What follows belongs to an exercise in optimizing a design on an open flow for small area; a production flow would make more cautious choices.
Where RTL was checked, it was by simulation tests only, not by an equivalence proof against the original.
Not every run is shown, and edits may drop behaviour that the tests do not exercise.
Only the layout flow was run in runs 3, 4 and 10 to 12; the RTL was not checked for function there.
Power figures rest on the tool's default switching activity, not on a simulated workload.

$ cat flow/run.sh
#!/bin/bash
# synth_recipe.tcl (not shown) runs the flow's synth.tcl, then flattens the netlist and writes it again
# the make line also repeats each setting of config.mk as NAME=value (left out here)
make -C /OpenROAD-flow-scripts/flow DESIGN_CONFIG=/design/flow/config.mk WORK_HOME=/design/flow/orfs CLKGATE_MAP_FILE= SYNTH_SCRIPT=/design/flow/synth_recipe.tcl finish
$ cat flow/config.mk
export PLATFORM = sky130hd
export DESIGN_NAME = axi_gpio_expanded
export DESIGN_NICKNAME = axi_gpio_expanded
export VERILOG_FILES = /design/flow/design.v
export SDC_FILE = /design/flow/constraint.sdc
export NUM_CORES = 4
export LEC_CHECK = 0
export CAP_MARGIN = 20
export CORE_MARGIN = 2
export CORE_UTILIZATION = 40
export SLEW_MARGIN = 20
$ cat flow/constraint.sdc
create_clock -name core_clock -period 5.0 [get_ports {ACLK}]
set_input_delay 1.0000 -clock core_clock [delete_from_list [all_inputs] [get_ports {ACLK}]]
set_output_delay 1.0000 -clock core_clock [all_outputs]
set_load 0.01 [all_outputs]
$ cat flow/design.v
module axi_gpio
#(
    parameter C_ALL_INPUTS        = 0,             
    parameter C_ALL_OUTPUTS       = 0,             
    parameter C_GPIO_WIDTH        = 32,            
    parameter C_DOUT_DEFAULT      = 32'h00000000,  
    parameter C_TRI_DEFAULT       = 32'hFFFFFFFF,  
    parameter C_IS_DUAL           = 0,             
    parameter C_ALL_INPUTS_2      = 0,             
    parameter C_ALL_OUTPUTS_2     = 0,             
    parameter C_GPIO2_WIDTH       = 32,            
    parameter C_DOUT_DEFAULT_2    = 32'h00000000,  
    parameter C_TRI_DEFAULT_2     = 32'hFFFFFFFF,  
    parameter C_INTERRUPT_PRESENT = 0              
)
(
    input  logic        ACLK,                     
    input  logic        ARESETn,                  
    input  logic  [8:0] s_axi_AWADDR,             
    input  logic        s_axi_AWVALID,            
    output logic        s_axi_AWREADY,            
    input  logic [31:0] s_axi_WDATA,              
    input  logic  [3:0] s_axi_WSTRB,              
    input  logic        s_axi_WVALID,             
    output logic        s_axi_WREADY,             
    output logic  [1:0] s_axi_BRESP,              
    output logic        s_axi_BVALID,             
    input  logic        s_axi_BREADY,             
    input  logic  [8:0] s_axi_ARADDR,             
    input  logic        s_axi_ARVALID,            
    output logic        s_axi_ARREADY,            
    output logic [31:0] s_axi_RDATA,              
    output logic  [1:0] s_axi_RRESP,              
    output logic        s_axi_RVALID,             
    input  logic        s_axi_RREADY,             
    output logic ip2intc_irpt,                    
    input  logic  [C_GPIO_WIDTH-1:0] gpio_io_i,   
    output logic  [C_GPIO_WIDTH-1:0] gpio_io_o,   
    output logic  [C_GPIO_WIDTH-1:0] gpio_io_t,   
    input  logic [C_GPIO2_WIDTH-1:0] gpio2_io_i,  
    output logic [C_GPIO2_WIDTH-1:0] gpio2_io_o,  
    output logic [C_GPIO2_WIDTH-1:0] gpio2_io_t   
);
localparam REG_GPIO_IO       = 9'h000;  
localparam REG_GPIO_IO_T     = 9'h004;  
localparam REG_GPIO2_IO      = 9'h008;  
localparam REG_GPIO2_IO_T    = 9'h00C;  
localparam REG_GLOBAL_INT_EN = 9'h11C;  
localparam REG_IP_INT_EN     = 9'h120;  
localparam REG_IP_INT_STATUS = 9'h128;  
localparam GPIO_IO_HIGH_0  = (C_GPIO_WIDTH >  8) ?  7 : C_GPIO_WIDTH-1;
localparam GPIO_IO_HIGH_1  = (C_GPIO_WIDTH > 16) ? 15 : C_GPIO_WIDTH-1;
localparam GPIO_IO_HIGH_2  = (C_GPIO_WIDTH > 24) ? 23 : C_GPIO_WIDTH-1;
localparam GPIO_IO_HIGH_3  = (C_GPIO_WIDTH > 32) ? 31 : C_GPIO_WIDTH-1;
localparam GPIO2_IO_HIGH_0 = (C_GPIO2_WIDTH >  8) ?  7 : C_GPIO2_WIDTH-1;
localparam GPIO2_IO_HIGH_1 = (C_GPIO2_WIDTH > 16) ? 15 : C_GPIO2_WIDTH-1;
localparam GPIO2_IO_HIGH_2 = (C_GPIO2_WIDTH > 24) ? 23 : C_GPIO2_WIDTH-1;
localparam GPIO2_IO_HIGH_3 = (C_GPIO2_WIDTH > 32) ? 31 : C_GPIO2_WIDTH-1;
logic [8:0] awaddr;
logic [8:0] araddr;
logic [C_GPIO_WIDTH-1:0]  gpio_io_i_reg;
logic [C_GPIO2_WIDTH-1:0] gpio2_io_i_reg;
logic [C_GPIO_WIDTH-1:0]  gpio_io_i_reg2;
logic [C_GPIO2_WIDTH-1:0] gpio2_io_i_reg2;
logic global_int_en;
logic [1:0] ip_int_en;
logic [1:0] ip_int_status;
logic clk;
logic rst;  
logic write_strobe;
logic read_strobe;
logic wr_reg_gpio_io;
logic wr_reg_gpio_io_t;
logic wr_reg_gpio2_io;
logic wr_reg_gpio2_io_t;
logic wr_reg_global_int_en;
logic wr_reg_ip_int_en;
logic wr_reg_ip_int_status;
assign clk = ACLK;
always_ff @(posedge clk) begin
    rst <= ~ARESETn;
end
assign write_strobe = s_axi_AWVALID && s_axi_WVALID && !s_axi_BVALID;
assign awaddr = {s_axi_AWADDR[8:2], 2'b00};
assign wr_reg_gpio_io       = (awaddr == REG_GPIO_IO      );
assign wr_reg_gpio_io_t     = (awaddr == REG_GPIO_IO_T    );
assign wr_reg_gpio2_io      = (awaddr == REG_GPIO2_IO     );
assign wr_reg_gpio2_io_t    = (awaddr == REG_GPIO2_IO_T   );
assign wr_reg_global_int_en = (awaddr == REG_GLOBAL_INT_EN);
assign wr_reg_ip_int_en     = (awaddr == REG_IP_INT_EN    );
assign wr_reg_ip_int_status = (awaddr == REG_IP_INT_STATUS);
assign s_axi_BRESP = 2'b00;  
generate
if (!C_ALL_INPUTS) begin
    if (C_GPIO_WIDTH > 0) begin
        always_ff @(posedge clk) begin
            if (rst)
                gpio_io_o[GPIO_IO_HIGH_0:0] <= C_DOUT_DEFAULT[GPIO_IO_HIGH_0:0];
            else if (write_strobe && wr_reg_gpio_io && s_axi_WSTRB[0])
                gpio_io_o[GPIO_IO_HIGH_0:0] <= s_axi_WDATA[GPIO_IO_HIGH_0:0];
        end
    end
    if (C_GPIO_WIDTH > 8) begin
        always_ff @(posedge clk) begin
            if (rst)
                gpio_io_o[GPIO_IO_HIGH_1:8] <= C_DOUT_DEFAULT[GPIO_IO_HIGH_1:8];
            else if (write_strobe && wr_reg_gpio_io && s_axi_WSTRB[1])
                gpio_io_o[GPIO_IO_HIGH_1:8] <= s_axi_WDATA[GPIO_IO_HIGH_1:8];
        end
    end
    if (C_GPIO_WIDTH > 16) begin
        always_ff @(posedge clk) begin
            if (rst)
                gpio_io_o[GPIO_IO_HIGH_2:16] <= C_DOUT_DEFAULT[GPIO_IO_HIGH_2:16];
            else if (write_strobe && wr_reg_gpio_io && s_axi_WSTRB[2])
                gpio_io_o[GPIO_IO_HIGH_2:16] <= s_axi_WDATA[GPIO_IO_HIGH_2:16];
        end
    end
    if (C_GPIO_WIDTH > 24) begin
        always_ff @(posedge clk) begin
            if (rst)
                gpio_io_o[GPIO_IO_HIGH_3:24] <= C_DOUT_DEFAULT[GPIO_IO_HIGH_3:24];
            else if (write_strobe && wr_reg_gpio_io && s_axi_WSTRB[3])
                gpio_io_o[GPIO_IO_HIGH_3:24] <= s_axi_WDATA[GPIO_IO_HIGH_3:24];
        end
    end
end
else begin
    assign gpio_io_o = C_DOUT_DEFAULT;
end
if (!C_ALL_INPUTS && !C_ALL_OUTPUTS) begin
    if (C_GPIO_WIDTH > 0) begin
        always_ff @(posedge clk) begin
            if (rst)
                gpio_io_t[GPIO_IO_HIGH_0:0] <= C_DOUT_DEFAULT[GPIO_IO_HIGH_0:0];
            else if (write_strobe && wr_reg_gpio_io_t && s_axi_WSTRB[0])
                gpio_io_t[GPIO_IO_HIGH_0:0] <= s_axi_WDATA[GPIO_IO_HIGH_0:0];
        end
    end
    if (C_GPIO_WIDTH > 8) begin
        always_ff @(posedge clk) begin
            if (rst)
                gpio_io_t[GPIO_IO_HIGH_1:8] <= C_DOUT_DEFAULT[GPIO_IO_HIGH_1:8];
            else if (write_strobe && wr_reg_gpio_io_t && s_axi_WSTRB[1])
                gpio_io_t[GPIO_IO_HIGH_1:8] <= s_axi_WDATA[GPIO_IO_HIGH_1:8];
        end
    end
    if (C_GPIO_WIDTH > 16) begin
        always_ff @(posedge clk) begin
            if (rst)
                gpio_io_t[GPIO_IO_HIGH_2:16] <= C_DOUT_DEFAULT[GPIO_IO_HIGH_2:16];
            else if (write_strobe && wr_reg_gpio_io_t && s_axi_WSTRB[2])
                gpio_io_t[GPIO_IO_HIGH_2:16] <= s_axi_WDATA[GPIO_IO_HIGH_2:16];
        end
    end
    if (C_GPIO_WIDTH > 24) begin
        always_ff @(posedge clk) begin
            if (rst)
                gpio_io_t[GPIO_IO_HIGH_3:24] <= C_DOUT_DEFAULT[GPIO_IO_HIGH_3:24];
            else if (write_strobe && wr_reg_gpio_io_t && s_axi_WSTRB[3])
                gpio_io_t[GPIO_IO_HIGH_3:24] <= s_axi_WDATA[GPIO_IO_HIGH_3:24];
        end
    end
end
else begin
    assign gpio_io_t = C_TRI_DEFAULT;
end
if (C_IS_DUAL && !C_ALL_INPUTS_2) begin
    if (C_GPIO2_WIDTH > 0) begin
        always_ff @(posedge clk) begin
            if (rst)
                gpio2_io_o[GPIO2_IO_HIGH_0:0] <= C_DOUT_DEFAULT[GPIO2_IO_HIGH_0:0];
            else if (write_strobe && wr_reg_gpio2_io && s_axi_WSTRB[0])
                gpio2_io_o[GPIO2_IO_HIGH_0:0] <= s_axi_WDATA[GPIO2_IO_HIGH_0:0];
        end
    end
    if (C_GPIO2_WIDTH > 8) begin
        always_ff @(posedge clk) begin
            if (rst)
                gpio2_io_o[GPIO2_IO_HIGH_1:8] <= C_DOUT_DEFAULT[GPIO2_IO_HIGH_1:8];
            else if (write_strobe && wr_reg_gpio2_io && s_axi_WSTRB[1])
                gpio2_io_o[GPIO2_IO_HIGH_1:8] <= s_axi_WDATA[GPIO2_IO_HIGH_1:8];
        end
    end
    if (C_GPIO2_WIDTH > 16) begin
        always_ff @(posedge clk) begin
            if (rst)
                gpio2_io_o[GPIO2_IO_HIGH_2:16] <= C_DOUT_DEFAULT[GPIO2_IO_HIGH_2:16];
            else if (write_strobe && wr_reg_gpio2_io && s_axi_WSTRB[2])
                gpio2_io_o[GPIO2_IO_HIGH_2:16] <= s_axi_WDATA[GPIO2_IO_HIGH_2:16];
        end
    end
    if (C_GPIO2_WIDTH > 24) begin
        always_ff @(posedge clk) begin
            if (rst)
                gpio2_io_o[GPIO2_IO_HIGH_3:24] <= C_DOUT_DEFAULT[GPIO2_IO_HIGH_3:24];
            else if (write_strobe && wr_reg_gpio2_io && s_axi_WSTRB[3])
                gpio2_io_o[GPIO2_IO_HIGH_3:24] <= s_axi_WDATA[GPIO2_IO_HIGH_3:24];
        end
    end
end
else begin
    assign gpio2_io_o = C_DOUT_DEFAULT_2;
end
if (C_IS_DUAL && !C_ALL_INPUTS_2 && !C_ALL_OUTPUTS_2) begin
    if (C_GPIO2_WIDTH > 0) begin
        always_ff @(posedge clk) begin
            if (rst)
                gpio2_io_t[GPIO2_IO_HIGH_0:0] <= C_DOUT_DEFAULT[GPIO2_IO_HIGH_0:0];
            else if (write_strobe && wr_reg_gpio2_io_t && s_axi_WSTRB[0])
                gpio2_io_t[GPIO2_IO_HIGH_0:0] <= s_axi_WDATA[GPIO2_IO_HIGH_0:0];
        end
    end
    if (C_GPIO2_WIDTH > 8) begin
        always_ff @(posedge clk) begin
            if (rst)
                gpio2_io_t[GPIO2_IO_HIGH_1:8] <= C_DOUT_DEFAULT[GPIO2_IO_HIGH_1:8];
            else if (write_strobe && wr_reg_gpio2_io_t && s_axi_WSTRB[1])
                gpio2_io_t[GPIO2_IO_HIGH_1:8] <= s_axi_WDATA[GPIO2_IO_HIGH_1:8];
        end
    end
    if (C_GPIO2_WIDTH > 16) begin
        always_ff @(posedge clk) begin
            if (rst)
                gpio2_io_t[GPIO2_IO_HIGH_2:16] <= C_DOUT_DEFAULT[GPIO2_IO_HIGH_2:16];
            else if (write_strobe && wr_reg_gpio2_io_t && s_axi_WSTRB[2])
                gpio2_io_t[GPIO2_IO_HIGH_2:16] <= s_axi_WDATA[GPIO2_IO_HIGH_2:16];
        end
    end
    if (C_GPIO2_WIDTH > 24) begin
        always_ff @(posedge clk) begin
            if (rst)
                gpio2_io_t[GPIO2_IO_HIGH_3:24] <= C_DOUT_DEFAULT[GPIO2_IO_HIGH_3:24];
            else if (write_strobe && wr_reg_gpio2_io_t && s_axi_WSTRB[3])
                gpio2_io_t[GPIO2_IO_HIGH_3:24] <= s_axi_WDATA[GPIO2_IO_HIGH_3:24];
        end
    end
end
else begin
    assign gpio2_io_t = C_TRI_DEFAULT;
end
if (C_INTERRUPT_PRESENT) begin
    always_ff @(posedge clk) begin
        if (rst) begin
            global_int_en <= 1'b0;
            ip_int_en <= 2'b00;
        end
        else if (write_strobe) begin
            if (wr_reg_global_int_en && s_axi_WSTRB[3]) global_int_en <= s_axi_WDATA[31];
            if (wr_reg_ip_int_en && s_axi_WSTRB[0]) ip_int_en <= s_axi_WDATA[1:0];
        end
    end
end
else begin
    assign global_int_en = 1'b0;
    assign ip_int_en = 2'b00;
end
endgenerate
always_ff @(posedge clk) begin
    if (rst) begin
        s_axi_AWREADY <= 1'b0;
        s_axi_WREADY  <= 1'b0;
        s_axi_BVALID  <= 1'b0;
    end
    else begin
        s_axi_AWREADY <= write_strobe;
        s_axi_WREADY  <= write_strobe;
        if (write_strobe) begin
            s_axi_BVALID  <= 1'b1;
        end
        else if (s_axi_BVALID) begin
            s_axi_BVALID  <= ~s_axi_BREADY;
        end
    end
end
generate
if (!C_ALL_OUTPUTS) begin
    always_ff @(posedge clk) begin
        gpio_io_i_reg  <= gpio_io_i;
    end
end
else begin
    assign gpio_io_i_reg = '0;
end
if (C_IS_DUAL && !C_ALL_OUTPUTS_2) begin
    always_ff @(posedge clk) begin
        gpio2_io_i_reg <= gpio2_io_i;
    end
end
else begin
    assign gpio2_io_i_reg = '0;
end
endgenerate
generate
if (C_INTERRUPT_PRESENT) begin
    always_ff @(posedge clk) begin
        if (rst) begin
            gpio_io_i_reg2  <= '0;
            gpio2_io_i_reg2 <= '0;
            ip_int_status   <= '0;
            ip2intc_irpt    <= 1'b0;
        end
        else begin
            gpio_io_i_reg2  <= gpio_io_i_reg;
            if (gpio_io_i_reg != gpio_io_i_reg2) begin
                ip_int_status[0] <= 1'b1;
            end
            else if (write_strobe && wr_reg_ip_int_status && s_axi_WSTRB[0]) begin
                ip_int_status[0] <= s_axi_WDATA[0] ^ ip_int_status[0];
            end
            gpio2_io_i_reg2 <= gpio2_io_i_reg;
            if (gpio2_io_i_reg != gpio2_io_i_reg2) begin
                ip_int_status[1] <= 1'b1;
            end
            else if (write_strobe && wr_reg_ip_int_status && s_axi_WSTRB[0]) begin
                ip_int_status[1] <= s_axi_WDATA[1] ^ ip_int_status[1];
            end
            ip2intc_irpt <= |ip_int_status[1:0];
        end
    end
end
else begin
    assign ip2intc_irpt = 1'b0;
    assign ip_int_status = 2'b00;
    assign gpio_io_i_reg2 = '0;
    assign gpio2_io_i_reg2 = '0;
end
endgenerate
assign read_strobe = s_axi_ARVALID && !s_axi_RVALID;
assign s_axi_RRESP = 2'b00;  
assign araddr = {s_axi_ARADDR[8:2],2'b00};
always_ff @(posedge clk) begin
    if (rst) begin
        s_axi_ARREADY <= '0;
        s_axi_RDATA   <= '0;
        s_axi_RVALID  <= '0;
    end
    else begin
        s_axi_ARREADY <= read_strobe;
        if (read_strobe) begin
            s_axi_RDATA <= 32'd0;  
            unique case (araddr)
                REG_GPIO_IO       : s_axi_RDATA <= gpio_io_i_reg;           
                REG_GPIO_IO_T     : s_axi_RDATA <= gpio_io_t;               
                REG_GPIO2_IO      : s_axi_RDATA <= gpio2_io_i_reg;          
                REG_GPIO2_IO_T    : s_axi_RDATA <= gpio2_io_t;              
                REG_GLOBAL_INT_EN : s_axi_RDATA <= {global_int_en, 30'd0};  
                REG_IP_INT_EN     : s_axi_RDATA <= {30'd0, ip_int_en};      
                REG_IP_INT_STATUS : s_axi_RDATA <= {30'd0, ip_int_status};  
                default : s_axi_RDATA <= 32'd0;          
            endcase
        end
        if (read_strobe) begin
            s_axi_RVALID <= 1'b1;
        end
        else if (s_axi_RVALID) begin
            s_axi_RVALID <= ~s_axi_RREADY;
        end
    end
end
endmodule
module axi_gpio_expanded
#(
    parameter C_ALL_INPUTS        = 0,             
    parameter C_ALL_OUTPUTS       = 0,             
    parameter C_GPIO_WIDTH        = 32,            
    parameter C_DOUT_DEFAULT      = 32'h00000000,  
    parameter C_TRI_DEFAULT       = 32'hFFFFFFFF,  
    parameter C_IS_DUAL           = 1,             
    parameter C_ALL_INPUTS_2      = 0,             
    parameter C_ALL_OUTPUTS_2     = 0,             
    parameter C_GPIO2_WIDTH       = 32,            
    parameter C_DOUT_DEFAULT_2    = 32'h00000000,  
    parameter C_TRI_DEFAULT_2     = 32'hFFFFFFFF,  
    parameter C_INTERRUPT_PRESENT = 1              
)
(
    input logic ACLK,     
    input logic ARESETn,  
    input  logic              [8:2] AWADDR,    
    input  logic              [2:0] AWPROT,    
    input  logic                    AWVALID,   
    output logic                    AWREADY,   
    input  logic             [31:0] WDATA,   
    input  logic              [3:0] WSTRB,   
    input  logic                    WVALID,  
    output logic                    WREADY,  
    output logic              [1:0] BRESP,   
    output logic                    BVALID,  
    input  logic                    BREADY,  
    input  logic              [8:2] ARADDR,    
    input  logic              [2:0] ARPROT,    
    input  logic                    ARVALID,   
    output logic                    ARREADY,   
    output logic             [31:0] RDATA,   
    output logic              [1:0] RRESP,   
    output logic                    RVALID,  
    input  logic                    RREADY,  
    output logic ip2intc_irpt,                    
    input  logic  [C_GPIO_WIDTH-1:0] gpio_io_i,   
    output logic  [C_GPIO_WIDTH-1:0] gpio_io_o,   
    output logic  [C_GPIO_WIDTH-1:0] gpio_io_t,   
    input  logic [C_GPIO2_WIDTH-1:0] gpio2_io_i,  
    output logic [C_GPIO2_WIDTH-1:0] gpio2_io_o,  
    output logic [C_GPIO2_WIDTH-1:0] gpio2_io_t   
);
   axi_gpio #(.C_ALL_INPUTS(C_ALL_INPUTS),
              .C_ALL_OUTPUTS(C_ALL_OUTPUTS),
              .C_GPIO_WIDTH(C_GPIO_WIDTH),
              .C_DOUT_DEFAULT(C_DOUT_DEFAULT),
              .C_TRI_DEFAULT(C_TRI_DEFAULT),
              .C_IS_DUAL(C_IS_DUAL),
              .C_ALL_INPUTS_2(C_ALL_INPUTS_2),
              .C_ALL_OUTPUTS_2(C_ALL_OUTPUTS_2),
              .C_GPIO2_WIDTH(C_GPIO2_WIDTH),
              .C_DOUT_DEFAULT_2(C_DOUT_DEFAULT_2),
              .C_TRI_DEFAULT_2(C_TRI_DEFAULT_2),
              .C_INTERRUPT_PRESENT(C_INTERRUPT_PRESENT))
     gpio(.ACLK(ACLK), .ARESETn(ARESETn),
          .s_axi_AWADDR({AWADDR, 2'b00}), .s_axi_AWVALID(AWVALID), .s_axi_AWREADY(AWREADY),
          .s_axi_WDATA(WDATA), .s_axi_WSTRB(WSTRB), .s_axi_WVALID(WVALID), .s_axi_WREADY(WREADY),
          .s_axi_BRESP(BRESP), .s_axi_BVALID(BVALID), .s_axi_BREADY(BREADY),
          .s_axi_ARADDR({ARADDR, 2'b00}), .s_axi_ARVALID(ARVALID), .s_axi_ARREADY(ARREADY),
          .s_axi_RDATA(RDATA), .s_axi_RRESP(RRESP), .s_axi_RVALID(RVALID), .s_axi_RREADY(RREADY),
          .ip2intc_irpt(ip2intc_irpt),
          .gpio_io_i(gpio_io_i), .gpio_io_o(gpio_io_o), .gpio_io_t(gpio_io_t),
          .gpio2_io_i(gpio2_io_i), .gpio2_io_o(gpio2_io_o), .gpio2_io_t(gpio2_io_t));
endmodule
==> run_1/wires.png <==
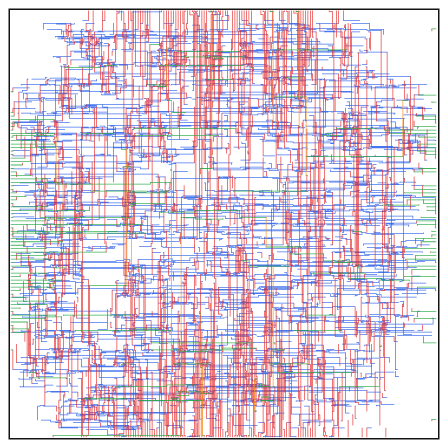
Key: red = metal 2 [wire length 15200 µm]; blue = metal 1 [wire length 15000 µm]; green = metal 3 [wire length 2160 µm]; orange = metal 4 [wire length 847 µm]
WL/cell: 19.59 µm
Vias: 8380
Global Route Usage Sum: 23.13%
final wirelength: 33.27 mm

==> run_1/clocks.png <==
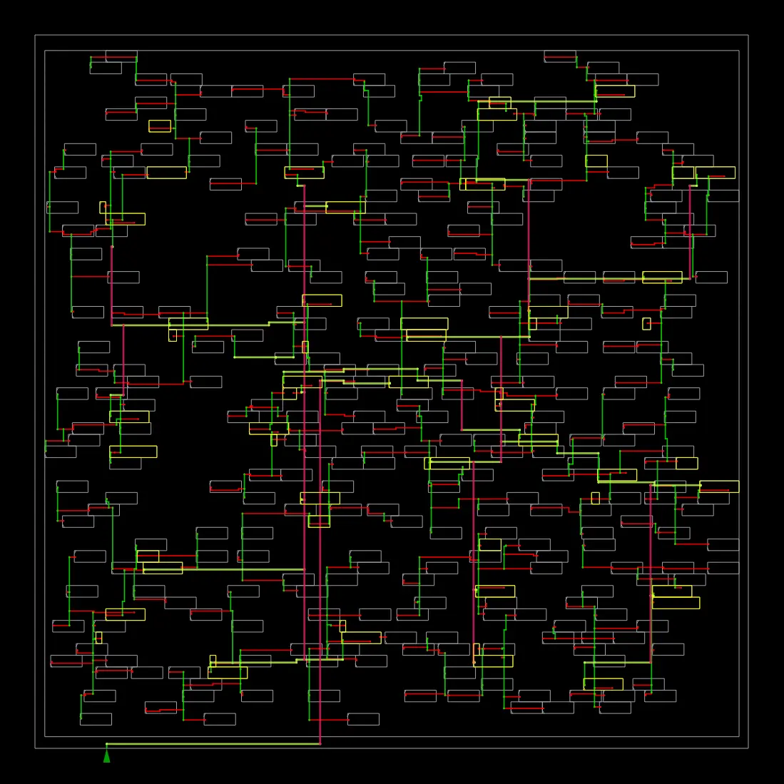
CTS sink cnt: 299
clock skew: 21.23 ps

==> run_1/layer_met3.png <==
Scale bar: 50 µm.
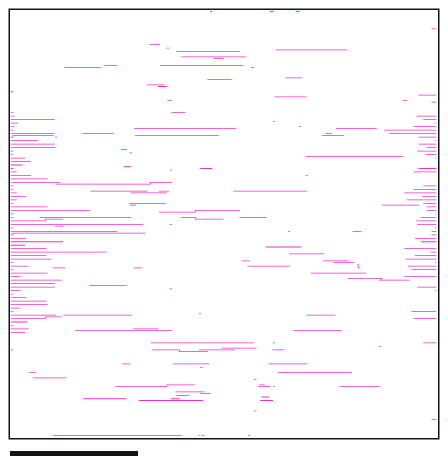
The longest straight run is 51.5 µm. The wires run mostly horizontal.
M3 GR Usage: 4.800%

[run 1: report_power, final]
part / internal [mW] / switching [mW] / leakage [nW]
clock: 1.41 / 0.936 / 0.517
combinational: 0.176 / 0.126 / 2.12
sequential: 2.44 / 0.0608 / 2.45
[run 1: worst paths after layout]
path,slack (ps),endpoint,from
min,450,gpio.gpio2_io_o[19],gpio.gpio2_io_o[19]
max reg2reg,2480,gpio.s_axi_RDATA[3],gpio.rst
min reg2reg,450,gpio.gpio2_io_o[19],gpio.gpio2_io_o[19]
max,2030,gpio.gpio2_io_t[29],AWADDR[4]
[run 1: logic make-up after synthesis]
logic type      after synthesis  share of synthesized area [%]
compound gates              174                          9.118
xor+xnor                     66                          5.449
buf+inv                      72                          2.984
flops                       299                          56.43
mux                          36                          7.054
other cells                   1                        0.03535
simple gates                422                          18.93
[run 1: routing by layer]
metal  vias to the layer above  wire [µm]
li1                       4115          -
met4                         0        846
met2                       295      15220
met5                         -          0
met3                        51       2156
met1                      3919      15040
[run 1: critical path: stages]
cell             delay (ps)
clkdlybuf4s50_1         500
or3_1                   440
nor4_4                  410
buf_4                   380
and3_1                  420
nand2_1                 130
a21oi_1                 170
==> impl_metrics.yaml, run 1 <==
cts:
  htree_levels: 1
  cts_tree: "done"
  clockRootBuffer: "clkbuf_16"
global_route:
  grt_overflow_total: 0
  use_met1_pct: 32.24
final_layout:
  num-nonclk-buffers: 291
  clkCellAreaFrac_pct: 7.087
  clkbuf_count: 48
  n_sequential_cell: 299
  design_area_mm2: 0.01472
  seq_share_pct: 40.68
  nMultiInputCombCells: 702
  fillers: 2366
  buffer_area_share_pct: 19.66
  nets: 1462
synthesis:
  yosysWarnings: 1
  seq_area_frac_synth_pct: 56.43
  synthArstFlopShare_pct: 0
  synthCells: 1070
  ys_ff_latch: 299
critical_path:
  arrival_ps: 3460
  worstPathMaxFanout: 24
  worstSetupStartpointType: "primary input"
  path_class: "in -> reg"
sta:
  hold_ws_ps: 451.0
  fin_crit_ps: 2975
  setup_viol: 0
  fin_setup_tns_ps: 0
  drv_slew: 0
  slew_headroom_pct: 26.33
hold_path:
  hold_path.class: "reg -> reg"
  min_delay_path_depth: 2
status:
  status: "timing/DRC/antenna clean"
die:
  dieArea_mm2: 0.02784
  initial_core_util_pct: 40.71
  tap_cells: 335
  chipHeight_um: 166.8
  coreArea_mm2: 0.02606
place:
  placed_cell_area_mm2: 0.01367
  portBuffers: 286
pwr:
  p_total_mw: 5.154
routing:
  drc: 0
  detail_route.first_pass.iterations: 5
flow_run:
  maxCapViolations: 0
--- run 2 (changed files replaced; the others as in run 1) ---
==> flow/design.v <==
module axi_gpio
(
    input  logic        ACLK,
    input  logic        ARESETn,
    input  logic  [8:2] AWADDR,
    input  logic        AWVALID,
    output logic        AWREADY,
    input  logic [31:0] WDATA,
    input  logic  [3:0] WSTRB,
    input  logic        WVALID,
    output logic        WREADY,
    output logic  [1:0] BRESP,
    output logic        BVALID,
    input  logic        BREADY,
    input  logic  [8:2] ARADDR,
    input  logic        ARVALID,
    output logic        ARREADY,
    output logic [31:0] RDATA,
    output logic  [1:0] RRESP,
    output logic        RVALID,
    input  logic        RREADY,
    output logic        ip2intc_irpt,
    input  logic [31:0] gpio_io_i,
    output logic [31:0] gpio_io_o,
    output logic [31:0] gpio_io_t,
    input  logic [31:0] gpio2_io_i,
    output logic [31:0] gpio2_io_o,
    output logic [31:0] gpio2_io_t
);
localparam [6:0] A_GPIO_IO    = 7'h00;  
localparam [6:0] A_GPIO_IO_T  = 7'h01;  
localparam [6:0] A_GPIO2_IO   = 7'h02;  
localparam [6:0] A_GPIO2_IO_T = 7'h03;  
localparam [6:0] A_GIER       = 7'h47;  
localparam [6:0] A_IER        = 7'h48;  
localparam [6:0] A_ISR        = 7'h4A;  
logic        rst;
logic        wready;
logic        write_strobe;
logic        read_strobe;
logic [31:0] wdat;
logic [31:0] gpio_io_i_reg;
logic [31:0] gpio2_io_i_reg;
logic  [1:0] in_changed;
logic        global_int_en;
logic  [1:0] ip_int_en;
logic  [1:0] ip_int_status;
logic        isr_toggle;
always_ff @(posedge ACLK)
    rst <= ~ARESETn;
assign BRESP = 2'b00;
assign RRESP = 2'b00;
assign write_strobe = AWVALID && WVALID && !BVALID;
assign read_strobe  = ARVALID && !RVALID;
assign wdat = rst ? 32'd0 : WDATA;
genvar b;
generate
for (b = 0; b < 4; b++) begin : g_byte
    always_ff @(posedge ACLK) begin
        if (rst || (write_strobe && AWADDR == A_GPIO_IO && WSTRB[b]))
            gpio_io_o[8*b +: 8] <= wdat[8*b +: 8];
        if (rst || (write_strobe && AWADDR == A_GPIO_IO_T && WSTRB[b]))
            gpio_io_t[8*b +: 8] <= wdat[8*b +: 8];
        if (rst || (write_strobe && AWADDR == A_GPIO2_IO && WSTRB[b]))
            gpio2_io_o[8*b +: 8] <= wdat[8*b +: 8];
        if (rst || (write_strobe && AWADDR == A_GPIO2_IO_T && WSTRB[b]))
            gpio2_io_t[8*b +: 8] <= wdat[8*b +: 8];
    end
end
endgenerate
always_ff @(posedge ACLK) begin
    if (rst || (write_strobe && AWADDR == A_GIER && WSTRB[3]))
        global_int_en <= wdat[31];
    if (rst || (write_strobe && AWADDR == A_IER && WSTRB[0]))
        ip_int_en <= wdat[1:0];
end
always_ff @(posedge ACLK) begin
    wready <= !rst && write_strobe;
    BVALID <= !rst && (write_strobe || (BVALID && !BREADY));
end
assign AWREADY = wready;
assign WREADY  = wready;
always_ff @(posedge ACLK) begin
    gpio_io_i_reg  <= gpio_io_i;
    gpio2_io_i_reg <= gpio2_io_i;
    in_changed[0] <= rst ? |gpio_io_i  : |(gpio_io_i  ^ gpio_io_i_reg);
    in_changed[1] <= rst ? |gpio2_io_i : |(gpio2_io_i ^ gpio2_io_i_reg);
end
assign isr_toggle = write_strobe && AWADDR == A_ISR && WSTRB[0];
always_ff @(posedge ACLK) begin
    ip_int_status <= rst ? 2'b00 :
                     (in_changed | (ip_int_status ^ (WDATA[1:0] & {2{isr_toggle}})));
    ip2intc_irpt  <= !rst && |ip_int_status;
end
always_ff @(posedge ACLK) begin
    ARREADY <= !rst && read_strobe;
    RVALID  <= !rst && (read_strobe || (RVALID && !RREADY));
end
always_ff @(posedge ACLK) begin
    if (!RVALID) begin
        case (ARADDR)
            A_GPIO_IO    : RDATA <= gpio_io_i_reg;
            A_GPIO_IO_T  : RDATA <= gpio_io_t;
            A_GPIO2_IO   : RDATA <= gpio2_io_i_reg;
            A_GPIO2_IO_T : RDATA <= gpio2_io_t;
            A_GIER       : RDATA <= {1'b0, global_int_en, 30'd0};
            A_IER        : RDATA <= {30'd0, ip_int_en};
            A_ISR        : RDATA <= {30'd0, ip_int_status};
            default      : RDATA <= 32'd0;
        endcase
    end
end
endmodule
module axi_gpio_expanded
#(
    parameter C_ALL_INPUTS        = 0,
    parameter C_ALL_OUTPUTS       = 0,
    parameter C_GPIO_WIDTH        = 32,
    parameter C_DOUT_DEFAULT      = 32'h00000000,
    parameter C_TRI_DEFAULT       = 32'hFFFFFFFF,
    parameter C_IS_DUAL           = 1,
    parameter C_ALL_INPUTS_2      = 0,
    parameter C_ALL_OUTPUTS_2     = 0,
    parameter C_GPIO2_WIDTH       = 32,
    parameter C_DOUT_DEFAULT_2    = 32'h00000000,
    parameter C_TRI_DEFAULT_2     = 32'hFFFFFFFF,
    parameter C_INTERRUPT_PRESENT = 1
)
(
    input  logic              ACLK,
    input  logic              ARESETn,
    input  logic        [8:2] AWADDR,
    input  logic        [2:0] AWPROT,
    input  logic              AWVALID,
    output logic              AWREADY,
    input  logic       [31:0] WDATA,
    input  logic        [3:0] WSTRB,
    input  logic              WVALID,
    output logic              WREADY,
    output logic        [1:0] BRESP,
    output logic              BVALID,
    input  logic              BREADY,
    input  logic        [8:2] ARADDR,
    input  logic        [2:0] ARPROT,
    input  logic              ARVALID,
    output logic              ARREADY,
    output logic       [31:0] RDATA,
    output logic        [1:0] RRESP,
    output logic              RVALID,
    input  logic              RREADY,
    output logic ip2intc_irpt,
    input  logic  [C_GPIO_WIDTH-1:0] gpio_io_i,
    output logic  [C_GPIO_WIDTH-1:0] gpio_io_o,
    output logic  [C_GPIO_WIDTH-1:0] gpio_io_t,
    input  logic [C_GPIO2_WIDTH-1:0] gpio2_io_i,
    output logic [C_GPIO2_WIDTH-1:0] gpio2_io_o,
    output logic [C_GPIO2_WIDTH-1:0] gpio2_io_t
);
   axi_gpio gpio(
      .ACLK(ACLK), .ARESETn(ARESETn),
      .AWADDR(AWADDR), .AWVALID(AWVALID), .AWREADY(AWREADY),
      .WDATA(WDATA), .WSTRB(WSTRB), .WVALID(WVALID), .WREADY(WREADY),
      .BRESP(BRESP), .BVALID(BVALID), .BREADY(BREADY),
      .ARADDR(ARADDR), .ARVALID(ARVALID), .ARREADY(ARREADY),
      .RDATA(RDATA), .RRESP(RRESP), .RVALID(RVALID), .RREADY(RREADY),
      .ip2intc_irpt(ip2intc_irpt),
      .gpio_io_i(gpio_io_i), .gpio_io_o(gpio_io_o), .gpio_io_t(gpio_io_t),
      .gpio2_io_i(gpio2_io_i), .gpio2_io_o(gpio2_io_o), .gpio2_io_t(gpio2_io_t));
endmodule
==> run_2/io_fan.png <==
Scale bar: 50 µm.
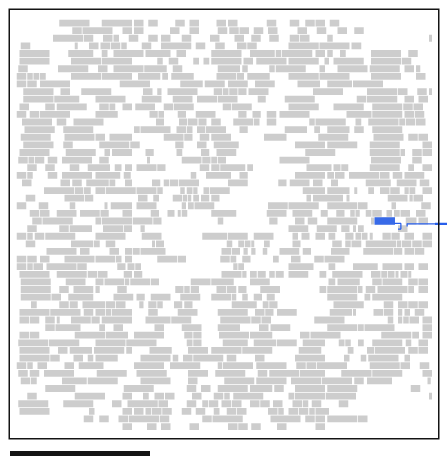
Key: blue = ip2intc_irpt [bits 1, direction output, edge right, end cells 1, buffers 1, wire 16.5 µm]
IO Count: 297
I/O Buffers: 286

==> run 2 against run 1 <==
Power decreased by 8.6%. Final cell count decreased by 34%. Area after synthesis decreased by 16%. Non-clock buffer count decreased by 1. Combinational power increased by 74%. First-iteration DRC count decreased by 50%. Sequential power decreased by 8.8%. Clock power decreased by 19%. Synthesized cell count decreased by 51%. Critical path type unchanged.
==> impl_metrics.yaml, run 2 <==
hold_path:
  min_to: "gpio.wready"
  hp-start: "gpio.BVALID"
  hold_path.class: "reg -> reg"
pwr:
  combPwrFrac_pct: 11.1
  clockNetworkPower_mw: 1.91
  power.combinational.total_uw: 524
  p_sw_share_pct: 22.02
  p_seq_share_pct: 48.3
  intPower_mw: 3.674
  power_switching_mw: 1.037
  power_leader: "sequential cells"
  p_total_mw: 4.712
  p_clk_share_pct: 40.5
sta:
  setup_viol: 0
  fin_setup_tns_ps: 0
  drv_slew: 0
  slew_headroom_pct: 34.24
  fin_skew_ps: 10.39
  hold_ws_ps: 474.0
  fin_crit_ps: 3294
global_route:
  grt_util_met3_pct: 6.323
  grt_overflow_total: 0
die:
  coreArea_mm2: 0.02182
  initial_core_util_pct: 40.64
  dieArea_mm2: 0.02338
  chipHeight_um: 152.9
synthesis:
  synthArstFlopShare_pct: 0
  synthCells: 529
  ys_ff_latch: 237
  yosysWarnings: 1
  seq_area_frac_synth_pct: 71.90
final_layout:
  nets: 953
  design_area_mm2: 0.01287
critical_path:
  path_class: "in -> reg"
  r2r_slack_ps: 2340
  worstSetupStartpointType: "primary input"
  arrival_ps: 3450
  r2r_start: "gpio.BVALID"
  crit_end: "gpio.gpio_io_o[20]"
  timing.rr.end: "gpio.gpio_io_o[20]"
  worstPathMaxFanout: 8
  crit_start: "WVALID"
routing:
  detail_route.first_pass.iterations: 4
  wl_met1_mm: 10.91
  wl_met3_mm: 2.319
  met2_length_mm: 12.83
  top_layer: "met4"
cts:
  clockRootBuffer: "clkbuf_16"
  htree_levels: 1
  cts_tree: "done"
  clock-sinks: 237
flow_run:
  maxCapViolations: 0
place:
  placed_cell_area_mm2: 0.01201
status:
  status: "timing/DRC/antenna clean"
==> run_2/wires.png <==
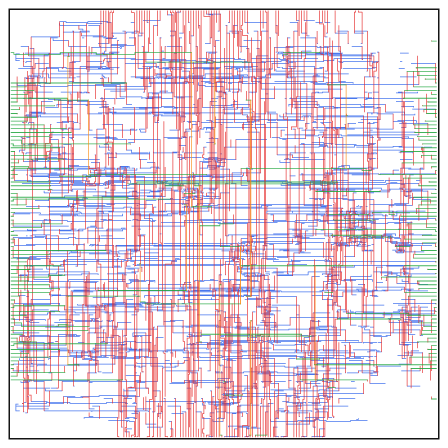
Global Route Usage Sum: 22.43%
final wirelength: 26.57 mm
Vias: 5668

==> run 2: changes by cell type after synthesis, sizes merged, moves of 18 or more <==
| cell | before | now |
|---|---|---|
| buf | 26 | 8 |
| xnor2 | 66 | 4 |
| edfxtp | 0 | 163 |
| nor4 | 7 | 30 |
| a21oi | 135 | 3 |
| xor2 | 0 | 62 |
| dfxtp | 299 | 74 |
| clkbuf | 36 | 14 |
| nand2 | 270 | 2 |
| a22o | 22 | 0 |
==> run 2: critical path, cell delays in order <==
cell	delay [ps]
clkdlybuf4s50_1	530
nand3b_4	100
or3_1	360
or4_4	490
nor3_2	480
a21o_1	480
==> run 2: kinds of logic (layout without fill, tap and decap cells) <==
kind of cell,after synthesis,after routing,synth area share (%)
flops,237,237,71.90
mux,34,34,8.352
xor+xnor,66,66,6.518
compound gates,27,27,2.187
buf+inv,28,340,1.439
other cells,1,6,0.04228
simple gates,136,136,9.566
==> run 2: layout make-up <==
class	instances	area, µm²
clock buffer	28	668.1
tap	280	350.3
fill	1751	8951
timing repair buffer	290	2883
inverter	6	22.52
sequential	237	6377
multi-input combinational	267	2376
clock inverter	16	190.2
antenna	2	5.005
==> run 2 -> run 3 <==
--- a/flow/design.v
+++ b/flow/design.v
@@ -40,3 +40,2 @@
 logic        read_strobe;
-logic [31:0] wdat;
 logic [31:0] gpio_io_i_reg;
@@ -54,23 +53,30 @@
 assign read_strobe  = ARVALID && !RVALID;
-assign wdat = rst ? 32'd0 : WDATA;
-genvar b;
-generate
-for (b = 0; b < 4; b++) begin : g_byte
-    always_ff @(posedge ACLK) begin
-        if (rst || (write_strobe && AWADDR == A_GPIO_IO && WSTRB[b]))
-            gpio_io_o[8*b +: 8] <= wdat[8*b +: 8];
-        if (rst || (write_strobe && AWADDR == A_GPIO_IO_T && WSTRB[b]))
-            gpio_io_t[8*b +: 8] <= wdat[8*b +: 8];
-        if (rst || (write_strobe && AWADDR == A_GPIO2_IO && WSTRB[b]))
-            gpio2_io_o[8*b +: 8] <= wdat[8*b +: 8];
-        if (rst || (write_strobe && AWADDR == A_GPIO2_IO_T && WSTRB[b]))
-            gpio2_io_t[8*b +: 8] <= wdat[8*b +: 8];
+logic [3:0] ld_o1, ld_t1, ld_o2, ld_t2;
+logic [3:0] hd_o1, hd_t1, hd_o2, hd_t2;
+logic       ld_gier, hd_gier, ld_ier, hd_ier;
+always_comb begin
+    for (int i = 0; i < 4; i++) begin
+        ld_o1[i] = !rst &&  (write_strobe && AWADDR == A_GPIO_IO    && WSTRB[i]);
+        hd_o1[i] = !rst && !(write_strobe && AWADDR == A_GPIO_IO    && WSTRB[i]);
+        ld_t1[i] = !rst &&  (write_strobe && AWADDR == A_GPIO_IO_T  && WSTRB[i]);
+        hd_t1[i] = !rst && !(write_strobe && AWADDR == A_GPIO_IO_T  && WSTRB[i]);
+        ld_o2[i] = !rst &&  (write_strobe && AWADDR == A_GPIO2_IO   && WSTRB[i]);
+        hd_o2[i] = !rst && !(write_strobe && AWADDR == A_GPIO2_IO   && WSTRB[i]);
+        ld_t2[i] = !rst &&  (write_strobe && AWADDR == A_GPIO2_IO_T && WSTRB[i]);
+        hd_t2[i] = !rst && !(write_strobe && AWADDR == A_GPIO2_IO_T && WSTRB[i]);
     end
+    ld_gier = !rst &&  (write_strobe && AWADDR == A_GIER && WSTRB[3]);
+    hd_gier = !rst && !(write_strobe && AWADDR == A_GIER && WSTRB[3]);
+    ld_ier  = !rst &&  (write_strobe && AWADDR == A_IER  && WSTRB[0]);
+    hd_ier  = !rst && !(write_strobe && AWADDR == A_IER  && WSTRB[0]);
 end
-endgenerate
 always_ff @(posedge ACLK) begin
-    if (rst || (write_strobe && AWADDR == A_GIER && WSTRB[3]))
-        global_int_en <= wdat[31];
-    if (rst || (write_strobe && AWADDR == A_IER && WSTRB[0]))
-        ip_int_en <= wdat[1:0];
+    for (int i = 0; i < 32; i++) begin
+        gpio_io_o[i]  <= (ld_o1[i/8] & WDATA[i]) | (hd_o1[i/8] & gpio_io_o[i]);
+        gpio_io_t[i]  <= (ld_t1[i/8] & WDATA[i]) | (hd_t1[i/8] & gpio_io_t[i]);
+        gpio2_io_o[i] <= (ld_o2[i/8] & WDATA[i]) | (hd_o2[i/8] & gpio2_io_o[i]);
+        gpio2_io_t[i] <= (ld_t2[i/8] & WDATA[i]) | (hd_t2[i/8] & gpio2_io_t[i]);
+    end
+    global_int_en <= (ld_gier & WDATA[31]) | (hd_gier & global_int_en);
+    ip_int_en     <= ({2{ld_ier}} & WDATA[1:0]) | ({2{hd_ier}} & ip_int_en);
 end
@@ -85,4 +91,4 @@
     gpio2_io_i_reg <= gpio2_io_i;
-    in_changed[0] <= rst ? |gpio_io_i  : |(gpio_io_i  ^ gpio_io_i_reg);
-    in_changed[1] <= rst ? |gpio2_io_i : |(gpio2_io_i ^ gpio2_io_i_reg);
+    in_changed[0] <= rst ? (|gpio_io_i)  : (|(gpio_io_i  ^ gpio_io_i_reg));
+    in_changed[1] <= rst ? (|gpio2_io_i) : (|(gpio2_io_i ^ gpio2_io_i_reg));
 end
@@ -98,15 +104,21 @@
 end
+logic s_io1, s_t1, s_io2, s_t2, s_gier, s_ier, s_isr;
+always_comb begin
+    s_io1  = !RVALID && ARADDR == A_GPIO_IO;
+    s_t1   = !RVALID && ARADDR == A_GPIO_IO_T;
+    s_io2  = !RVALID && ARADDR == A_GPIO2_IO;
+    s_t2   = !RVALID && ARADDR == A_GPIO2_IO_T;
+    s_gier = !RVALID && ARADDR == A_GIER;
+    s_ier  = !RVALID && ARADDR == A_IER;
+    s_isr  = !RVALID && ARADDR == A_ISR;
+end
 always_ff @(posedge ACLK) begin
-    if (!RVALID) begin
-        case (ARADDR)
-            A_GPIO_IO    : RDATA <= gpio_io_i_reg;
-            A_GPIO_IO_T  : RDATA <= gpio_io_t;
-            A_GPIO2_IO   : RDATA <= gpio2_io_i_reg;
-            A_GPIO2_IO_T : RDATA <= gpio2_io_t;
-            A_GIER       : RDATA <= {1'b0, global_int_en, 30'd0};
-            A_IER        : RDATA <= {30'd0, ip_int_en};
-            A_ISR        : RDATA <= {30'd0, ip_int_status};
-            default      : RDATA <= 32'd0;
-        endcase
-    end
+    RDATA <= ({32{RVALID}} & RDATA)
+           | ({32{s_io1}} & gpio_io_i_reg)
+           | ({32{s_t1}}  & gpio_io_t)
+           | ({32{s_io2}} & gpio2_io_i_reg)
+           | ({32{s_t2}}  & gpio2_io_t)
+           | ({32{s_gier}} & {1'b0, global_int_en, 30'd0})
+           | ({32{s_ier}}  & {30'd0, ip_int_en})
+           | ({32{s_isr}}  & {30'd0, ip_int_status});
 end
--- a/flow/config.mk
+++ b/flow/config.mk
@@ -7,2 +7,3 @@
 export LEC_CHECK = 0
+export ABC_AREA = 1
 export CAP_MARGIN = 20
==> run_3/clocks.png <==
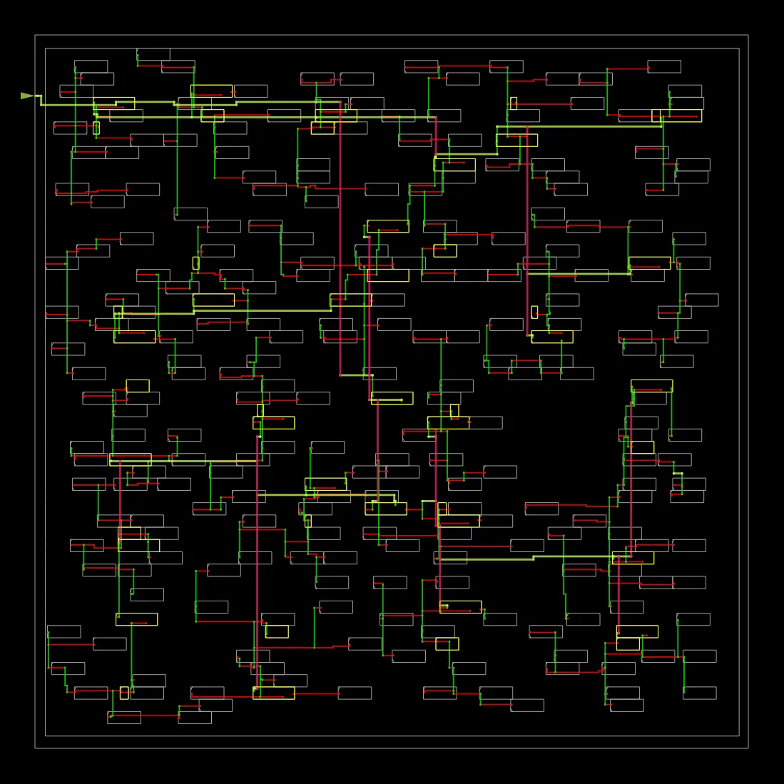
clk pwr: 1.88 mW
total CTS buffers: 26
clock skew: 8.798 ps
Clock Latency Late Sink: 530 ps

==> run 3 against run 2 <==
Still clean. Sequential power shrank 14%. Area after synthesis is 6.9% higher. Final cell count is 73% higher. Critical path depth shrank 5. Wire length grew 25%. Clock skew is 1.6 ps lower. Sequential share of layout area decreased by 14 points. Clock power is essentially flat. Global-route usage rose by 3.6 points. Critical endpoint is now RVALID.
==> impl_metrics.yaml, run 3 <==
critical_path:
  worstSetupStartpointType: "flop"
  worstPathMaxFanout: 19
  crit_family: "flip-flops"
  crit_end: "RVALID"
  r2r_start: "gpio.RVALID"
  crit_slowest_cell: "dfxtp_1"
  timing.rr.end: "gpio.RDATA[14]"
  cp_num_buf_inv: 1
  r2r_slack_ps: 2370
  path_class: "reg -> out"
  cp_cell_sequence: "clkdlybuf4s50_1"
  crit_start: "gpio.RVALID"
  max_stage_delay_ps: 830
  arrival_ps: 2030
  cp.depth: 1
pwr:
  power_switching_uw: 950.9
  p_seq_share_pct: 47.2
  power.combinational.total_uw: 298
  power_leader: "sequential cells"
  intPower_mw: 3.180
  p_seq_mw: 1.95
  p_clk_share_pct: 45.5
  p_sw_share_pct: 23.02
  combPwrFrac_pct: 7.2
cts:
  htree_levels: 1
  cts_tree: "done"
  clock-sinks: 237
routing:
  detail_route.first_pass.iterations: 5
  drc: 0
synthesis:
  yosysWarnings: 1
  synth-compound-area-share_pct: 4.644
  synth_xor_area_share_pct: 2.032
  synthCells: 1328
  synth_top_family_by_area: "simple AND/OR/NAND/NOR gates"
  ys_ff_latch: 237
  synthArstFlopShare_pct: 0
  synth_fa_ha_area_share_pct: 0
  seq_area_frac_synth_pct: 50.03
  synthMuxAreaShare_pct: 0
hold_path:
  min_to: "gpio.gpio2_io_o[8]"
  min_delay_path_depth: 2
  hold_path.class: "reg -> reg"
global_route:
  grt_overflow_total: 0
  groute.usage.overall_pct: 25.99
die:
  chipHeight_um: 158.0
  ios: 297
  coreArea_mm2: 0.02340
  dieArea_mm2: 0.02495
final_layout:
  antennaDiodeCount: 0
  nets: 1738
  fillers: 2325
flow_run:
  maxCapViolations: 0
sta:
  drv_slew: 0
  hold_ws_ps: 468.4
  fin_setup_tns_ps: 0
status:
  status: "timing/DRC/antenna clean"
place:
  portBuffers: 286
==> run_3/wires.png <==
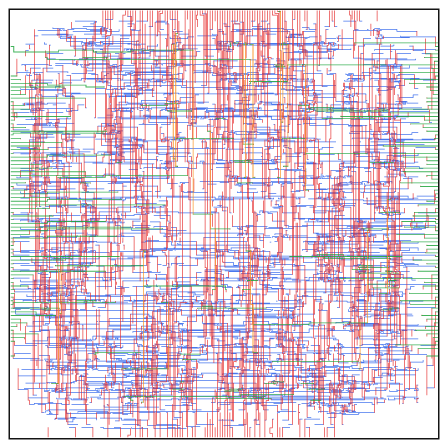
Key: green = metal 3 [wire length 2630 µm]; red = metal 2 [wire length 15500 µm]; orange = metal 4 [wire length 799 µm]; blue = metal 1 [wire length 14300 µm]
final wirelength: 33.24 mm
WL/cell: 17.05 µm
Vias: 9412

-- run 3: cell types whose count changed after synthesis, moves of 60 or more --
cell / before / now
nand2_1: 2 / 479
dfxtp_1: 74 / 237
o21ai_0: 0 / 74
xor2_1: 62 / 2
nor2b_1: 62 / 0
edfxtp_1: 163 / 0
inv_1: 5 / 151
nand3_1: 9 / 169
nor2_1: 7 / 79
-- run 3: per-stage QoR --
stage | instances | area, µm²
after floorplan | 1331 | 9494
after global placement | 1902 | 12620
after detailed placement | 1902 | 12630
after CTS | 1949 | 13480
after global routing | 1949 | 13480
final | 1949 | 13480
-- run 3: kinds of logic after synthesis --
family,count (synthesis)
simple gates,788
flops,237
buf+inv,194
compound gates,86
xor+xnor,22
other cells,1
-- run 3: final cells by class --
type	instances	area, µm²	area share [%]
sequential	237	4745	35.21
multi-input combinational	900	3993	29.63
timing repair buffer	293	2915	21.63
clock buffer	42	822.0	6.100
inverter	153	576.8	4.280
tap	319	399.1	2.962
clock inverter	5	25.02	0.1857
-- run 3: per-layer routing --
metal	vias to the layer above	part of all wire [%]	GRT usage, %
met2	346	47	43.69
met5	-	0	0
met1	4268	43	33.28
met3	47	7.9	6.351
met4	0	2.4	7.250
li1	4751	-	-
==> run 3 -> run 4 <==
--- a/flow/config.mk
+++ b/flow/config.mk
@@ -11,2 +11,4 @@
 export CORE_UTILIZATION = 40
+export CTS_BUF_LIST = sky130_fd_sc_hd__clkbuf_4
+export CTS_CLUSTER_SIZE = 30
 export SLEW_MARGIN = 20
==> run_4/layer_met3.png <==
Scale bar: 50 µm.
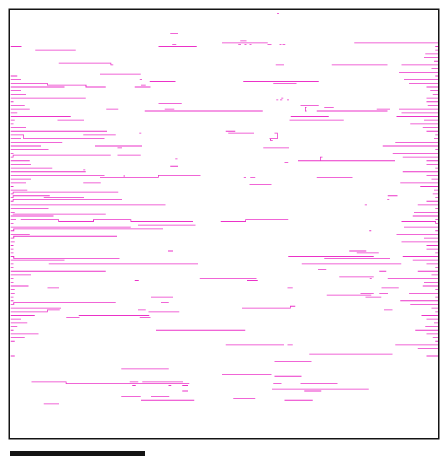
The layer holds 8.5% of the routed length. The wires run mostly horizontal. 232 nets have wire on it. The longest straight run is 56.8 µm.
Vias: 9695
final wirelength: 33.58 mm

==> run 4 against run 3 <==
Design area about the same. Still clean on timing, DRC and antenna. Global-route usage up 0.65 points. Setup slack worse by 130 ps. Critical path depth unchanged. Area after synthesis unchanged. Sequential power about the same. Count of clock-buffer cells in the layout up 69. Combinational power about the same. Largest cell class unchanged. First-iteration DRC count up 7.9%. Final cell count up 3.6%. Die area unchanged. Sequential cell count unchanged. Critical path type unchanged.
==> impl_metrics.yaml, run 4 <==
status:
  status: "timing/DRC/antenna clean"
pwr:
  p_sw_share_pct: 24.32
  p_clk_share_pct: 44.3
  combPwrFrac_pct: 7.4
  power_switching_uw: 981.2
  power.combinational.total_uw: 298
sta:
  drv_slew: 0
  fin_setup_tns_ps: 0
  slew_headroom_pct: 37.86
critical_path:
  timing.rr.end: "gpio.RDATA[11]"
  arrival_ps: 2170
  cp_cell_sequence: "clkdlybuf4s50_1"
  crit_end: "RVALID"
  r2r_start: "gpio.RVALID"
place:
  placed_cell_area_mm2: 0.01263
  placedCellCount: 1902
hold_path:
  hold_path.class: "reg -> reg"
  hp-start: "gpio.gpio2_io_o[8]"
  min_to: "gpio.gpio2_io_o[8]"
cts:
  htree_levels: 3
  numCtsBuffers: 66
  insertion_delay_ps: 660
flow_run:
  maxCapViolations: 0
die:
  coreArea_mm2: 0.02340
  chipHeight_um: 158.0
synthesis:
  yosysWarnings: 1
  synthArstFlopShare_pct: 0
routing:
  drc: 0
  detail_route.first_pass.iterations: 5
final_layout:
  nets: 1778
  fin_cells: 2019
==> run_4/wires.png <==
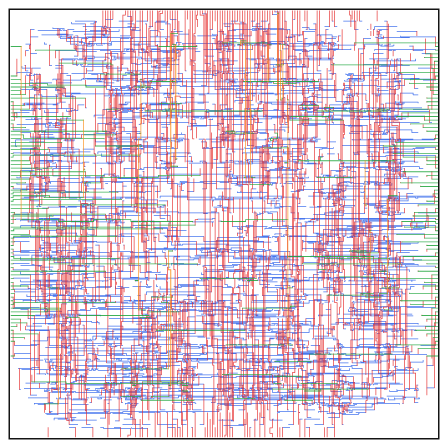
WL/cell: 16.63 µm
Global Route Usage Sum: 26.64%

[run 4: cell types whose count changed in the layout (fill, tap and decap cells not counted)]
cell       change
clkbuf_4     +111
clkbuf_8       -9
clkbuf_1       -6
clkinv_2       -5
diode_2        +1
clkbuf_16     -27
clkinv_1       +5
[run 4: logic make-up (layout without fill, tap and decap cells)]
logic type / count (synthesis) / in the layout / share of synthesized area, %
AOI/OAI and AO/OA: 86 / 86 / 4.644
xor gates and xnor gates: 22 / 22 / 2.032
buffers and inverters: 194 / 562 / 8.154
DFF: 237 / 237 / 50.03
other: 1 / 5 / 0.03955
and+or+nand+nor: 788 / 788 / 35.10
[run 4: layout make-up]
class	instances	area, µm²
sequential	237	4745
multi-input combinational	900	3993
clock buffer	111	833.3
clock inverter	5	18.77
fill	2357	9920
inverter	153	576.8
tap	319	399.1
timing repair buffer	293	2915
antenna	1	2.502
[run 4: layer usage]
layer / vias up / global-route usage [%] / share of wire, %
li1: 4868 / - / -
met1: 4401 / 32.68 / 42
met2: 379 / 44.31 / 47
met3: 47 / 8.267 / 8.5
met4: 0 / 9.266 / 2.2
met5: - / 0 / 0
==> run 4 -> run 5 <==
--- a/flow/design.v
+++ b/flow/design.v
@@ -72,9 +72,19 @@
 end
-always_ff @(posedge ACLK) begin
-    for (int i = 0; i < 32; i++) begin
-        gpio_io_o[i]  <= (ld_o1[i/8] & WDATA[i]) | (hd_o1[i/8] & gpio_io_o[i]);
-        gpio_io_t[i]  <= (ld_t1[i/8] & WDATA[i]) | (hd_t1[i/8] & gpio_io_t[i]);
-        gpio2_io_o[i] <= (ld_o2[i/8] & WDATA[i]) | (hd_o2[i/8] & gpio2_io_o[i]);
-        gpio2_io_t[i] <= (ld_t2[i/8] & WDATA[i]) | (hd_t2[i/8] & gpio2_io_t[i]);
+genvar i;
+generate
+for (i = 0; i < 32; i++) begin : g_bit
+    logic d_o1, d_t1, d_o2, d_t2;
+    gpio_ao22 u_o1(.a1(ld_o1[i/8]), .a2(WDATA[i]), .b1(hd_o1[i/8]), .b2(gpio_io_o[i]),  .y(d_o1));
+    gpio_ao22 u_t1(.a1(ld_t1[i/8]), .a2(WDATA[i]), .b1(hd_t1[i/8]), .b2(gpio_io_t[i]),  .y(d_t1));
+    gpio_ao22 u_o2(.a1(ld_o2[i/8]), .a2(WDATA[i]), .b1(hd_o2[i/8]), .b2(gpio2_io_o[i]), .y(d_o2));
+    gpio_ao22 u_t2(.a1(ld_t2[i/8]), .a2(WDATA[i]), .b1(hd_t2[i/8]), .b2(gpio2_io_t[i]), .y(d_t2));
+    always_ff @(posedge ACLK) begin
+        gpio_io_o[i]  <= d_o1;
+        gpio_io_t[i]  <= d_t1;
+        gpio2_io_o[i] <= d_o2;
+        gpio2_io_t[i] <= d_t2;
     end
+end
+endgenerate
+always_ff @(posedge ACLK) begin
     global_int_en <= (ld_gier & WDATA[31]) | (hd_gier & global_int_en);
@@ -114,8 +124,15 @@
 end
-always_ff @(posedge ACLK) begin
-    RDATA <= ({32{RVALID}} & RDATA)
-           | ({32{s_io1}} & gpio_io_i_reg)
-           | ({32{s_t1}}  & gpio_io_t)
-           | ({32{s_io2}} & gpio2_io_i_reg)
-           | ({32{s_t2}}  & gpio2_io_t)
+logic [31:0] rd_mux;
+generate
+for (i = 0; i < 32; i++) begin : g_rd
+    gpio_rd_bit u_rd(.hold(RVALID), .q(RDATA[i]),
+                     .s0(s_io1), .d0(gpio_io_i_reg[i]),
+                     .s1(s_t1),  .d1(gpio_io_t[i]),
+                     .s2(s_io2), .d2(gpio2_io_i_reg[i]),
+                     .s3(s_t2),  .d3(gpio2_io_t[i]),
+                     .y(rd_mux[i]));
+end
+endgenerate
+always_ff @(posedge ACLK) begin
+    RDATA <= rd_mux
            | ({32{s_gier}} & {1'b0, global_int_en, 30'd0})
@@ -124,2 +141,9 @@
 end
+endmodule
+module gpio_ao22 (input logic a1, a2, b1, b2, output logic y);
+    assign y = (a1 & a2) | (b1 & b2);
+endmodule
+module gpio_rd_bit (input logic hold, q, s0, d0, s1, d1, s2, d2, s3, d3,
+                    output logic y);
+    assign y = (hold & q) | (s0 & d0) | (s1 & d1) | (s2 & d2) | (s3 & d3);
 endmodule
--- a/flow/config.mk
+++ b/flow/config.mk
@@ -7,3 +7,2 @@
 export LEC_CHECK = 0
-export ABC_AREA = 1
 export CAP_MARGIN = 20
@@ -11,4 +10,3 @@
 export CORE_UTILIZATION = 40
-export CTS_BUF_LIST = sky130_fd_sc_hd__clkbuf_4
-export CTS_CLUSTER_SIZE = 30
 export SLEW_MARGIN = 20
+export SYNTH_HIERARCHICAL = 1
==> run_5/layer_met3.png <==
Scale bar: 50 µm.
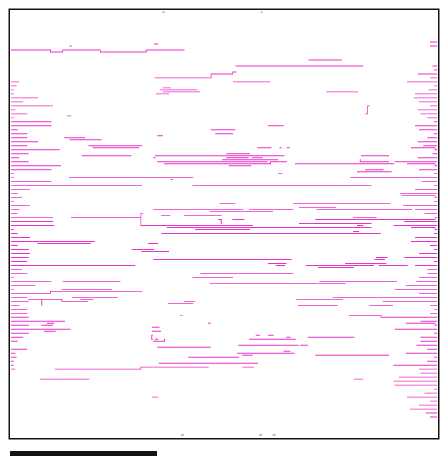
final wirelength: 29.96 mm
M3 GR Usage: 6.614%
Vias: 7381

==> run 5 against run 4 <==
Design area fell by 9.5%. Wire length fell by 11%. Area after synthesis fell by 15%. Power rose by 5.9%. Count of clock-buffer cells in the layout fell by 81. Via count fell by 24%. Critical path type is now in -> reg. Largest power group is now clock.
==> impl_metrics.yaml, run 5 <==
status:
  status: "timing/DRC/antenna clean"
sta:
  setup_viol: 0
  slew_headroom_pct: 33.68
  drv_slew: 0
  hold_ws_ps: 467.9
  fin_crit_ps: 3179
final_layout:
  antennaDiodeCount: 0
  n_all_inverters: 9
  multi_input_area_share_pct: 26.64
  nets: 1127
  nMultiInputCombCells: 432
  clkbuf_count: 30
  buffer_area_share_pct: 24.02
  multi_input_area_mm2: 0.003251
  num-nonclk-buffers: 295
critical_path:
  path_class: "in -> reg"
  crit_slowest_cell: "nor3b_4"
  r2r_slack_ps: 2440
  worstSetupStartpointType: "primary input"
routing:
  wl_met1_mm: 12.49
  top_layer: "met4"
die:
  chipHeight_um: 145.9
  dieArea_mm2: 0.02129
  tap_cells: 265
cts:
  insertion_delay_ps: 530
  htree_levels: 1
global_route:
  top_usage_layer: "met2"
  grt_overflow_total: 0
synthesis:
  synth_fa_ha_area_share_pct: 0
pwr:
  p_total_mw: 4.271
==> run_5/wires.png <==
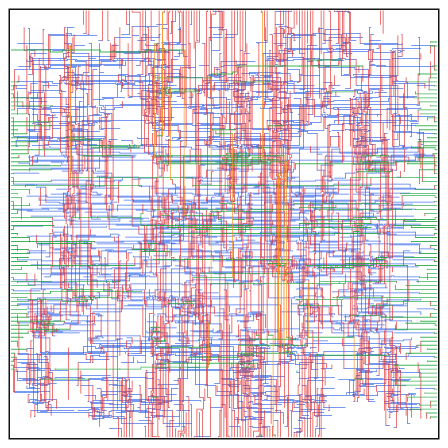
WL/cell: 23.33 µm
Global Route Usage Sum: 27.18%

==> run 5: cell count changes after synthesis, sizes merged, moves of 28 or more <==
cell,previous run,this run
a222oi,0,33
a22oi,0,32
o21ai,77,0
a22o,0,128
xor2,2,30
nand2,479,37
nand3,169,6
inv,152,9
nor2,89,28
==> run 5: report_power, final <==
group / switching, mW / leakage, nW / internal, mW
clock network: 0.776 / 0.452 / 1.26
registers: 0.0276 / 1.94 / 1.92
logic: 0.144 / 2.24 / 0.138
==> run 5: path summary, 6_finish.rpt <==
kind	startpoint	endpoint	depth (start not counted)
hold / removal	gpio.gpio_io_o[27]	gpio.gpio_io_o[27]	1
setup / recovery	ARADDR[7]	gpio.RDATA[1]	8
setup reg to reg	gpio.RVALID	gpio.RDATA[1]	7
hold reg to reg	gpio.gpio_io_o[27]	gpio.gpio_io_o[27]	1
==> run 5: modules after synthesis (local to each module, per instance), a selection <==
module / cell area, µm² / cells / flip-flops and latches
axi_gpio: 6252 / 461 / 237
gpio_rd_bit: 21.27 / 3 / 0
gpio_ao22: 8.758 / 1 / 0
==> run 5: worst max-delay path, delay by kind of cell <==
family,cells,cell delay [ps]
simple gates,4,1670
compound gates,2,220
buf+inv,2,730
==> run 5 -> run 6 <==
--- a/flow/config.mk
+++ b/flow/config.mk
@@ -10,2 +10,5 @@
 export CORE_UTILIZATION = 40
+export CTS_BUF_LIST = sky130_fd_sc_hd__clkbuf_16
+export CTS_CLUSTER_DIAMETER = 200
+export CTS_CLUSTER_SIZE = 30
 export SLEW_MARGIN = 20
==> run_6/io_fan.png <==
Scale bar: 50 µm.
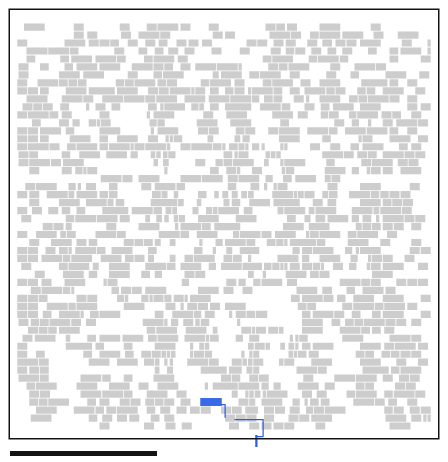
Key: blue = ip2intc_irpt [bits 1, direction output, edge bottom, end cells 1, buffers 1, wire 23.7 µm]

==> run 6 against run 5 <==
Global-route usage decreased by 0.41 points. Sequential share of layout area rose by 2.1 points. Sequential power hardly changed. Setup slack worse by 49 ps. Maximum frequency down 1.5%. Highest routed layer unchanged. Still clean on timing, DRC and antenna. Final cell count is 2.6% lower. Combinational power hardly changed. Critical path depth stayed put. Power decreased by 25%.
==> impl_metrics.yaml, run 6 <==
critical_path:
  r2r_slack_ps: 2400
  cp_cell_sequence: "clkdlybuf4s50_1, or3_1, or4_4, nor3b_4, buf_4, a22oi_1, nand2_1, o21bai_1"
  crit_family: "simple AND/OR/NAND/NOR gates"
  worstSetupStartpointType: "primary input"
  arrival_ps: 3640
  max_stage_delay_ps: 640
  timing.rr.end: "gpio.RDATA[1]"
  r2r_cells: 7
  r2r_start: "gpio.RVALID"
synthesis:
  ys_ff_latch: 237
  synthArstFlopShare_pct: 0
  seq_area_frac_synth_pct: 58.91
  yosysWarnings: 7
global_route:
  use_met1_pct: 37.03
  grt_util_met3_pct: 5.298
  groute.usage.overall_pct: 26.77
  top_usage_layer: "met2"
  grt_overflow_total: 0
final_layout:
  n_sequential_cell: 237
  clkbuf_count: 11
  multi_input_area_share_pct: 28.09
  n_all_inverters: 9
  largest_class: "flip-flops and latches"
  num-nonclk-buffers: 295
  fin_cells: 1251
  nets: 1113
  antennaDiodeCount: 1
  seqCellArea_mm2: 0.004745
sta:
  fin_setup_tns_ps: 0
  fin_crit_ps: 3228
  hold_ws_ps: 475.5
  setup_viol: 0
pwr:
  power.combinational.total_uw: 282
  p_total_mw: 3.220
  p_seq_mw: 1.95
  power_leader: "sequential cells"
  power_switching_uw: 757.5
  p_clk_share_pct: 30.7
  p_sw_share_pct: 23.53
  intPower_mw: 2.462
  clockNetworkPower_uw: 989
cts:
  htree_levels: 1
  clockRootBuffer: "clkbuf_16"
  cts_tree: "done"
  clock-sinks: 237
place:
  placedCellCount: 1238
  portBuffers: 286
status:
  status: "timing/DRC/antenna clean"
die:
  tap_cells: 265
  initial_core_util_pct: 41.11
  chipHeight_um: 145.9
flow_run:
  maxCapViolations: 0
==> run_6/layer_met2.png <==
Scale bar: 50 µm.
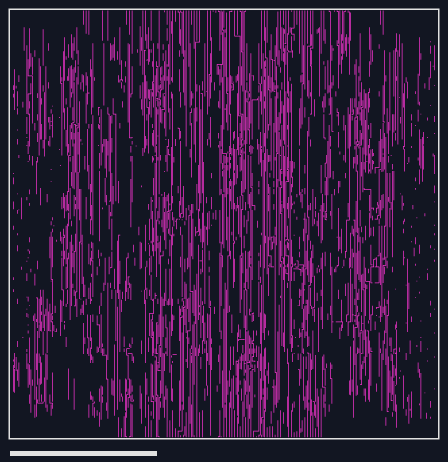
The longest straight run is 66.6 µm. The wires run mostly vertical. The layer carries 13400 µm of wire. The layer holds 45% of the routed length.
final wirelength: 29.58 mm
Vias: 7203
GRT met2 Usage: 42.88%

==> run 6: kinds of logic (layout without fill, tap and decap cells) <==
logic type | after synthesis | after routing | synth area share (%)
DFF | 237 | 237 | 58.91
and+or+nand+nor | 140 | 140 | 9.554
muxes | 5 | 5 | 0.6214
AOI/OAI and AO/OA | 221 | 221 | 23.01
xor gates and xnor gates | 62 | 62 | 6.742
other | 1 | 5 | 0.04656
buffers and inverters | 19 | 316 | 1.118
==> run 6: how the worst max path moves through the flow <==
stage,startpoint,to,slack (ps)
5_1_grt,ARADDR[6],gpio.RDATA[1],1700
3_5_place_dp,ARADDR[7],gpio.RDATA[1],1320
4_1_cts,ARADDR[7],gpio.RDATA[1],1820
6_report,ARADDR[7],gpio.RDATA[1],1770
2_1_floorplan,ARADDR[7],gpio.RDATA[30],1030
3_3_place_gp,ARADDR[7],gpio.RDATA[30],1340
==> run 6: stage by stage <==
step / cell area [µm²] / utilization, %
after floorplan: 8065 / -
after global placement: 11290 / 57.64
after detailed placement: 11290 / 57.64
after CTS: 11570 / 59.07
after global routing: 11570 / 59.07
final: 11570 / 59.08
==> run 6 -> run 7 <==
--- a/flow/config.mk
+++ b/flow/config.mk
@@ -10,5 +10,5 @@
 export CORE_UTILIZATION = 40
-export CTS_BUF_LIST = sky130_fd_sc_hd__clkbuf_16
-export CTS_CLUSTER_DIAMETER = 200
-export CTS_CLUSTER_SIZE = 30
+export CTS_BUF_LIST = sky130_fd_sc_hd__clkbuf_8
+export CTS_CLUSTER_DIAMETER = 100
+export CTS_CLUSTER_SIZE = 16
 export SLEW_MARGIN = 20
==> run_7/layer_met2.png <==
Scale bar: 50 µm.
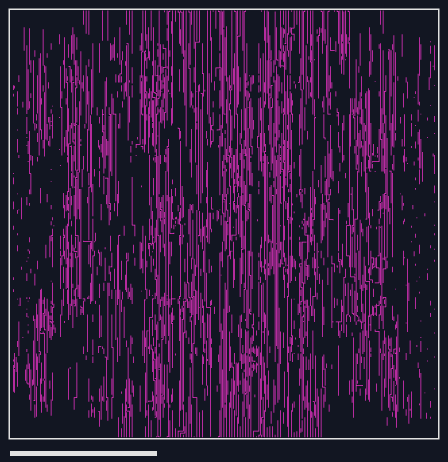
The wires run mostly vertical. The layer holds 46% of the routed length. The longest straight run is 72.1 µm. 1024 nets have wire on it. The layer carries 13500 µm of wire.
final wirelength: 29.71 mm
GRT met2 Usage: 42.97%
Vias: 7244

==> run 7 against run 6 <==
Non-clock buffer count stayed put. Register-to-register slack gained 20 ps. Setup slack better by 62 ps. Wire length grew 0.43%. Area after synthesis is the same. Highest routed layer unchanged. Final cell count is 0.56% higher. Still clean on timing, DRC and antenna. Sequential share of layout area increased by 0.058 points. Sequential power about the same. Critical endpoint unchanged.
==> impl_metrics.yaml, run 7 <==
critical_path:
  worstSetupStartpointType: "primary input"
  worstPathMaxFanout: 14
  r2r_cells: 7
  timing.rr.end: "gpio.RDATA[1]"
  r2r_start: "gpio.RVALID"
  cp_num_buf_inv: 2
  path_class: "in -> reg"
  crit_slowest_cell: "nor3b_4"
  max_stage_delay_ps: 630
  crit_start: "ARADDR[7]"
  r2r_slack_ps: 2420
  arrival_ps: 3620
synthesis:
  synthCells: 685
  ys_ff_latch: 237
  yosysWarnings: 7
  synthArstFlopShare_pct: 0
routing:
  top_layer: "met4"
  wl_met3_mm: 2.699
  wl_met1_mm: 12.72
  met2_length_mm: 13.53
pwr:
  power.combinational.total_uw: 282
  clockNetworkPower_uw: 937
  power_switching_uw: 764.3
  p_seq_mw: 1.95
  p_seq_share_pct: 61.5
  intPower_mw: 2.403
  p_clk_share_pct: 29.6
  combPwrFrac_pct: 8.9
cts:
  htree_levels: 1
  insertion_delay_ps: 530
  clock-sinks: 237
  numCtsBuffers: 18
  cts_tree: "done"
final_layout:
  multi_input_area_mm2: 0.003251
  fin_cells: 1258
hold_path:
  min_delay_path_depth: 2
  min_to: "gpio.ip_int_status[1]"
status:
  status: "timing/DRC/antenna clean"
sta:
  fin_crit_ps: 3166
  hold_ws_ps: 471.6
  setup_viol: 0
  fin_skew_ps: 16.97
  drv_slew: 0
place:
  portBuffers: 286
  placedCellCount: 1238
die:
  coreArea_mm2: 0.01959
  dieArea_mm2: 0.02129
  initial_core_util_pct: 41.11
flow_run:
  maxCapViolations: 0
==> run_7/wires.png <==
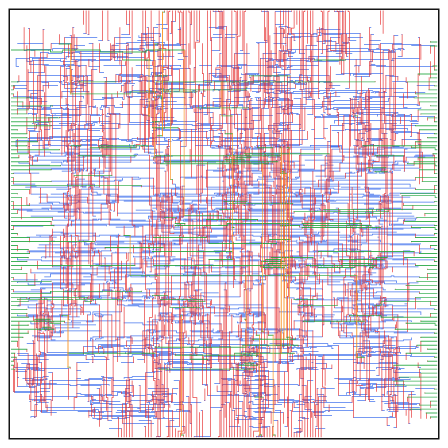
Key: orange = metal 4 [wire length 757 µm]; red = metal 2 [wire length 13500 µm]; green = metal 3 [wire length 2700 µm]; blue = metal 1 [wire length 12700 µm]
Global Route Usage Sum: 26.91%
WL/cell: 23.62 µm

## run 7: cell counts after synthesis
No cell type changed its count.
## run 7: worst max-delay path by stage
| stage | cells after the start | slack [ps] | end |
|---|---|---|---|
| after floorplan | 7 | 1030 | gpio.RDATA[30] |
| after global placement | 9 | 1340 | gpio.RDATA[30] |
| after detailed placement | 8 | 1320 | gpio.RDATA[1] |
| after CTS | 8 | 1870 | gpio.RDATA[1] |
| after global routing | 8 | 1750 | gpio.RDATA[1] |
| final | 8 | 1830 | gpio.RDATA[1] |
## run 7: layer usage
layer  up-vias  global-route usage (%)
met5         -                       0
met4         0                   7.598
met3        43                   5.705
met2       376                   42.97
met1      3545                   36.89
li1       3280                       -
## run 7: metrics by stage
step / cell area (µm²) / worst slack (ps)
global placement: 11290 / 1341
floorplan: 8065 / 1031
finish: 11560 / 1834
detailed placement: 11290 / 1319
global route: 11560 / 1749
CTS: 11560 / 1865
## run 7: cell type report
type                       instances  area share, %
sequential                       237          41.05
multi-input combinational        432          28.13
timing repair buffer             295          25.35
tap                              265          2.869
clock buffer                      19          2.263
inverter                           9         0.2923
clock inverter                     1        0.04330
==> run 7 -> run 8 <==
==> flow/flow/run.sh (new file) <==
#!/bin/bash
# Own layout flow: the standard ORFS flow (standard.sh, unchanged synthesis),
# with two layout options changed:
#  - port buffers use the smallest buffer cell (buf_1) instead of the tool's pick;
#  - clock tree synthesis without dummy load cells.
# Each tool's full output stays in orfs/logs/; make's own output goes to flow_make.log.
set -euo pipefail
cd "$(dirname "$0")/.."
BPA="-buffer_cell sky130_fd_sc_hd__buf_1"
CTSA="-sink_clustering_enable -repair_clock_nets -dont_use_dummy_load"
if [[ -f flow/cts_args.txt ]]; then CTSA="$(cat flow/cts_args.txt)"; fi
export BUFFER_PORTS_ARGS="$BPA"
export CTS_ARGS="$CTSA"
bash standard.sh "BUFFER_PORTS_ARGS=$BPA" "CTS_ARGS=$CTSA" finish > flow_make.log 2>&1
==> flow/flow/cts_args.txt (new file) <==
-sink_clustering_enable -repair_clock_nets -dont_use_dummy_load -sink_clustering_size 30 -sink_clustering_max_diameter 200 -buf_list sky130_fd_sc_hd__clkbuf_16
==> flow/standard.sh (new file) <==
#!/bin/bash
# synth_recipe.tcl (not shown) runs the flow's synth.tcl, then flattens the netlist and writes it again
# the make line also repeats each setting of config.mk as NAME=value (left out here)
make -C /OpenROAD-flow-scripts/flow DESIGN_CONFIG=/design/flow/config.mk WORK_HOME=/design/flow/orfs CLKGATE_MAP_FILE= SYNTH_SCRIPT=/design/flow/synth_recipe.tcl "${@:-finish}"
--- a/flow/config.mk
+++ b/flow/config.mk
@@ -10,5 +10,3 @@
 export CORE_UTILIZATION = 40
-export CTS_BUF_LIST = sky130_fd_sc_hd__clkbuf_8
-export CTS_CLUSTER_DIAMETER = 100
-export CTS_CLUSTER_SIZE = 16
+export GPL_TIMING_DRIVEN = 0
 export SLEW_MARGIN = 20
removed: flow/run.sh
==> run_8/layer_met2.png <==
Scale bar: 50 µm.
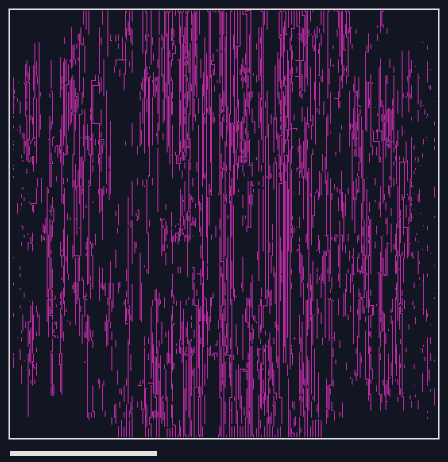
The longest straight run is 72.9 µm. The wires run mostly vertical. The layer carries 12400 µm of wire. 1005 nets have wire on it. The layer holds 44% of the routed length.
final wirelength: 28.40 mm
Vias: 6997

==> run 8 against run 7 <==
Power shrank 0.66%. Largest cell class unchanged. Non-clock buffer count grew 8. Largest power group unchanged. Critical path depth grew 1.
==> impl_metrics.yaml, run 8 <==
synthesis:
  synth_xor_area_share_pct: 6.742
  synth_fa_ha_area_share_pct: 0
  seq_area_frac_synth_pct: 58.91
  synthMuxAreaShare_pct: 0.6214
critical_path:
  r2r_cells: 8
  crit_slowest_cell: "nor3b_4"
  worstSetupStartpointType: "primary input"
  crit_family: "simple AND/OR/NAND/NOR gates"
  timing.rr.end: "gpio.RDATA[30]"
  crit_start: "ARADDR[7]"
  cp_num_buf_inv: 3
status:
  status: "timing/DRC/antenna clean"
hold_path:
  min_to: "gpio.ip_int_status[0]"
  min_delay_path_depth: 2
  hold_path.class: "reg -> reg"
cts:
  insertion_delay_ps: 470
  cts_tree: "done"
final_layout:
  fin_cells: 1257
  buffer_area_share_pct: 12.69
  multi_input_area_share_pct: 32.89
  largest_class: "flip-flops and latches"
  n_all_inverters: 9
die:
  dieArea_mm2: 0.02129
sta:
  fin_skew_ps: 17.02
  fin_crit_ps: 2903
global_route:
  grt_overflow_total: 0
routing:
  drc: 0
  detail_route.first_pass.iterations: 5
place:
  portBuffers: 284
  pre_cts_slack_ps: 1576
==> run_8/wires.png <==
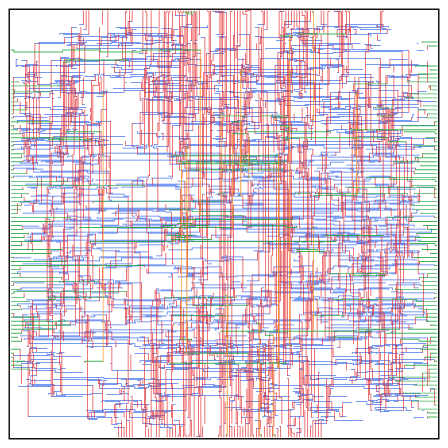
Global Route Usage Sum: 25.78%
WL/cell: 22.59 µm

[run 8: cell types whose count changed in the layout (fill, tap and decap cells not counted), sizes merged]
cell	before	now
clkdlybuf4s50	286	0
clkbuf	19	15
buf	9	299
clkinv	1	0
[run 8: cell families after synthesis]
group                  after synthesis
multiplexers                         5
flip-flops                         237
buffers and inverters               19
XOR/XNOR                            62
AND/OR/NAND/NOR                    140
AO/OA/AOI/OAI                      221
other                                1
[run 8: tightest hold or removal path, cell delays in order (launching register included)]
cell and delay, ps:
dfxtp_1 320, inv_1 50, a21oi_1 50
[run 8: Yosys stat by module (local to each module, per instance), excerpt]
module	flip-flops and latches	copies in the design	cell area [µm²]
gpio_ao22	0	128	8.758
gpio_rd_bit	0	32	21.27
axi_gpio	237	1	6252
[run 8: power by group]
part	internal, mW	switching [mW]	total, mW	leakage, nW
Combinational	0.0738	0.141	0.214	1.59
Clock	0.401	0.577	0.978	0.136
Sequential	1.92	0.0321	1.95	1.94
[run 8: per-layer routing]
metal,vias to the layer above,track usage (%),share of wire [%]
met5,-,0,0
met4,0,7.255,2.8
met3,35,6.207,8.2
met2,325,39.98,44
met1,3350,35.89,45
li1,3287,-,-
==> run 8 -> run 9 <==
--- a/flow/config.mk
+++ b/flow/config.mk
@@ -10,3 +10,2 @@
 export CORE_UTILIZATION = 40
-export GPL_TIMING_DRIVEN = 0
 export SLEW_MARGIN = 20
==> run_9/wires.png <==
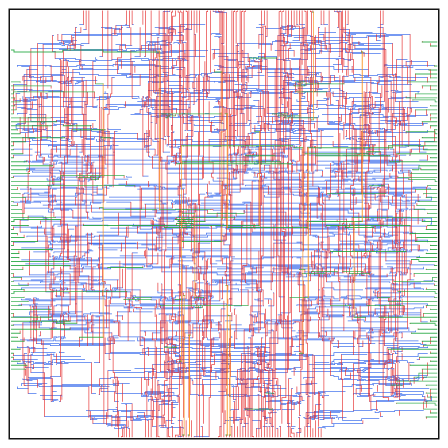
Key: blue = metal 1 [wire length 13100 µm]; green = metal 3 [wire length 1990 µm]; red = metal 2 [wire length 12400 µm]; orange = metal 4 [wire length 803 µm]
WL/cell: 22.56 µm
Vias: 7034
Global Route Usage Sum: 25.73%
final wirelength: 28.24 mm

==> run 9 against run 8 <==
Still clean on timing, DRC and antenna. Critical path type unchanged. Area after synthesis did not move. Core utilization fell by 0.56 points. Synthesized cell count did not move.
==> impl_metrics.yaml, run 9 <==
critical_path:
  worstSetupStartpointType: "primary input"
  r2r_slack_ps: 2450
  r2r_cells: 8
  cp_num_buf_inv: 3
  timing.rr.end: "gpio.RDATA[30]"
  arrival_ps: 3270
  r2r_start: "gpio.RVALID"
  path_class: "in -> reg"
  worstPathMaxFanout: 13
  max_stage_delay_ps: 620
  cp.depth: 9
  crit_slowest_cell: "nor3b_4"
final_layout:
  clkbuf_count: 11
  design_area_mm2: 0.009789
  multi_input_area_share_pct: 33.21
  n_sequential_cell: 237
  largest_class: "flip-flops and latches"
  buffer_area_share_pct: 11.73
  fin_cells: 1252
  multi_input_area_mm2: 0.003251
  antennaDiodeCount: 2
  num-nonclk-buffers: 296
  seq_share_pct: 48.47
  nMultiInputCombCells: 432
pwr:
  p_total_mw: 3.144
die:
  dieArea_mm2: 0.02129
  ios: 297
synthesis:
  seq_area_frac_synth_pct: 58.91
place:
  placedCellCount: 1239
  placed_cell_area_mm2: 0.009509
  pre_cts_slack_ps: 1619
cts:
  clock-sinks: 237
  clockRootBuffer: "clkbuf_16"
  insertion_delay_ps: 480
  numCtsBuffers: 11
  cts_tree: "done"
  htree_levels: 1
sta:
  setup_viol: 0
  fin_crit_ps: 2867
  slew_headroom_pct: 33.52
  worst_slack_ps: 2133
  fin_setup_tns_ps: 0
  fin_skew_ps: 15.88
global_route:
  grt_overflow_total: 0
status:
  status: "timing/DRC/antenna clean"
routing:
  detail_route.first_pass.iterations: 5
hold_path:
  min_delay_path_depth: 2
  hold_path.class: "reg -> reg"
==> run_9/layer_met3.png <==
Scale bar: 50 µm.
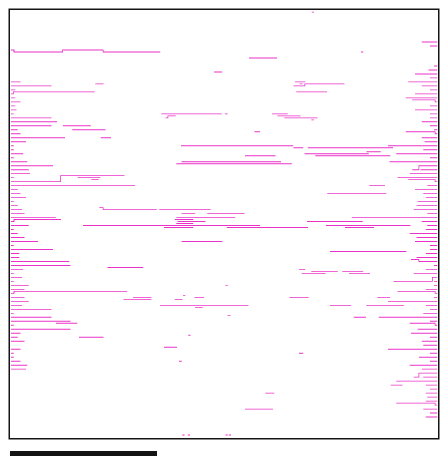
The layer holds 7.1% of the routed length. The layer carries 1990 µm of wire. The wires run mostly horizontal.
M3 GR Usage: 4.922%

==> run 9: layer usage <==
metal / up-vias / GRT usage (%) / share of wire, % / wire [µm]
li1: 3285 / - / - / -
met1: 3408 / 36.54 / 46 / 13050
met2: 306 / 40.02 / 44 / 12390
met3: 35 / 4.922 / 7.1 / 1994
met4: 0 / 7.157 / 2.8 / 803
met5: - / 0 / 0 / 0
==> run 9: report_power, final <==
group | switching (mW) | leakage (nW) | internal, mW | total [mW]
logic | 0.143 | 1.55 | 0.0686 | 0.212
clock network | 0.583 | 0.136 | 0.401 | 0.984
registers | 0.0266 | 1.94 | 1.92 | 1.95
total | 0.753 | 3.62 | 2.39 | 3.14
==> run 9: kinds of logic (layout without fill, tap and decap cells) <==
| family | count (synthesis) | count (layout) | synth area share (%) |
|---|---|---|---|
| compound gates | 221 | 221 | 23.01 |
| xor+xnor | 62 | 62 | 6.742 |
| buf+inv | 19 | 316 | 1.118 |
| flops | 237 | 237 | 58.91 |
| mux | 5 | 5 | 0.6214 |
| other cells | 1 | 6 | 0.04656 |
| simple gates | 140 | 140 | 9.554 |
==> run 9 -> run 10 <==
--- a/flow/design.v
+++ b/flow/design.v
@@ -114,8 +114,4 @@
 end
-logic s_io1, s_t1, s_io2, s_t2, s_gier, s_ier, s_isr;
+logic s_gier, s_ier, s_isr;
 always_comb begin
-    s_io1  = !RVALID && ARADDR == A_GPIO_IO;
-    s_t1   = !RVALID && ARADDR == A_GPIO_IO_T;
-    s_io2  = !RVALID && ARADDR == A_GPIO2_IO;
-    s_t2   = !RVALID && ARADDR == A_GPIO2_IO_T;
     s_gier = !RVALID && ARADDR == A_GIER;
@@ -124,2 +120,7 @@
 end
+logic [1:0] h_io1, h_t1, h_io2, h_t2;
+gpio_rsel u_rsel_lo(.rvalid(RVALID), .addr(ARADDR),
+                    .s0(h_io1[0]), .s1(h_t1[0]), .s2(h_io2[0]), .s3(h_t2[0]));
+gpio_rsel u_rsel_hi(.rvalid(RVALID), .addr(ARADDR),
+                    .s0(h_io1[1]), .s1(h_t1[1]), .s2(h_io2[1]), .s3(h_t2[1]));
 logic [31:0] rd_mux;
@@ -128,6 +129,6 @@
     gpio_rd_bit u_rd(.hold(RVALID), .q(RDATA[i]),
-                     .s0(s_io1), .d0(gpio_io_i_reg[i]),
-                     .s1(s_t1),  .d1(gpio_io_t[i]),
-                     .s2(s_io2), .d2(gpio2_io_i_reg[i]),
-                     .s3(s_t2),  .d3(gpio2_io_t[i]),
+                     .s0(h_io1[i/16]), .d0(gpio_io_i_reg[i]),
+                     .s1(h_t1[i/16]),  .d1(gpio_io_t[i]),
+                     .s2(h_io2[i/16]), .d2(gpio2_io_i_reg[i]),
+                     .s3(h_t2[i/16]),  .d3(gpio2_io_t[i]),
                      .y(rd_mux[i]));
@@ -148,2 +149,11 @@
     assign y = (hold & q) | (s0 & d0) | (s1 & d1) | (s2 & d2) | (s3 & d3);
+endmodule
+module gpio_rsel (input logic rvalid, input logic [8:2] addr,
+                  output logic s0, s1, s2, s3);
+    logic base;
+    assign base = !rvalid && addr[8:4] == 5'd0;
+    assign s0 = base && addr[3:2] == 2'd0;
+    assign s1 = base && addr[3:2] == 2'd1;
+    assign s2 = base && addr[3:2] == 2'd2;
+    assign s3 = base && addr[3:2] == 2'd3;
 endmodule
--- a/flow/config.mk
+++ b/flow/config.mk
@@ -9,3 +9,3 @@
 export CORE_MARGIN = 2
-export CORE_UTILIZATION = 40
+export CORE_UTILIZATION = 55
 export SLEW_MARGIN = 20
==> run_10/io_fan.png <==
Scale bar: 50 µm.
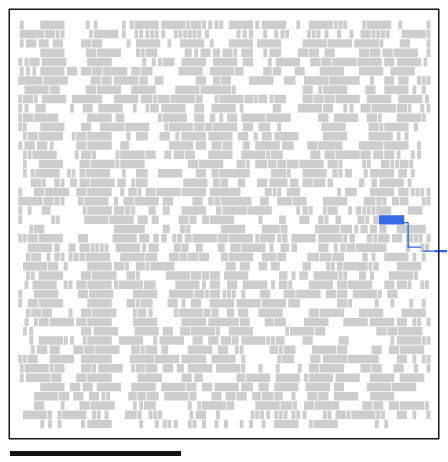
Key: blue = ip2intc_irpt [bits 1, direction output, edge right, end cells 1, buffers 1, wire 15.8 µm]

==> run 10 against run 9 <==
Sequential share of layout area up 0.26 points. Setup slack better by 210 ps. Clock power down 2.7%. First-iteration DRC count up 3.9%. Non-clock buffer count down 1. Die area down 26%. Sequential power about the same. Clock skew down 1.2 ps. Design area down 0.52%. Critical path depth down 2. Worst hold slack worse by 5.5 ps. Core utilization up 17 points. Largest power group unchanged.
==> impl_metrics.yaml, run 10 <==
status:
  status: "timing/DRC/antenna clean"
pwr:
  p_total_mw: 3.109
die:
  coreArea_mm2: 0.01448
cts:
  cts_tree: "done"
  clockRootBuffer: "clkbuf_16"
synthesis:
  synth-compound-area-share_pct: 22.44
  synthCells: 689
  synthMuxAreaShare_pct: 0.6177
  synthSimpleGateAreaFrac_pct: 10.33
  synth_top_family_by_area: "compound AO/OA/AOI/OAI gates"
sta:
  drv_slew: 0
  setup_viol: 0
critical_path:
  r2r_slack_ps: 2590
  arrival_ps: 3020
  path_class: "in -> reg"
  r2r_start: "gpio.RVALID"
final_layout:
  antennaDiodeCount: 0
  fillers: 1212
  fin_util_pct: 67.26
  nets: 1118
routing:
  wl_per_cell_um: 21.27
  wirelength_mm: 24.95
  detail_route.first_pass.iterations: 7
  wl_met3_mm: 1.963
  wl_met1_mm: 10.21
flow_run:
  maxCapViolations: 0
hold_path:
  hp-start: "gpio.in_changed[0]"
  min_to: "gpio.ip_int_status[0]"
global_route:
  grt_use_met2_pct: 51.44
place:
  portBuffers: 286
==> run_10/clocks.png <==
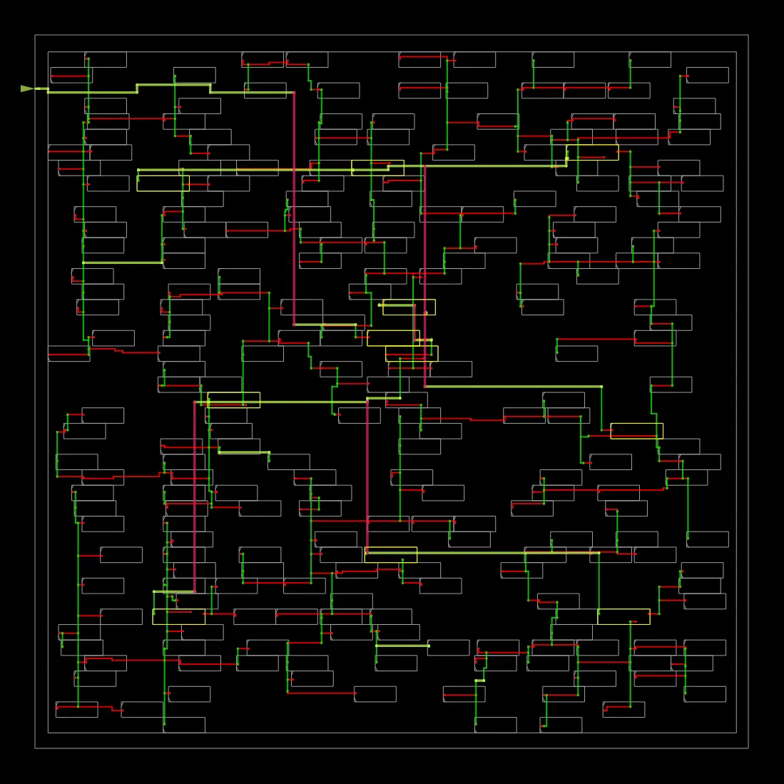
clk pwr: 957 µW
Clock Latency Late Sink: 470 ps

## run 10: power breakdown
group          internal (mW)  switching (mW)
logic                 0.0654           0.137
registers               1.92          0.0281
clock network          0.400           0.558
total                   2.39           0.723
## run 10: layout make-up
type	count	area [µm²]	share of cell area, %
inverter	5	18.77	0.1927
timing repair buffer	295	1141	11.72
tap	184	230.2	2.364
clock buffer	11	275.3	2.827
multi-input combinational	441	3328	34.18
sequential	237	4745	48.72
## run 10: through the flow
stage	setup slack, ps	cell area [µm²]	cells	hold WS (ps)
global placement	1960	9463	1162	437.7
global route	2281	9738	1173	492.9
CTS	2437	9738	1173	457.4
floorplan	1734	8114	692	410.8
detailed placement	1955	9463	1162	441.7
finish	2345	9738	1173	460.3
## run 10: cells by family after synthesis
group | count (synthesis)
XOR/XNOR | 66
AND/OR/NAND/NOR | 149
flip-flops | 237
multiplexers | 5
other | 1
AO/OA/AOI/OAI | 217
buffers and inverters | 14
## run 10: critical path: stages
cell and delay (ps):
buf_1 110, or3_1 430, nor3_2 210, nand2_1 120, nor2_1 500, a21oi_1 370, a22o_1 300
==> run 10 -> run 11 <==
--- a/flow/config.mk
+++ b/flow/config.mk
@@ -9,3 +9,3 @@
 export CORE_MARGIN = 2
-export CORE_UTILIZATION = 55
+export CORE_UTILIZATION = 40
 export SLEW_MARGIN = 20
==> run_11/layer_met2.png <==
Scale bar: 50 µm.
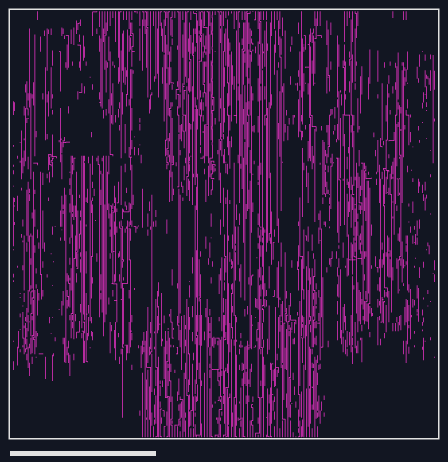
The layer carries 12800 µm of wire. The longest straight run is 61.5 µm. The wires run mostly vertical.
GRT met2 Usage: 41.37%
Vias: 6884
final wirelength: 27.30 mm

==> run 11 against run 10 <==
Sequential cell count did not move. Register-to-register slack improved by 210 ps. Final cell count rose by 7.5%. First-iteration DRC count fell by 6.7%. Setup slack got worse by 200 ps. Critical path depth did not move.
==> impl_metrics.yaml, run 11 <==
status:
  status: "timing/DRC/antenna clean"
final_layout:
  fillers: 2012
  design_area_mm2: 0.009857
  fin_util_pct: 49.19
  fin_cells: 1261
cts:
  cts_tree: "done"
  numCtsBuffers: 11
  htree_levels: 1
  clockRootBuffer: "clkbuf_16"
  clock-sinks: 237
critical_path:
  cp_cell_sequence: "buf_1, or3_1, nor3_2, nand2_1, nor3_2, a21oi_1, a22o_1"
  worstPathMaxFanout: 8
  cp_num_buf_inv: 1
  worstSetupStartpointType: "primary input"
  r2r_slack_ps: 2800
  crit_family: "simple AND/OR/NAND/NOR gates"
  path_class: "in -> reg"
  max_stage_delay_ps: 640
die:
  ios: 297
  initial_core_util_pct: 40.43
  dieArea_mm2: 0.02141
  chipHeight_um: 146.3
synthesis:
  synth_fa_ha_area_share_pct: 0
  synth_top_family_by_area: "compound AO/OA/AOI/OAI gates"
  synth-compound-area-share_pct: 22.44
  synthArstFlopShare_pct: 0
  synthCells: 689
  seq_area_frac_synth_pct: 58.55
  synthMuxAreaShare_pct: 0.6177
  yosysWarnings: 7
  synthSimpleGateAreaFrac_pct: 10.33
routing:
  wl_per_cell_um: 21.65
  detail_route.first_pass.iterations: 7
global_route:
  grt_overflow_total: 0
place:
  placed_cell_area_mm2: 0.009570
  placedCellCount: 1248
  portBuffers: 286
pwr:
  combPwrFrac_pct: 6.5
  power_switching_uw: 737.8
  p_clk_share_pct: 31.1
  p_total_mw: 3.125
  p_sw_share_pct: 23.61
  p_seq_share_pct: 62.4
  power_leader: "sequential cells"
  intPower_mw: 2.388
  power.combinational.total_uw: 204
sta:
  fin_crit_ps: 2855
  setup_viol: 0
  fin_skew_ps: 14.66
  worst_slack_ps: 2145
  hold_ws_ps: 459.8
hold_path:
  hold_path.class: "reg -> reg"
==> run_11/io_fan.png <==
Scale bar: 50 µm.
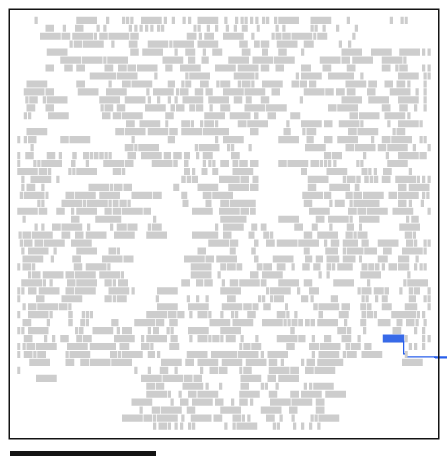
Key: blue = ip2intc_irpt [bits 1, direction output, edge right, end cells 1, buffers 1, wire 14.9 µm]

[run 11: cell types whose count changed in the layout (fill, tap and decap cells not counted)]
cell	delta
nor3_2	-1
diode_2	+2
nor3_4	+1
[run 11: worst paths after layout]
path | startpoint | depth (start not counted) | end
setup / recovery | AWADDR[7] | 7 | gpio.gpio2_io_o[6]
hold / removal | gpio.in_changed[1] | 2 | gpio.ip_int_status[1]
setup reg to reg | gpio.BVALID | 5 | gpio.gpio2_io_t[8]
hold reg to reg | gpio.in_changed[1] | 2 | gpio.ip_int_status[1]
[run 11: layout make-up]
type / count / area, µm² / area share (%)
Tap cell: 270 / 337.8 / 3.427
Multi-Input combinational cell: 441 / 3334 / 33.83
Inverter: 5 / 18.77 / 0.1904
Clock buffer: 11 / 275.3 / 2.793
Sequential cell: 237 / 4745 / 48.13
Antenna cell: 2 / 5.005 / 0.05077
Timing Repair Buffer: 295 / 1141 / 11.58
[run 11: routing by layer]
layer / vias to the layer above / global-route usage, % / wire, µm
li1: 3297 / - / -
met1: 3266 / 32.42 / 11480
met2: 284 / 41.37 / 12760
met3: 37 / 4.906 / 2253
met4: 0 / 7.136 / 798
met5: - / 0 / 0
==> run 11 -> run 12 <==
--- a/flow/config.mk
+++ b/flow/config.mk
@@ -10,2 +10,3 @@
 export CORE_UTILIZATION = 40
+export GPL_TIMING_DRIVEN = 0
 export SLEW_MARGIN = 20
==> run_12/wires.png <==
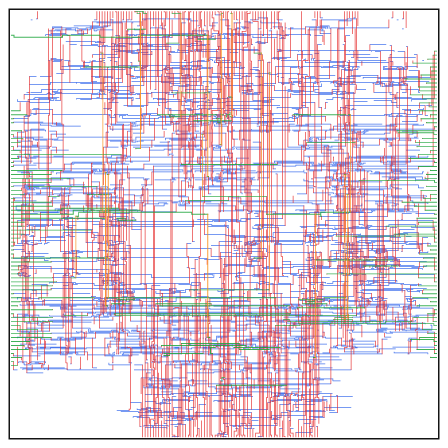
Key: green = metal 3 [wire length 2070 µm]; orange = metal 4 [wire length 755 µm]; red = metal 2 [wire length 13200 µm]; blue = metal 1 [wire length 11900 µm]
final wirelength: 27.89 mm
Global Route Usage Sum: 24.72%
WL/cell: 21.89 µm
Vias: 6985

==> run 12 against run 11 <==
Still clean on timing, DRC and antenna. Combinational power grew 2%. Power grew 0.59%. Sequential share of layout area shrank 0.45 points. Core utilization grew 0.47 points. Via count grew 1.5%. Critical endpoint is now gpio.gpio2_io_o[5]. Largest power group unchanged.
==> impl_metrics.yaml, run 12 <==
status:
  status: "timing/DRC/antenna clean"
synthesis:
  yosysWarnings: 7
  synthArstFlopShare_pct: 0
  synthSimpleGateAreaFrac_pct: 10.33
  synth-compound-area-share_pct: 22.44
  synthMuxAreaShare_pct: 0.6177
  synth_fa_ha_area_share_pct: 0
  seq_area_frac_synth_pct: 58.55
place:
  portBuffers: 285
  pre_cts_slack_ps: 1822
final_layout:
  fin_util_pct: 49.66
  multi_input_area_mm2: 0.003351
  buffer_area_share_pct: 12.22
  seq_share_pct: 47.69
  antennaDiodeCount: 3
  n_sequential_cell: 237
  multi_input_area_share_pct: 33.67
  num-nonclk-buffers: 307
  n_all_inverters: 5
  largest_class: "flip-flops and latches"
  seqCellArea_mm2: 0.004746
  fillers: 2019
  nets: 1130
sta:
  worst_slack_ps: 2234
  fin_skew_ps: 21.71
  setup_viol: 0
  drv_slew: 0
  slew_headroom_pct: 43.16
  fin_crit_ps: 2766
  fin_setup_tns_ps: 0
  hold_ws_ps: 454.6
global_route:
  grt_use_met2_pct: 41.96
  grt_overflow_total: 0
hold_path:
  hold_path.class: "reg -> reg"
pwr:
  p_total_mw: 3.144
  combPwrFrac_pct: 6.7
  p_sw_share_pct: 23.90
  power_switching_uw: 751.4
  p_clk_share_pct: 31.3
  intPower_mw: 2.393
critical_path:
  cp_common_cell: "nor3_2"
  arrival_ps: 3130
  worstSetupStartpointType: "primary input"
  path_class: "in -> reg"
  max_stage_delay_ps: 540
  cp_num_buf_inv: 1
cts:
  insertion_delay_ps: 480
  numCtsBuffers: 11
  clockRootBuffer: "clkbuf_16"
die:
  coreArea_mm2: 0.02004
  ios: 297
  dieArea_mm2: 0.02141
  chipHeight_um: 146.3
  initial_core_util_pct: 40.43
routing:
  wl_met3_mm: 2.073
==> run_12/layer_met3.png <==
Scale bar: 50 µm.
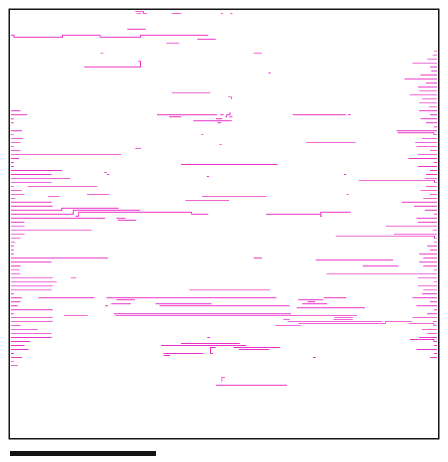
The wires run mostly horizontal. 195 nets have wire on it.
M3 GR Usage: 4.781%

run 12: cell counts after synthesis:
No cell type changed its count.
run 12: worst paths after layout:
| path | start | endpoint | slack [ps] | cells past startpoint |
|---|---|---|---|---|
| hold / removal | gpio.in_changed[1] | gpio.ip_int_status[1] | 450 | 2 |
| setup / recovery | AWADDR[7] | gpio.gpio2_io_o[5] | 2230 | 7 |
| setup reg to reg | gpio.rst | gpio.gpio2_io_o[5] | 2540 | 4 |
| hold reg to reg | gpio.in_changed[1] | gpio.ip_int_status[1] | 450 | 2 |
run 12: kinds of logic after synthesis:
family	count (synthesis)
DFF	237
xor gates and xnor gates	66
and+or+nand+nor	149
other	1
muxes	5
AOI/OAI and AO/OA	217
buffers and inverters	14
run 12: power by group through the flow:
stage / logic, mW / registers (mW) / clock network, mW
after floorplan: 0.0806 / 1.99 / 0
after global placement: 0.194 / 2.00 / 0
after detailed placement: 0.208 / 1.99 / 0
after CTS: 0.210 / 1.95 / 1.00
after global routing: 0.227 / 1.96 / 1.07
final: 0.209 / 1.95 / 0.983
run 12: stage by stage:
step                area, µm²  instances
global route             9945       1271
floorplan                8114        692
detailed placement       9669       1260
CTS                      9945       1271
global placement         9522       1247
finish                   9952       1274
==> run 12 -> run 13 <==
--- a/flow/design.v
+++ b/flow/design.v
@@ -53,2 +53,11 @@
 assign read_strobe  = ARVALID && !RVALID;
+logic ws_ok;
+logic aw_low;
+logic [3:0] w_sel;
+assign ws_ok  = write_strobe && !rst;
+assign aw_low = AWADDR[8:4] == 5'd0;
+assign w_sel[0] = ws_ok && aw_low && AWADDR[3:2] == 2'd0;
+assign w_sel[1] = ws_ok && aw_low && AWADDR[3:2] == 2'd1;
+assign w_sel[2] = ws_ok && aw_low && AWADDR[3:2] == 2'd2;
+assign w_sel[3] = ws_ok && aw_low && AWADDR[3:2] == 2'd3;
 logic [3:0] ld_o1, ld_t1, ld_o2, ld_t2;
@@ -56,17 +65,16 @@
 logic       ld_gier, hd_gier, ld_ier, hd_ier;
+genvar k;
+generate
+for (k = 0; k < 4; k++) begin : g_ldhd
+    gpio_ldhd u_o1(.sel(w_sel[0]), .strb(WSTRB[k]), .rst(rst), .ld(ld_o1[k]), .hd(hd_o1[k]));
+    gpio_ldhd u_t1(.sel(w_sel[1]), .strb(WSTRB[k]), .rst(rst), .ld(ld_t1[k]), .hd(hd_t1[k]));
+    gpio_ldhd u_o2(.sel(w_sel[2]), .strb(WSTRB[k]), .rst(rst), .ld(ld_o2[k]), .hd(hd_o2[k]));
+    gpio_ldhd u_t2(.sel(w_sel[3]), .strb(WSTRB[k]), .rst(rst), .ld(ld_t2[k]), .hd(hd_t2[k]));
+end
+endgenerate
 always_comb begin
-    for (int i = 0; i < 4; i++) begin
-        ld_o1[i] = !rst &&  (write_strobe && AWADDR == A_GPIO_IO    && WSTRB[i]);
-        hd_o1[i] = !rst && !(write_strobe && AWADDR == A_GPIO_IO    && WSTRB[i]);
-        ld_t1[i] = !rst &&  (write_strobe && AWADDR == A_GPIO_IO_T  && WSTRB[i]);
-        hd_t1[i] = !rst && !(write_strobe && AWADDR == A_GPIO_IO_T  && WSTRB[i]);
-        ld_o2[i] = !rst &&  (write_strobe && AWADDR == A_GPIO2_IO   && WSTRB[i]);
-        hd_o2[i] = !rst && !(write_strobe && AWADDR == A_GPIO2_IO   && WSTRB[i]);
-        ld_t2[i] = !rst &&  (write_strobe && AWADDR == A_GPIO2_IO_T && WSTRB[i]);
-        hd_t2[i] = !rst && !(write_strobe && AWADDR == A_GPIO2_IO_T && WSTRB[i]);
-    end
-    ld_gier = !rst &&  (write_strobe && AWADDR == A_GIER && WSTRB[3]);
-    hd_gier = !rst && !(write_strobe && AWADDR == A_GIER && WSTRB[3]);
-    ld_ier  = !rst &&  (write_strobe && AWADDR == A_IER  && WSTRB[0]);
-    hd_ier  = !rst && !(write_strobe && AWADDR == A_IER  && WSTRB[0]);
+    ld_gier = ws_ok && AWADDR == A_GIER && WSTRB[3];
+    hd_gier = !(ld_gier || rst);
+    ld_ier  = ws_ok && AWADDR == A_IER  && WSTRB[0];
+    hd_ier  = !(ld_ier || rst);
 end
@@ -101,5 +109,7 @@
     gpio2_io_i_reg <= gpio2_io_i;
-    in_changed[0] <= rst ? (|gpio_io_i)  : (|(gpio_io_i  ^ gpio_io_i_reg));
-    in_changed[1] <= rst ? (|gpio2_io_i) : (|(gpio2_io_i ^ gpio2_io_i_reg));
-end
+    in_changed    <= in_changed_d;
+end
+logic [1:0] in_changed_d;
+assign in_changed_d[0] = rst ? (|gpio_io_i)  : (|(gpio_io_i  ^ gpio_io_i_reg));
+assign in_changed_d[1] = rst ? (|gpio2_io_i) : (|(gpio2_io_i ^ gpio2_io_i_reg));
 assign isr_toggle = write_strobe && AWADDR == A_ISR && WSTRB[0];
@@ -114,4 +124,8 @@
 end
-logic s_gier, s_ier, s_isr;
+logic s_io1, s_t1, s_io2, s_t2, s_gier, s_ier, s_isr;
 always_comb begin
+    s_io1  = !RVALID && ARADDR == A_GPIO_IO;
+    s_t1   = !RVALID && ARADDR == A_GPIO_IO_T;
+    s_io2  = !RVALID && ARADDR == A_GPIO2_IO;
+    s_t2   = !RVALID && ARADDR == A_GPIO2_IO_T;
     s_gier = !RVALID && ARADDR == A_GIER;
@@ -120,7 +134,2 @@
 end
-logic [1:0] h_io1, h_t1, h_io2, h_t2;
-gpio_rsel u_rsel_lo(.rvalid(RVALID), .addr(ARADDR),
-                    .s0(h_io1[0]), .s1(h_t1[0]), .s2(h_io2[0]), .s3(h_t2[0]));
-gpio_rsel u_rsel_hi(.rvalid(RVALID), .addr(ARADDR),
-                    .s0(h_io1[1]), .s1(h_t1[1]), .s2(h_io2[1]), .s3(h_t2[1]));
 logic [31:0] rd_mux;
@@ -129,6 +138,6 @@
     gpio_rd_bit u_rd(.hold(RVALID), .q(RDATA[i]),
-                     .s0(h_io1[i/16]), .d0(gpio_io_i_reg[i]),
-                     .s1(h_t1[i/16]),  .d1(gpio_io_t[i]),
-                     .s2(h_io2[i/16]), .d2(gpio2_io_i_reg[i]),
-                     .s3(h_t2[i/16]),  .d3(gpio2_io_t[i]),
+                     .s0(s_io1), .d0(gpio_io_i_reg[i]),
+                     .s1(s_t1),  .d1(gpio_io_t[i]),
+                     .s2(s_io2), .d2(gpio2_io_i_reg[i]),
+                     .s3(s_t2),  .d3(gpio2_io_t[i]),
                      .y(rd_mux[i]));
@@ -150,10 +159,8 @@
 endmodule
-module gpio_rsel (input logic rvalid, input logic [8:2] addr,
-                  output logic s0, s1, s2, s3);
-    logic base;
-    assign base = !rvalid && addr[8:4] == 5'd0;
-    assign s0 = base && addr[3:2] == 2'd0;
-    assign s1 = base && addr[3:2] == 2'd1;
-    assign s2 = base && addr[3:2] == 2'd2;
-    assign s3 = base && addr[3:2] == 2'd3;
+module gpio_chg (input logic rst, input logic [31:0] i, r, output logic y);
+    assign y = rst ? (|i) : (|(i ^ r));
+endmodule
+module gpio_ldhd (input logic sel, strb, rst, output logic ld, hd);
+    assign ld = sel & strb;
+    assign hd = ~(ld | rst);
 endmodule
--- a/flow/config.mk
+++ b/flow/config.mk
@@ -7,7 +7,6 @@
 export LEC_CHECK = 0
-export CAP_MARGIN = 20
+export CAP_MARGIN = 5
 export CORE_MARGIN = 2
 export CORE_UTILIZATION = 40
-export GPL_TIMING_DRIVEN = 0
-export SLEW_MARGIN = 20
+export SLEW_MARGIN = 5
 export SYNTH_HIERARCHICAL = 1
==> run_13/layer_met2.png <==
Scale bar: 50 µm.
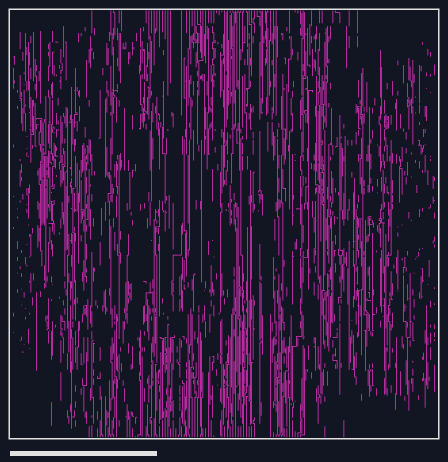
The layer carries 11800 µm of wire. The longest straight run is 77.9 µm. The layer holds 45% of the routed length.
final wirelength: 26.49 mm
Vias: 6813

==> run 13 against run 12 <==
Still clean on timing, DRC and antenna. Critical path depth rose by 1. Die area fell by 1.3%. Via count fell by 2.5%.
==> impl_metrics.yaml, run 13 <==
status:
  status: "timing/DRC/antenna clean"
cts:
  clockRootBuffer: "clkbuf_16"
  numCtsBuffers: 11
  htree_levels: 1
global_route:
  grt_use_met2_pct: 37.39
  grt_overflow_total: 0
  top_usage_layer: "met2"
sta:
  slew_headroom_pct: 40.21
  fin_setup_tns_ps: 0
  drv_slew: 0
final_layout:
  n_all_inverters: 2
  buffer_area_share_pct: 11.65
  num-nonclk-buffers: 294
  fillers: 1979
  seqCellArea_mm2: 0.004745
  seq_share_pct: 48.78
  multi_input_area_mm2: 0.003232
  n_sequential_cell: 237
  largest_class: "flip-flops and latches"
  clkbuf_count: 11
  nMultiInputCombCells: 431
pwr:
  p_clk_share_pct: 31.2
  intPower_mw: 2.386
  p_sw_share_pct: 23.53
  power_leader: "sequential cells"
  clockNetworkPower_uw: 975
  power_switching_uw: 734.2
routing:
  drc: 0
  top_layer: "met4"
place:
  portBuffers: 286
die:
  tap_cells: 265
  ios: 297
  initial_core_util_pct: 40.95
  dieArea_mm2: 0.02114
critical_path:
  timing.rr.end: "gpio.gpio_io_t[21]"
  r2r_start: "gpio.rst"
  worstPathMaxFanout: 8
  r2r_cells: 7
  path_class: "in -> reg"
  arrival_ps: 3620
synthesis:
  synthMuxAreaShare_pct: 0.3912
  synth_xor_area_share_pct: 7.011
  synthCells: 674
  ys_ff_latch: 237
hold_path:
  min_to: "gpio.gpio_io_o[9]"
  hp-start: "gpio.gpio_io_o[9]"
  hold_path.class: "reg -> reg"
  min_delay_path_depth: 1
flow_run:
  maxCapViolations: 0
==> run_13/io_fan.png <==
Scale bar: 50 µm.
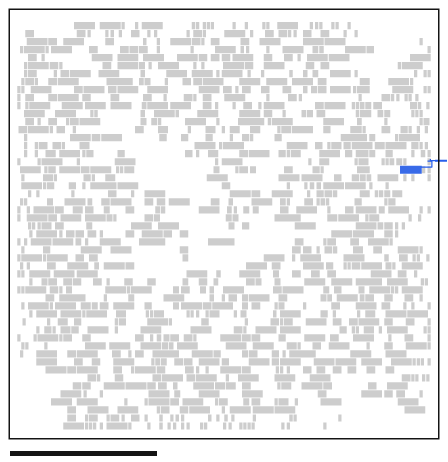

-- run 13: worst max-delay path, stage by stage --
cell      delay (ps)
buf_1            130
nand3b_4          90
or2_4            240
or3_1            330
or3_4            370
nor3b_2          720
a21oi_1          410
a22o_1           300
-- run 13: through the flow --
step / area, µm² / setup slack (ps) / total power, mW / hold WS, ps / cells
2_1_floorplan: 8006 / 1196 / 2.064 / 413.0 / 677
3_3_place_gp: 9449 / 1288 / 2.185 / 450.2 / 1229
3_5_place_dp: 9449 / 1241 / 2.186 / 453.3 / 1229
4_1_cts: 9724 / 1737 / 3.142 / 482.5 / 1240
5_1_grt: 9724 / 1575 / 3.223 / 496.1 / 1240
6_report: 9727 / 1749 / 3.120 / 477.1 / 1241
-- run 13: worst max path at each step --
stage | from | end | slack (ps)
6_report | AWVALID | gpio.gpio_io_t[21] | 1750
5_1_grt | AWVALID | gpio.gpio_io_t[10] | 1570
4_1_cts | AWVALID | gpio.gpio2_io_t[11] | 1740
3_5_place_dp | AWVALID | gpio.gpio_io_t[21] | 1240
3_3_place_gp | AWVALID | gpio.gpio2_io_t[7] | 1290
2_1_floorplan | ARADDR[7] | gpio.RDATA[0] | 1200
==> run 13 -> run 14 <==
--- a/flow/config.mk
+++ b/flow/config.mk
@@ -7,6 +7,6 @@
 export LEC_CHECK = 0
-export CAP_MARGIN = 5
+export CAP_MARGIN = 20
 export CORE_MARGIN = 2
 export CORE_UTILIZATION = 40
-export SLEW_MARGIN = 5
+export SLEW_MARGIN = 20
 export SYNTH_HIERARCHICAL = 1
==> run_14/wires.png <==
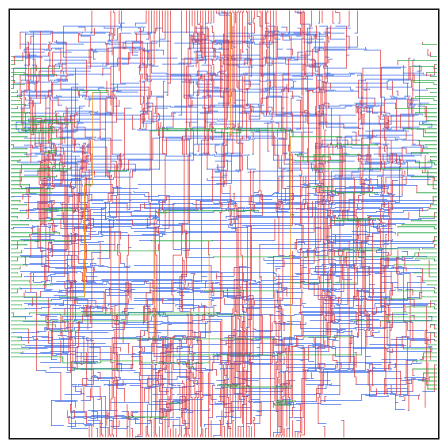
Key: red = metal 2 [wire length 11800 µm]; blue = metal 1 [wire length 12400 µm]; orange = metal 4 [wire length 245 µm]; green = metal 3 [wire length 2060 µm]
WL/cell: 21.34 µm
Global Route Usage Sum: 23.60%

==> run 14 against run 13 <==
Worst hold slack unchanged. Clock power about the same. Die area unchanged. Core utilization unchanged. Global-route usage unchanged. Critical path type unchanged. Synthesized cell count unchanged. Non-clock buffer count unchanged. Clock skew unchanged. Sequential power about the same. Maximum frequency unchanged. Register-to-register slack about the same. Design area unchanged.
==> impl_metrics.yaml, run 14 <==
place:
  portBuffers: 286
  placed_cell_area_mm2: 0.009449
  placedCellCount: 1229
cts:
  insertion_delay_ps: 470
  htree_levels: 1
  clockRootBuffer: "clkbuf_16"
  numCtsBuffers: 11
  cts_tree: "done"
synthesis:
  synth_top_family_by_area: "compound AO/OA/AOI/OAI gates"
  seq_area_frac_synth_pct: 59.34
  ys_ff_latch: 237
  synthSimpleGateAreaFrac_pct: 9.546
  synth-compound-area-share_pct: 23.00
  synth_xor_area_share_pct: 7.011
  synth_fa_ha_area_share_pct: 0
  yosysWarnings: 7
sta:
  hold_ws_ps: 477.1
  fin_setup_tns_ps: 0
  slew_headroom_pct: 40.21
  fin_skew_ps: 19.31
critical_path:
  arrival_ps: 3620
  timing.rr.end: "gpio.gpio_io_t[21]"
  path_class: "in -> reg"
  r2r_start: "gpio.rst"
  worstSetupStartpointType: "primary input"
  max_stage_delay_ps: 720
  cp_cell_sequence: "buf_1, nand3b_4, or2_4, or3_1, or3_4, nor3b_2, a21oi_1, a22o_1"
  r2r_slack_ps: 1890
status:
  status: "timing/DRC/antenna clean"
final_layout:
  fin_cells: 1241
  nets: 1104
routing:
  drc: 0
  met2_length_mm: 11.82
  top_layer: "met4"
  detail_route.first_pass.iterations: 6
hold_path:
  hp-start: "gpio.gpio_io_o[9]"
  hold_path.class: "reg -> reg"
  min_to: "gpio.gpio_io_o[9]"
pwr:
  p_total_mw: 3.120
  intPower_mw: 2.386
  p_sw_share_pct: 23.53
  power.combinational.total_uw: 196
  p_seq_share_pct: 62.5
  power_switching_uw: 734.2
  p_seq_mw: 1.95
  power_leader: "sequential cells"
flow_run:
  maxCapViolations: 0
die:
  dieArea_mm2: 0.02114
  ios: 297
  coreArea_mm2: 0.01953
global_route:
  use_met1_pct: 34.56
  grt_use_met2_pct: 37.39
==> run_14/layer_met3.png <==
Scale bar: 50 µm.
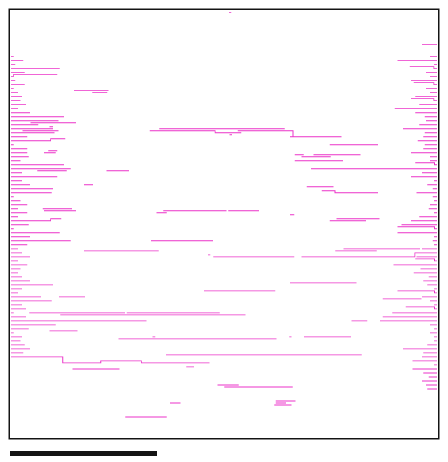
The longest straight run is 66.2 µm. The wires run mostly horizontal. The layer carries 2060 µm of wire.
M3 GR Usage: 4.326%

[run 14: cell counts after synthesis]
Identical to the previous run, type by type.
[run 14: cell type report]
class	count	area, µm²	share of cell area (%)
well taps	265	331.6	3.409
diodes	1	2.502	0.02573
inverters	2	7.507	0.07718
multi-input cells	431	3232	33.23
repair buffers	294	1134	11.65
flip-flops and latches	237	4745	48.78
clock buffers	11	275.3	2.830
[run 14: modules after synthesis (local to each module, per instance), a selection]
module / times used / flops+latches / cell area [µm²] / cells
gpio_ldhd: 16 / 0 / 11.26 / 2
gpio_rd_bit: 32 / 0 / 21.27 / 3
gpio_ao22: 128 / 0 / 8.758 / 1
axi_gpio: 1 / 237 / 6013 / 418
[run 14: worst max-delay path by stage]
stage                          from                   to  slack [ps]
final                       AWVALID   gpio.gpio_io_t[21]        1750
after floorplan           ARADDR[7]        gpio.RDATA[0]        1200
after global placement      AWVALID   gpio.gpio2_io_t[7]        1290
after global routing        AWVALID   gpio.gpio_io_t[10]        1570
after detailed placement    AWVALID   gpio.gpio_io_t[21]        1240
after CTS                   AWVALID  gpio.gpio2_io_t[11]        1740
[run 14: worst max-delay path: cells and delay by family]
family          cells  cell delay [ps]
simple gates        5             1750
compound gates      2              710
buf+inv             1              130
==> run 14 -> run 15 <==
==> flow/flow/cts_args.txt (replaced) <==
-sink_clustering_enable -repair_clock_nets -dont_use_dummy_load -sink_clustering_size 30 -sink_clustering_max_diameter 200 -buf_list sky130_fd_sc_hd__clkbuf_16 -root_buf sky130_fd_sc_hd__clkbuf_8 -tree_buf sky130_fd_sc_hd__clkbuf_8
==> run_15/wires.png <==
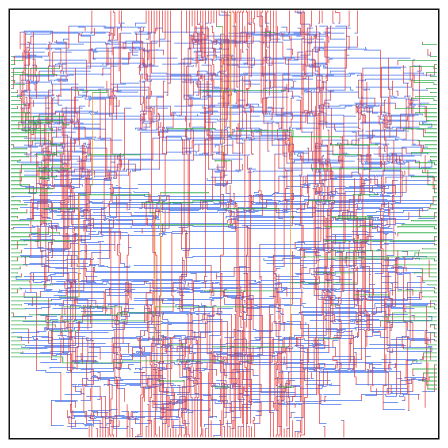
Key: orange = metal 4 [wire length 320 µm]; blue = metal 1 [wire length 12500 µm]; green = metal 3 [wire length 1880 µm]; red = metal 2 [wire length 11800 µm]
Vias: 6830
WL/cell: 21.37 µm
final wirelength: 26.52 mm
Global Route Usage Sum: 23.68%

==> run 15 against run 14 <==
Maximum frequency rose by 0.96%. Global-route usage rose by 0.074 points. Power decreased by 1.8%. Critical path type unchanged. Sequential power about the same. Still clean on timing, DRC and antenna. Largest cell class unchanged. Register-to-register slack hardly changed.
==> impl_metrics.yaml, run 15 <==
status:
  status: "timing/DRC/antenna clean"
pwr:
  intPower_mw: 2.332
  power_switching_uw: 731.0
  p_sw_share_pct: 23.86
  power.combinational.total_uw: 196
  p_seq_mw: 1.95
  p_clk_share_pct: 30.0
  combPwrFrac_pct: 6.4
  power_leader: "sequential cells"
sta:
  setup_viol: 0
  fin_setup_tns_ps: 0
  fin_crit_ps: 3220
  fin_skew_ps: 24.61
  drv_slew: 0
  slew_headroom_pct: 39.37
cts:
  clockRootBuffer: "clkbuf_8"
  htree_levels: 1
  clock-sinks: 237
  insertion_delay_ps: 520
place:
  portBuffers: 286
hold_path:
  hp-start: "gpio.BVALID"
  min_to: "gpio.BVALID"
global_route:
  grt_use_met2_pct: 37.39
  use_met1_pct: 34.56
  grt_util_met3_pct: 4.326
  grt_overflow_total: 0
synthesis:
  yosysWarnings: 7
  synth_top_family_by_area: "compound AO/OA/AOI/OAI gates"
  seq_area_frac_synth_pct: 59.34
  synthMuxAreaShare_pct: 0.3912
  synth_xor_area_share_pct: 7.011
  synth-compound-area-share_pct: 23.00
routing:
  wl_met1_mm: 12.49
  top_layer: "met4"
  detail_route.first_pass.iterations: 7
  wl_met3_mm: 1.877
  met2_length_mm: 11.84
die:
  initial_core_util_pct: 40.95
  dieArea_mm2: 0.02114
  coreArea_mm2: 0.01953
final_layout:
  fin_util_pct: 49.64
  fillers: 1984
critical_path:
  cp_cell_sequence: "buf_1, nand3b_4, or2_4, or3_1, or3_4, nor3b_2, a21oi_1, a22o_1"
  r2r_slack_ps: 1880
  r2r_cells: 7
  arrival_ps: 3630
  cp.depth: 8
  timing.rr.end: "gpio.gpio_io_t[26]"
  worstSetupStartpointType: "primary input"
  crit_family: "simple AND/OR/NAND/NOR gates"
  crit_start: "AWVALID"
==> run_15/layer_met3.png <==
Scale bar: 50 µm.
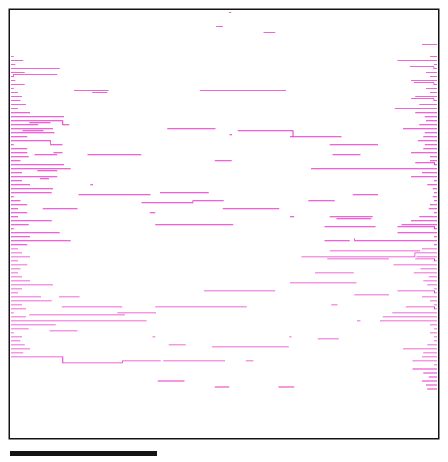
The longest straight run is 45.8 µm. 199 nets have wire on it.

run 15: cell counts after synthesis:
No cell type changed its count.
run 15: layout make-up:
type	count	area [µm²]	area share, %
multi-input cells	431	3232	33.34
repair buffers	294	1134	11.69
inverters	2	7.507	0.07745
well taps	265	331.6	3.421
diodes	1	2.502	0.02582
clock buffers	11	241.5	2.491
flip-flops and latches	237	4745	48.95
run 15: how the worst max path moves through the flow:
stage | end | slack, ps
after floorplan | gpio.RDATA[0] | 1200
after global placement | gpio.gpio2_io_t[7] | 1290
after detailed placement | gpio.gpio_io_t[21] | 1240
after CTS | gpio.gpio2_io_t[23] | 1780
after global routing | gpio.gpio_io_t[10] | 1620
final | gpio.gpio_io_t[26] | 1780
run 15: metrics by stage:
step	power, mW	instances	cell area [µm²]	hold WS (ps)	setup slack [ps]
2_1_floorplan	2.064	677	8006	413.0	1196
3_3_place_gp	2.185	1229	9449	450.2	1288
3_5_place_dp	2.186	1229	9449	453.3	1241
4_1_cts	3.085	1240	9691	482.5	1781
5_1_grt	3.166	1240	9691	496.0	1618
6_report	3.063	1241	9693	474.7	1780

## Gallery

Signal wires on met2.
Scale bar: 50 µm.
picture 1
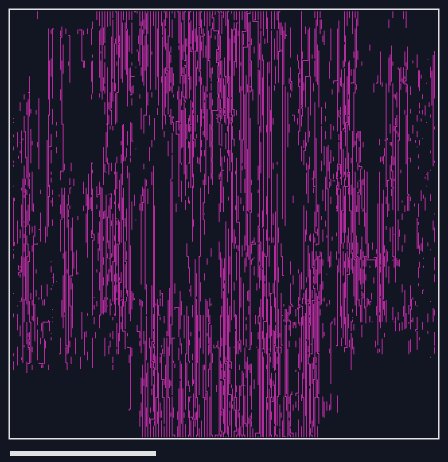
picture 2
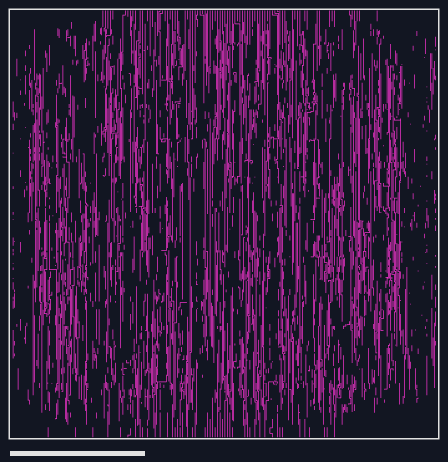
picture 3
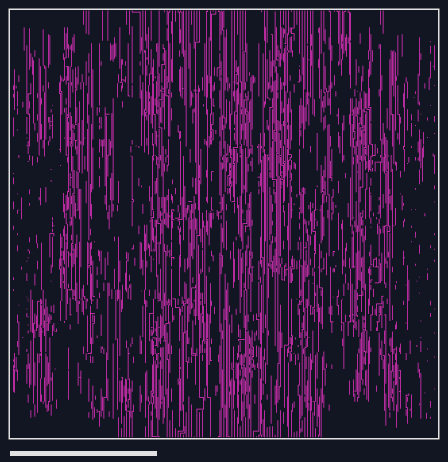
picture 4
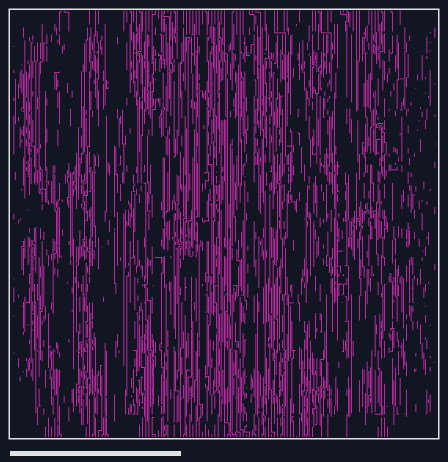
The one with the largest die is picture 2.
Picture 3 comes from run 5.
Picture 1 comes from run 12.
Picture 4 comes from run 10.
Picture 2 comes from run 3.


## Gallery

M3 wires.
Scale bar: 50 µm.
image #1
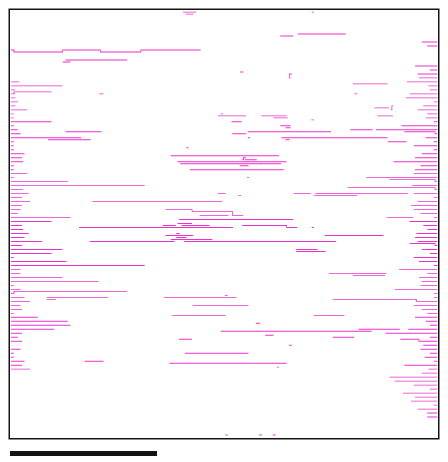
image #2
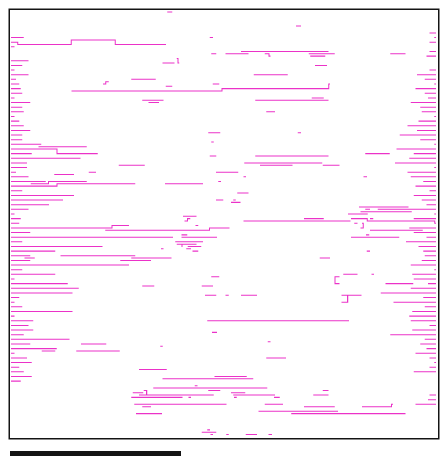
image #3
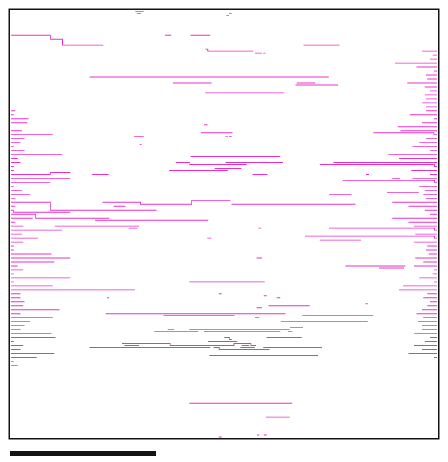
Run 11 is image #3.
Run 8 is image #1.
Run 10 is image #2.
Of these, smallest die: image #2

## static timing again, ports no longer ideal
Ports are ideal in the flow. The routed layouts listed here were re-timed in OpenROAD. Step 1 assumes that a clkbuf_16 drives the clock port and a buf_2 every other input. Step 2 also shifts input and output timing later by t, the mid clock arrival at the registers, as if the neighbouring blocks saw the same clock. Three values: ideal, step 1, step 2; two values: the first two.
| run | t, ns | setup slack, ns | worst setup path at the end | slew at the worst register clock pin (ns) |
|---|---|---|---|---|
| run 1 | 0.601 | 2.025 / 2.030 / 1.429 | input to register | 0.06 / 0.06 |
| run 2 | 0.548 | 1.706 / 1.727 / 1.180 | input to register | 0.06 / 0.06 |
| run 3 | 0.571 | 1.967 / 1.920 / 1.576 | input to register | 0.06 / 0.06 |
| run 4 | 0.688 | 1.834 / 1.792 / 1.567 | input to register | 0.07 / 0.07 |
| run 5 | 0.567 | 1.821 / 1.840 / 1.273 | input to register | 0.07 / 0.07 |
| run 6 | 0.518 | 1.772 / 1.790 / 1.272 | input to register | 0.12 / 0.12 |
| run 7 | 0.562 | 1.834 / 1.851 / 1.288 | input to register | 0.11 / 0.11 |
| run 8 | 0.514 | 2.097 / 2.124 / 1.611 | input to register | 0.12 / 0.12 |
| run 9 | 0.515 | 2.133 / 2.159 / 1.644 | input to register | 0.11 / 0.11 |
| run 10 | 0.501 | 2.345 / 2.362 / 1.861 | input to register | 0.11 / 0.11 |
| run 11 | 0.508 | 2.145 / 2.171 / 1.663 | input to register | 0.12 / 0.12 |
| run 12 | 0.512 | 2.234 / 2.256 / 1.744 | input to register | 0.12 / 0.12 |
| run 13 | 0.502 | 1.749 / 1.764 / 1.262 | input to register | 0.12 / 0.12 |
| run 14 | 0.502 | 1.749 / 1.764 / 1.262 | input to register | 0.12 / 0.12 |
| run 15 | 0.544 | 1.780 / 1.793 / 1.250 | input to register | 0.12 / 0.12 |
After both steps every run listed still meets setup and hold. For run 1, which loses most, drivers alone change the setup slack by +0.005 ns; drivers and shift together by -0.596 ns.
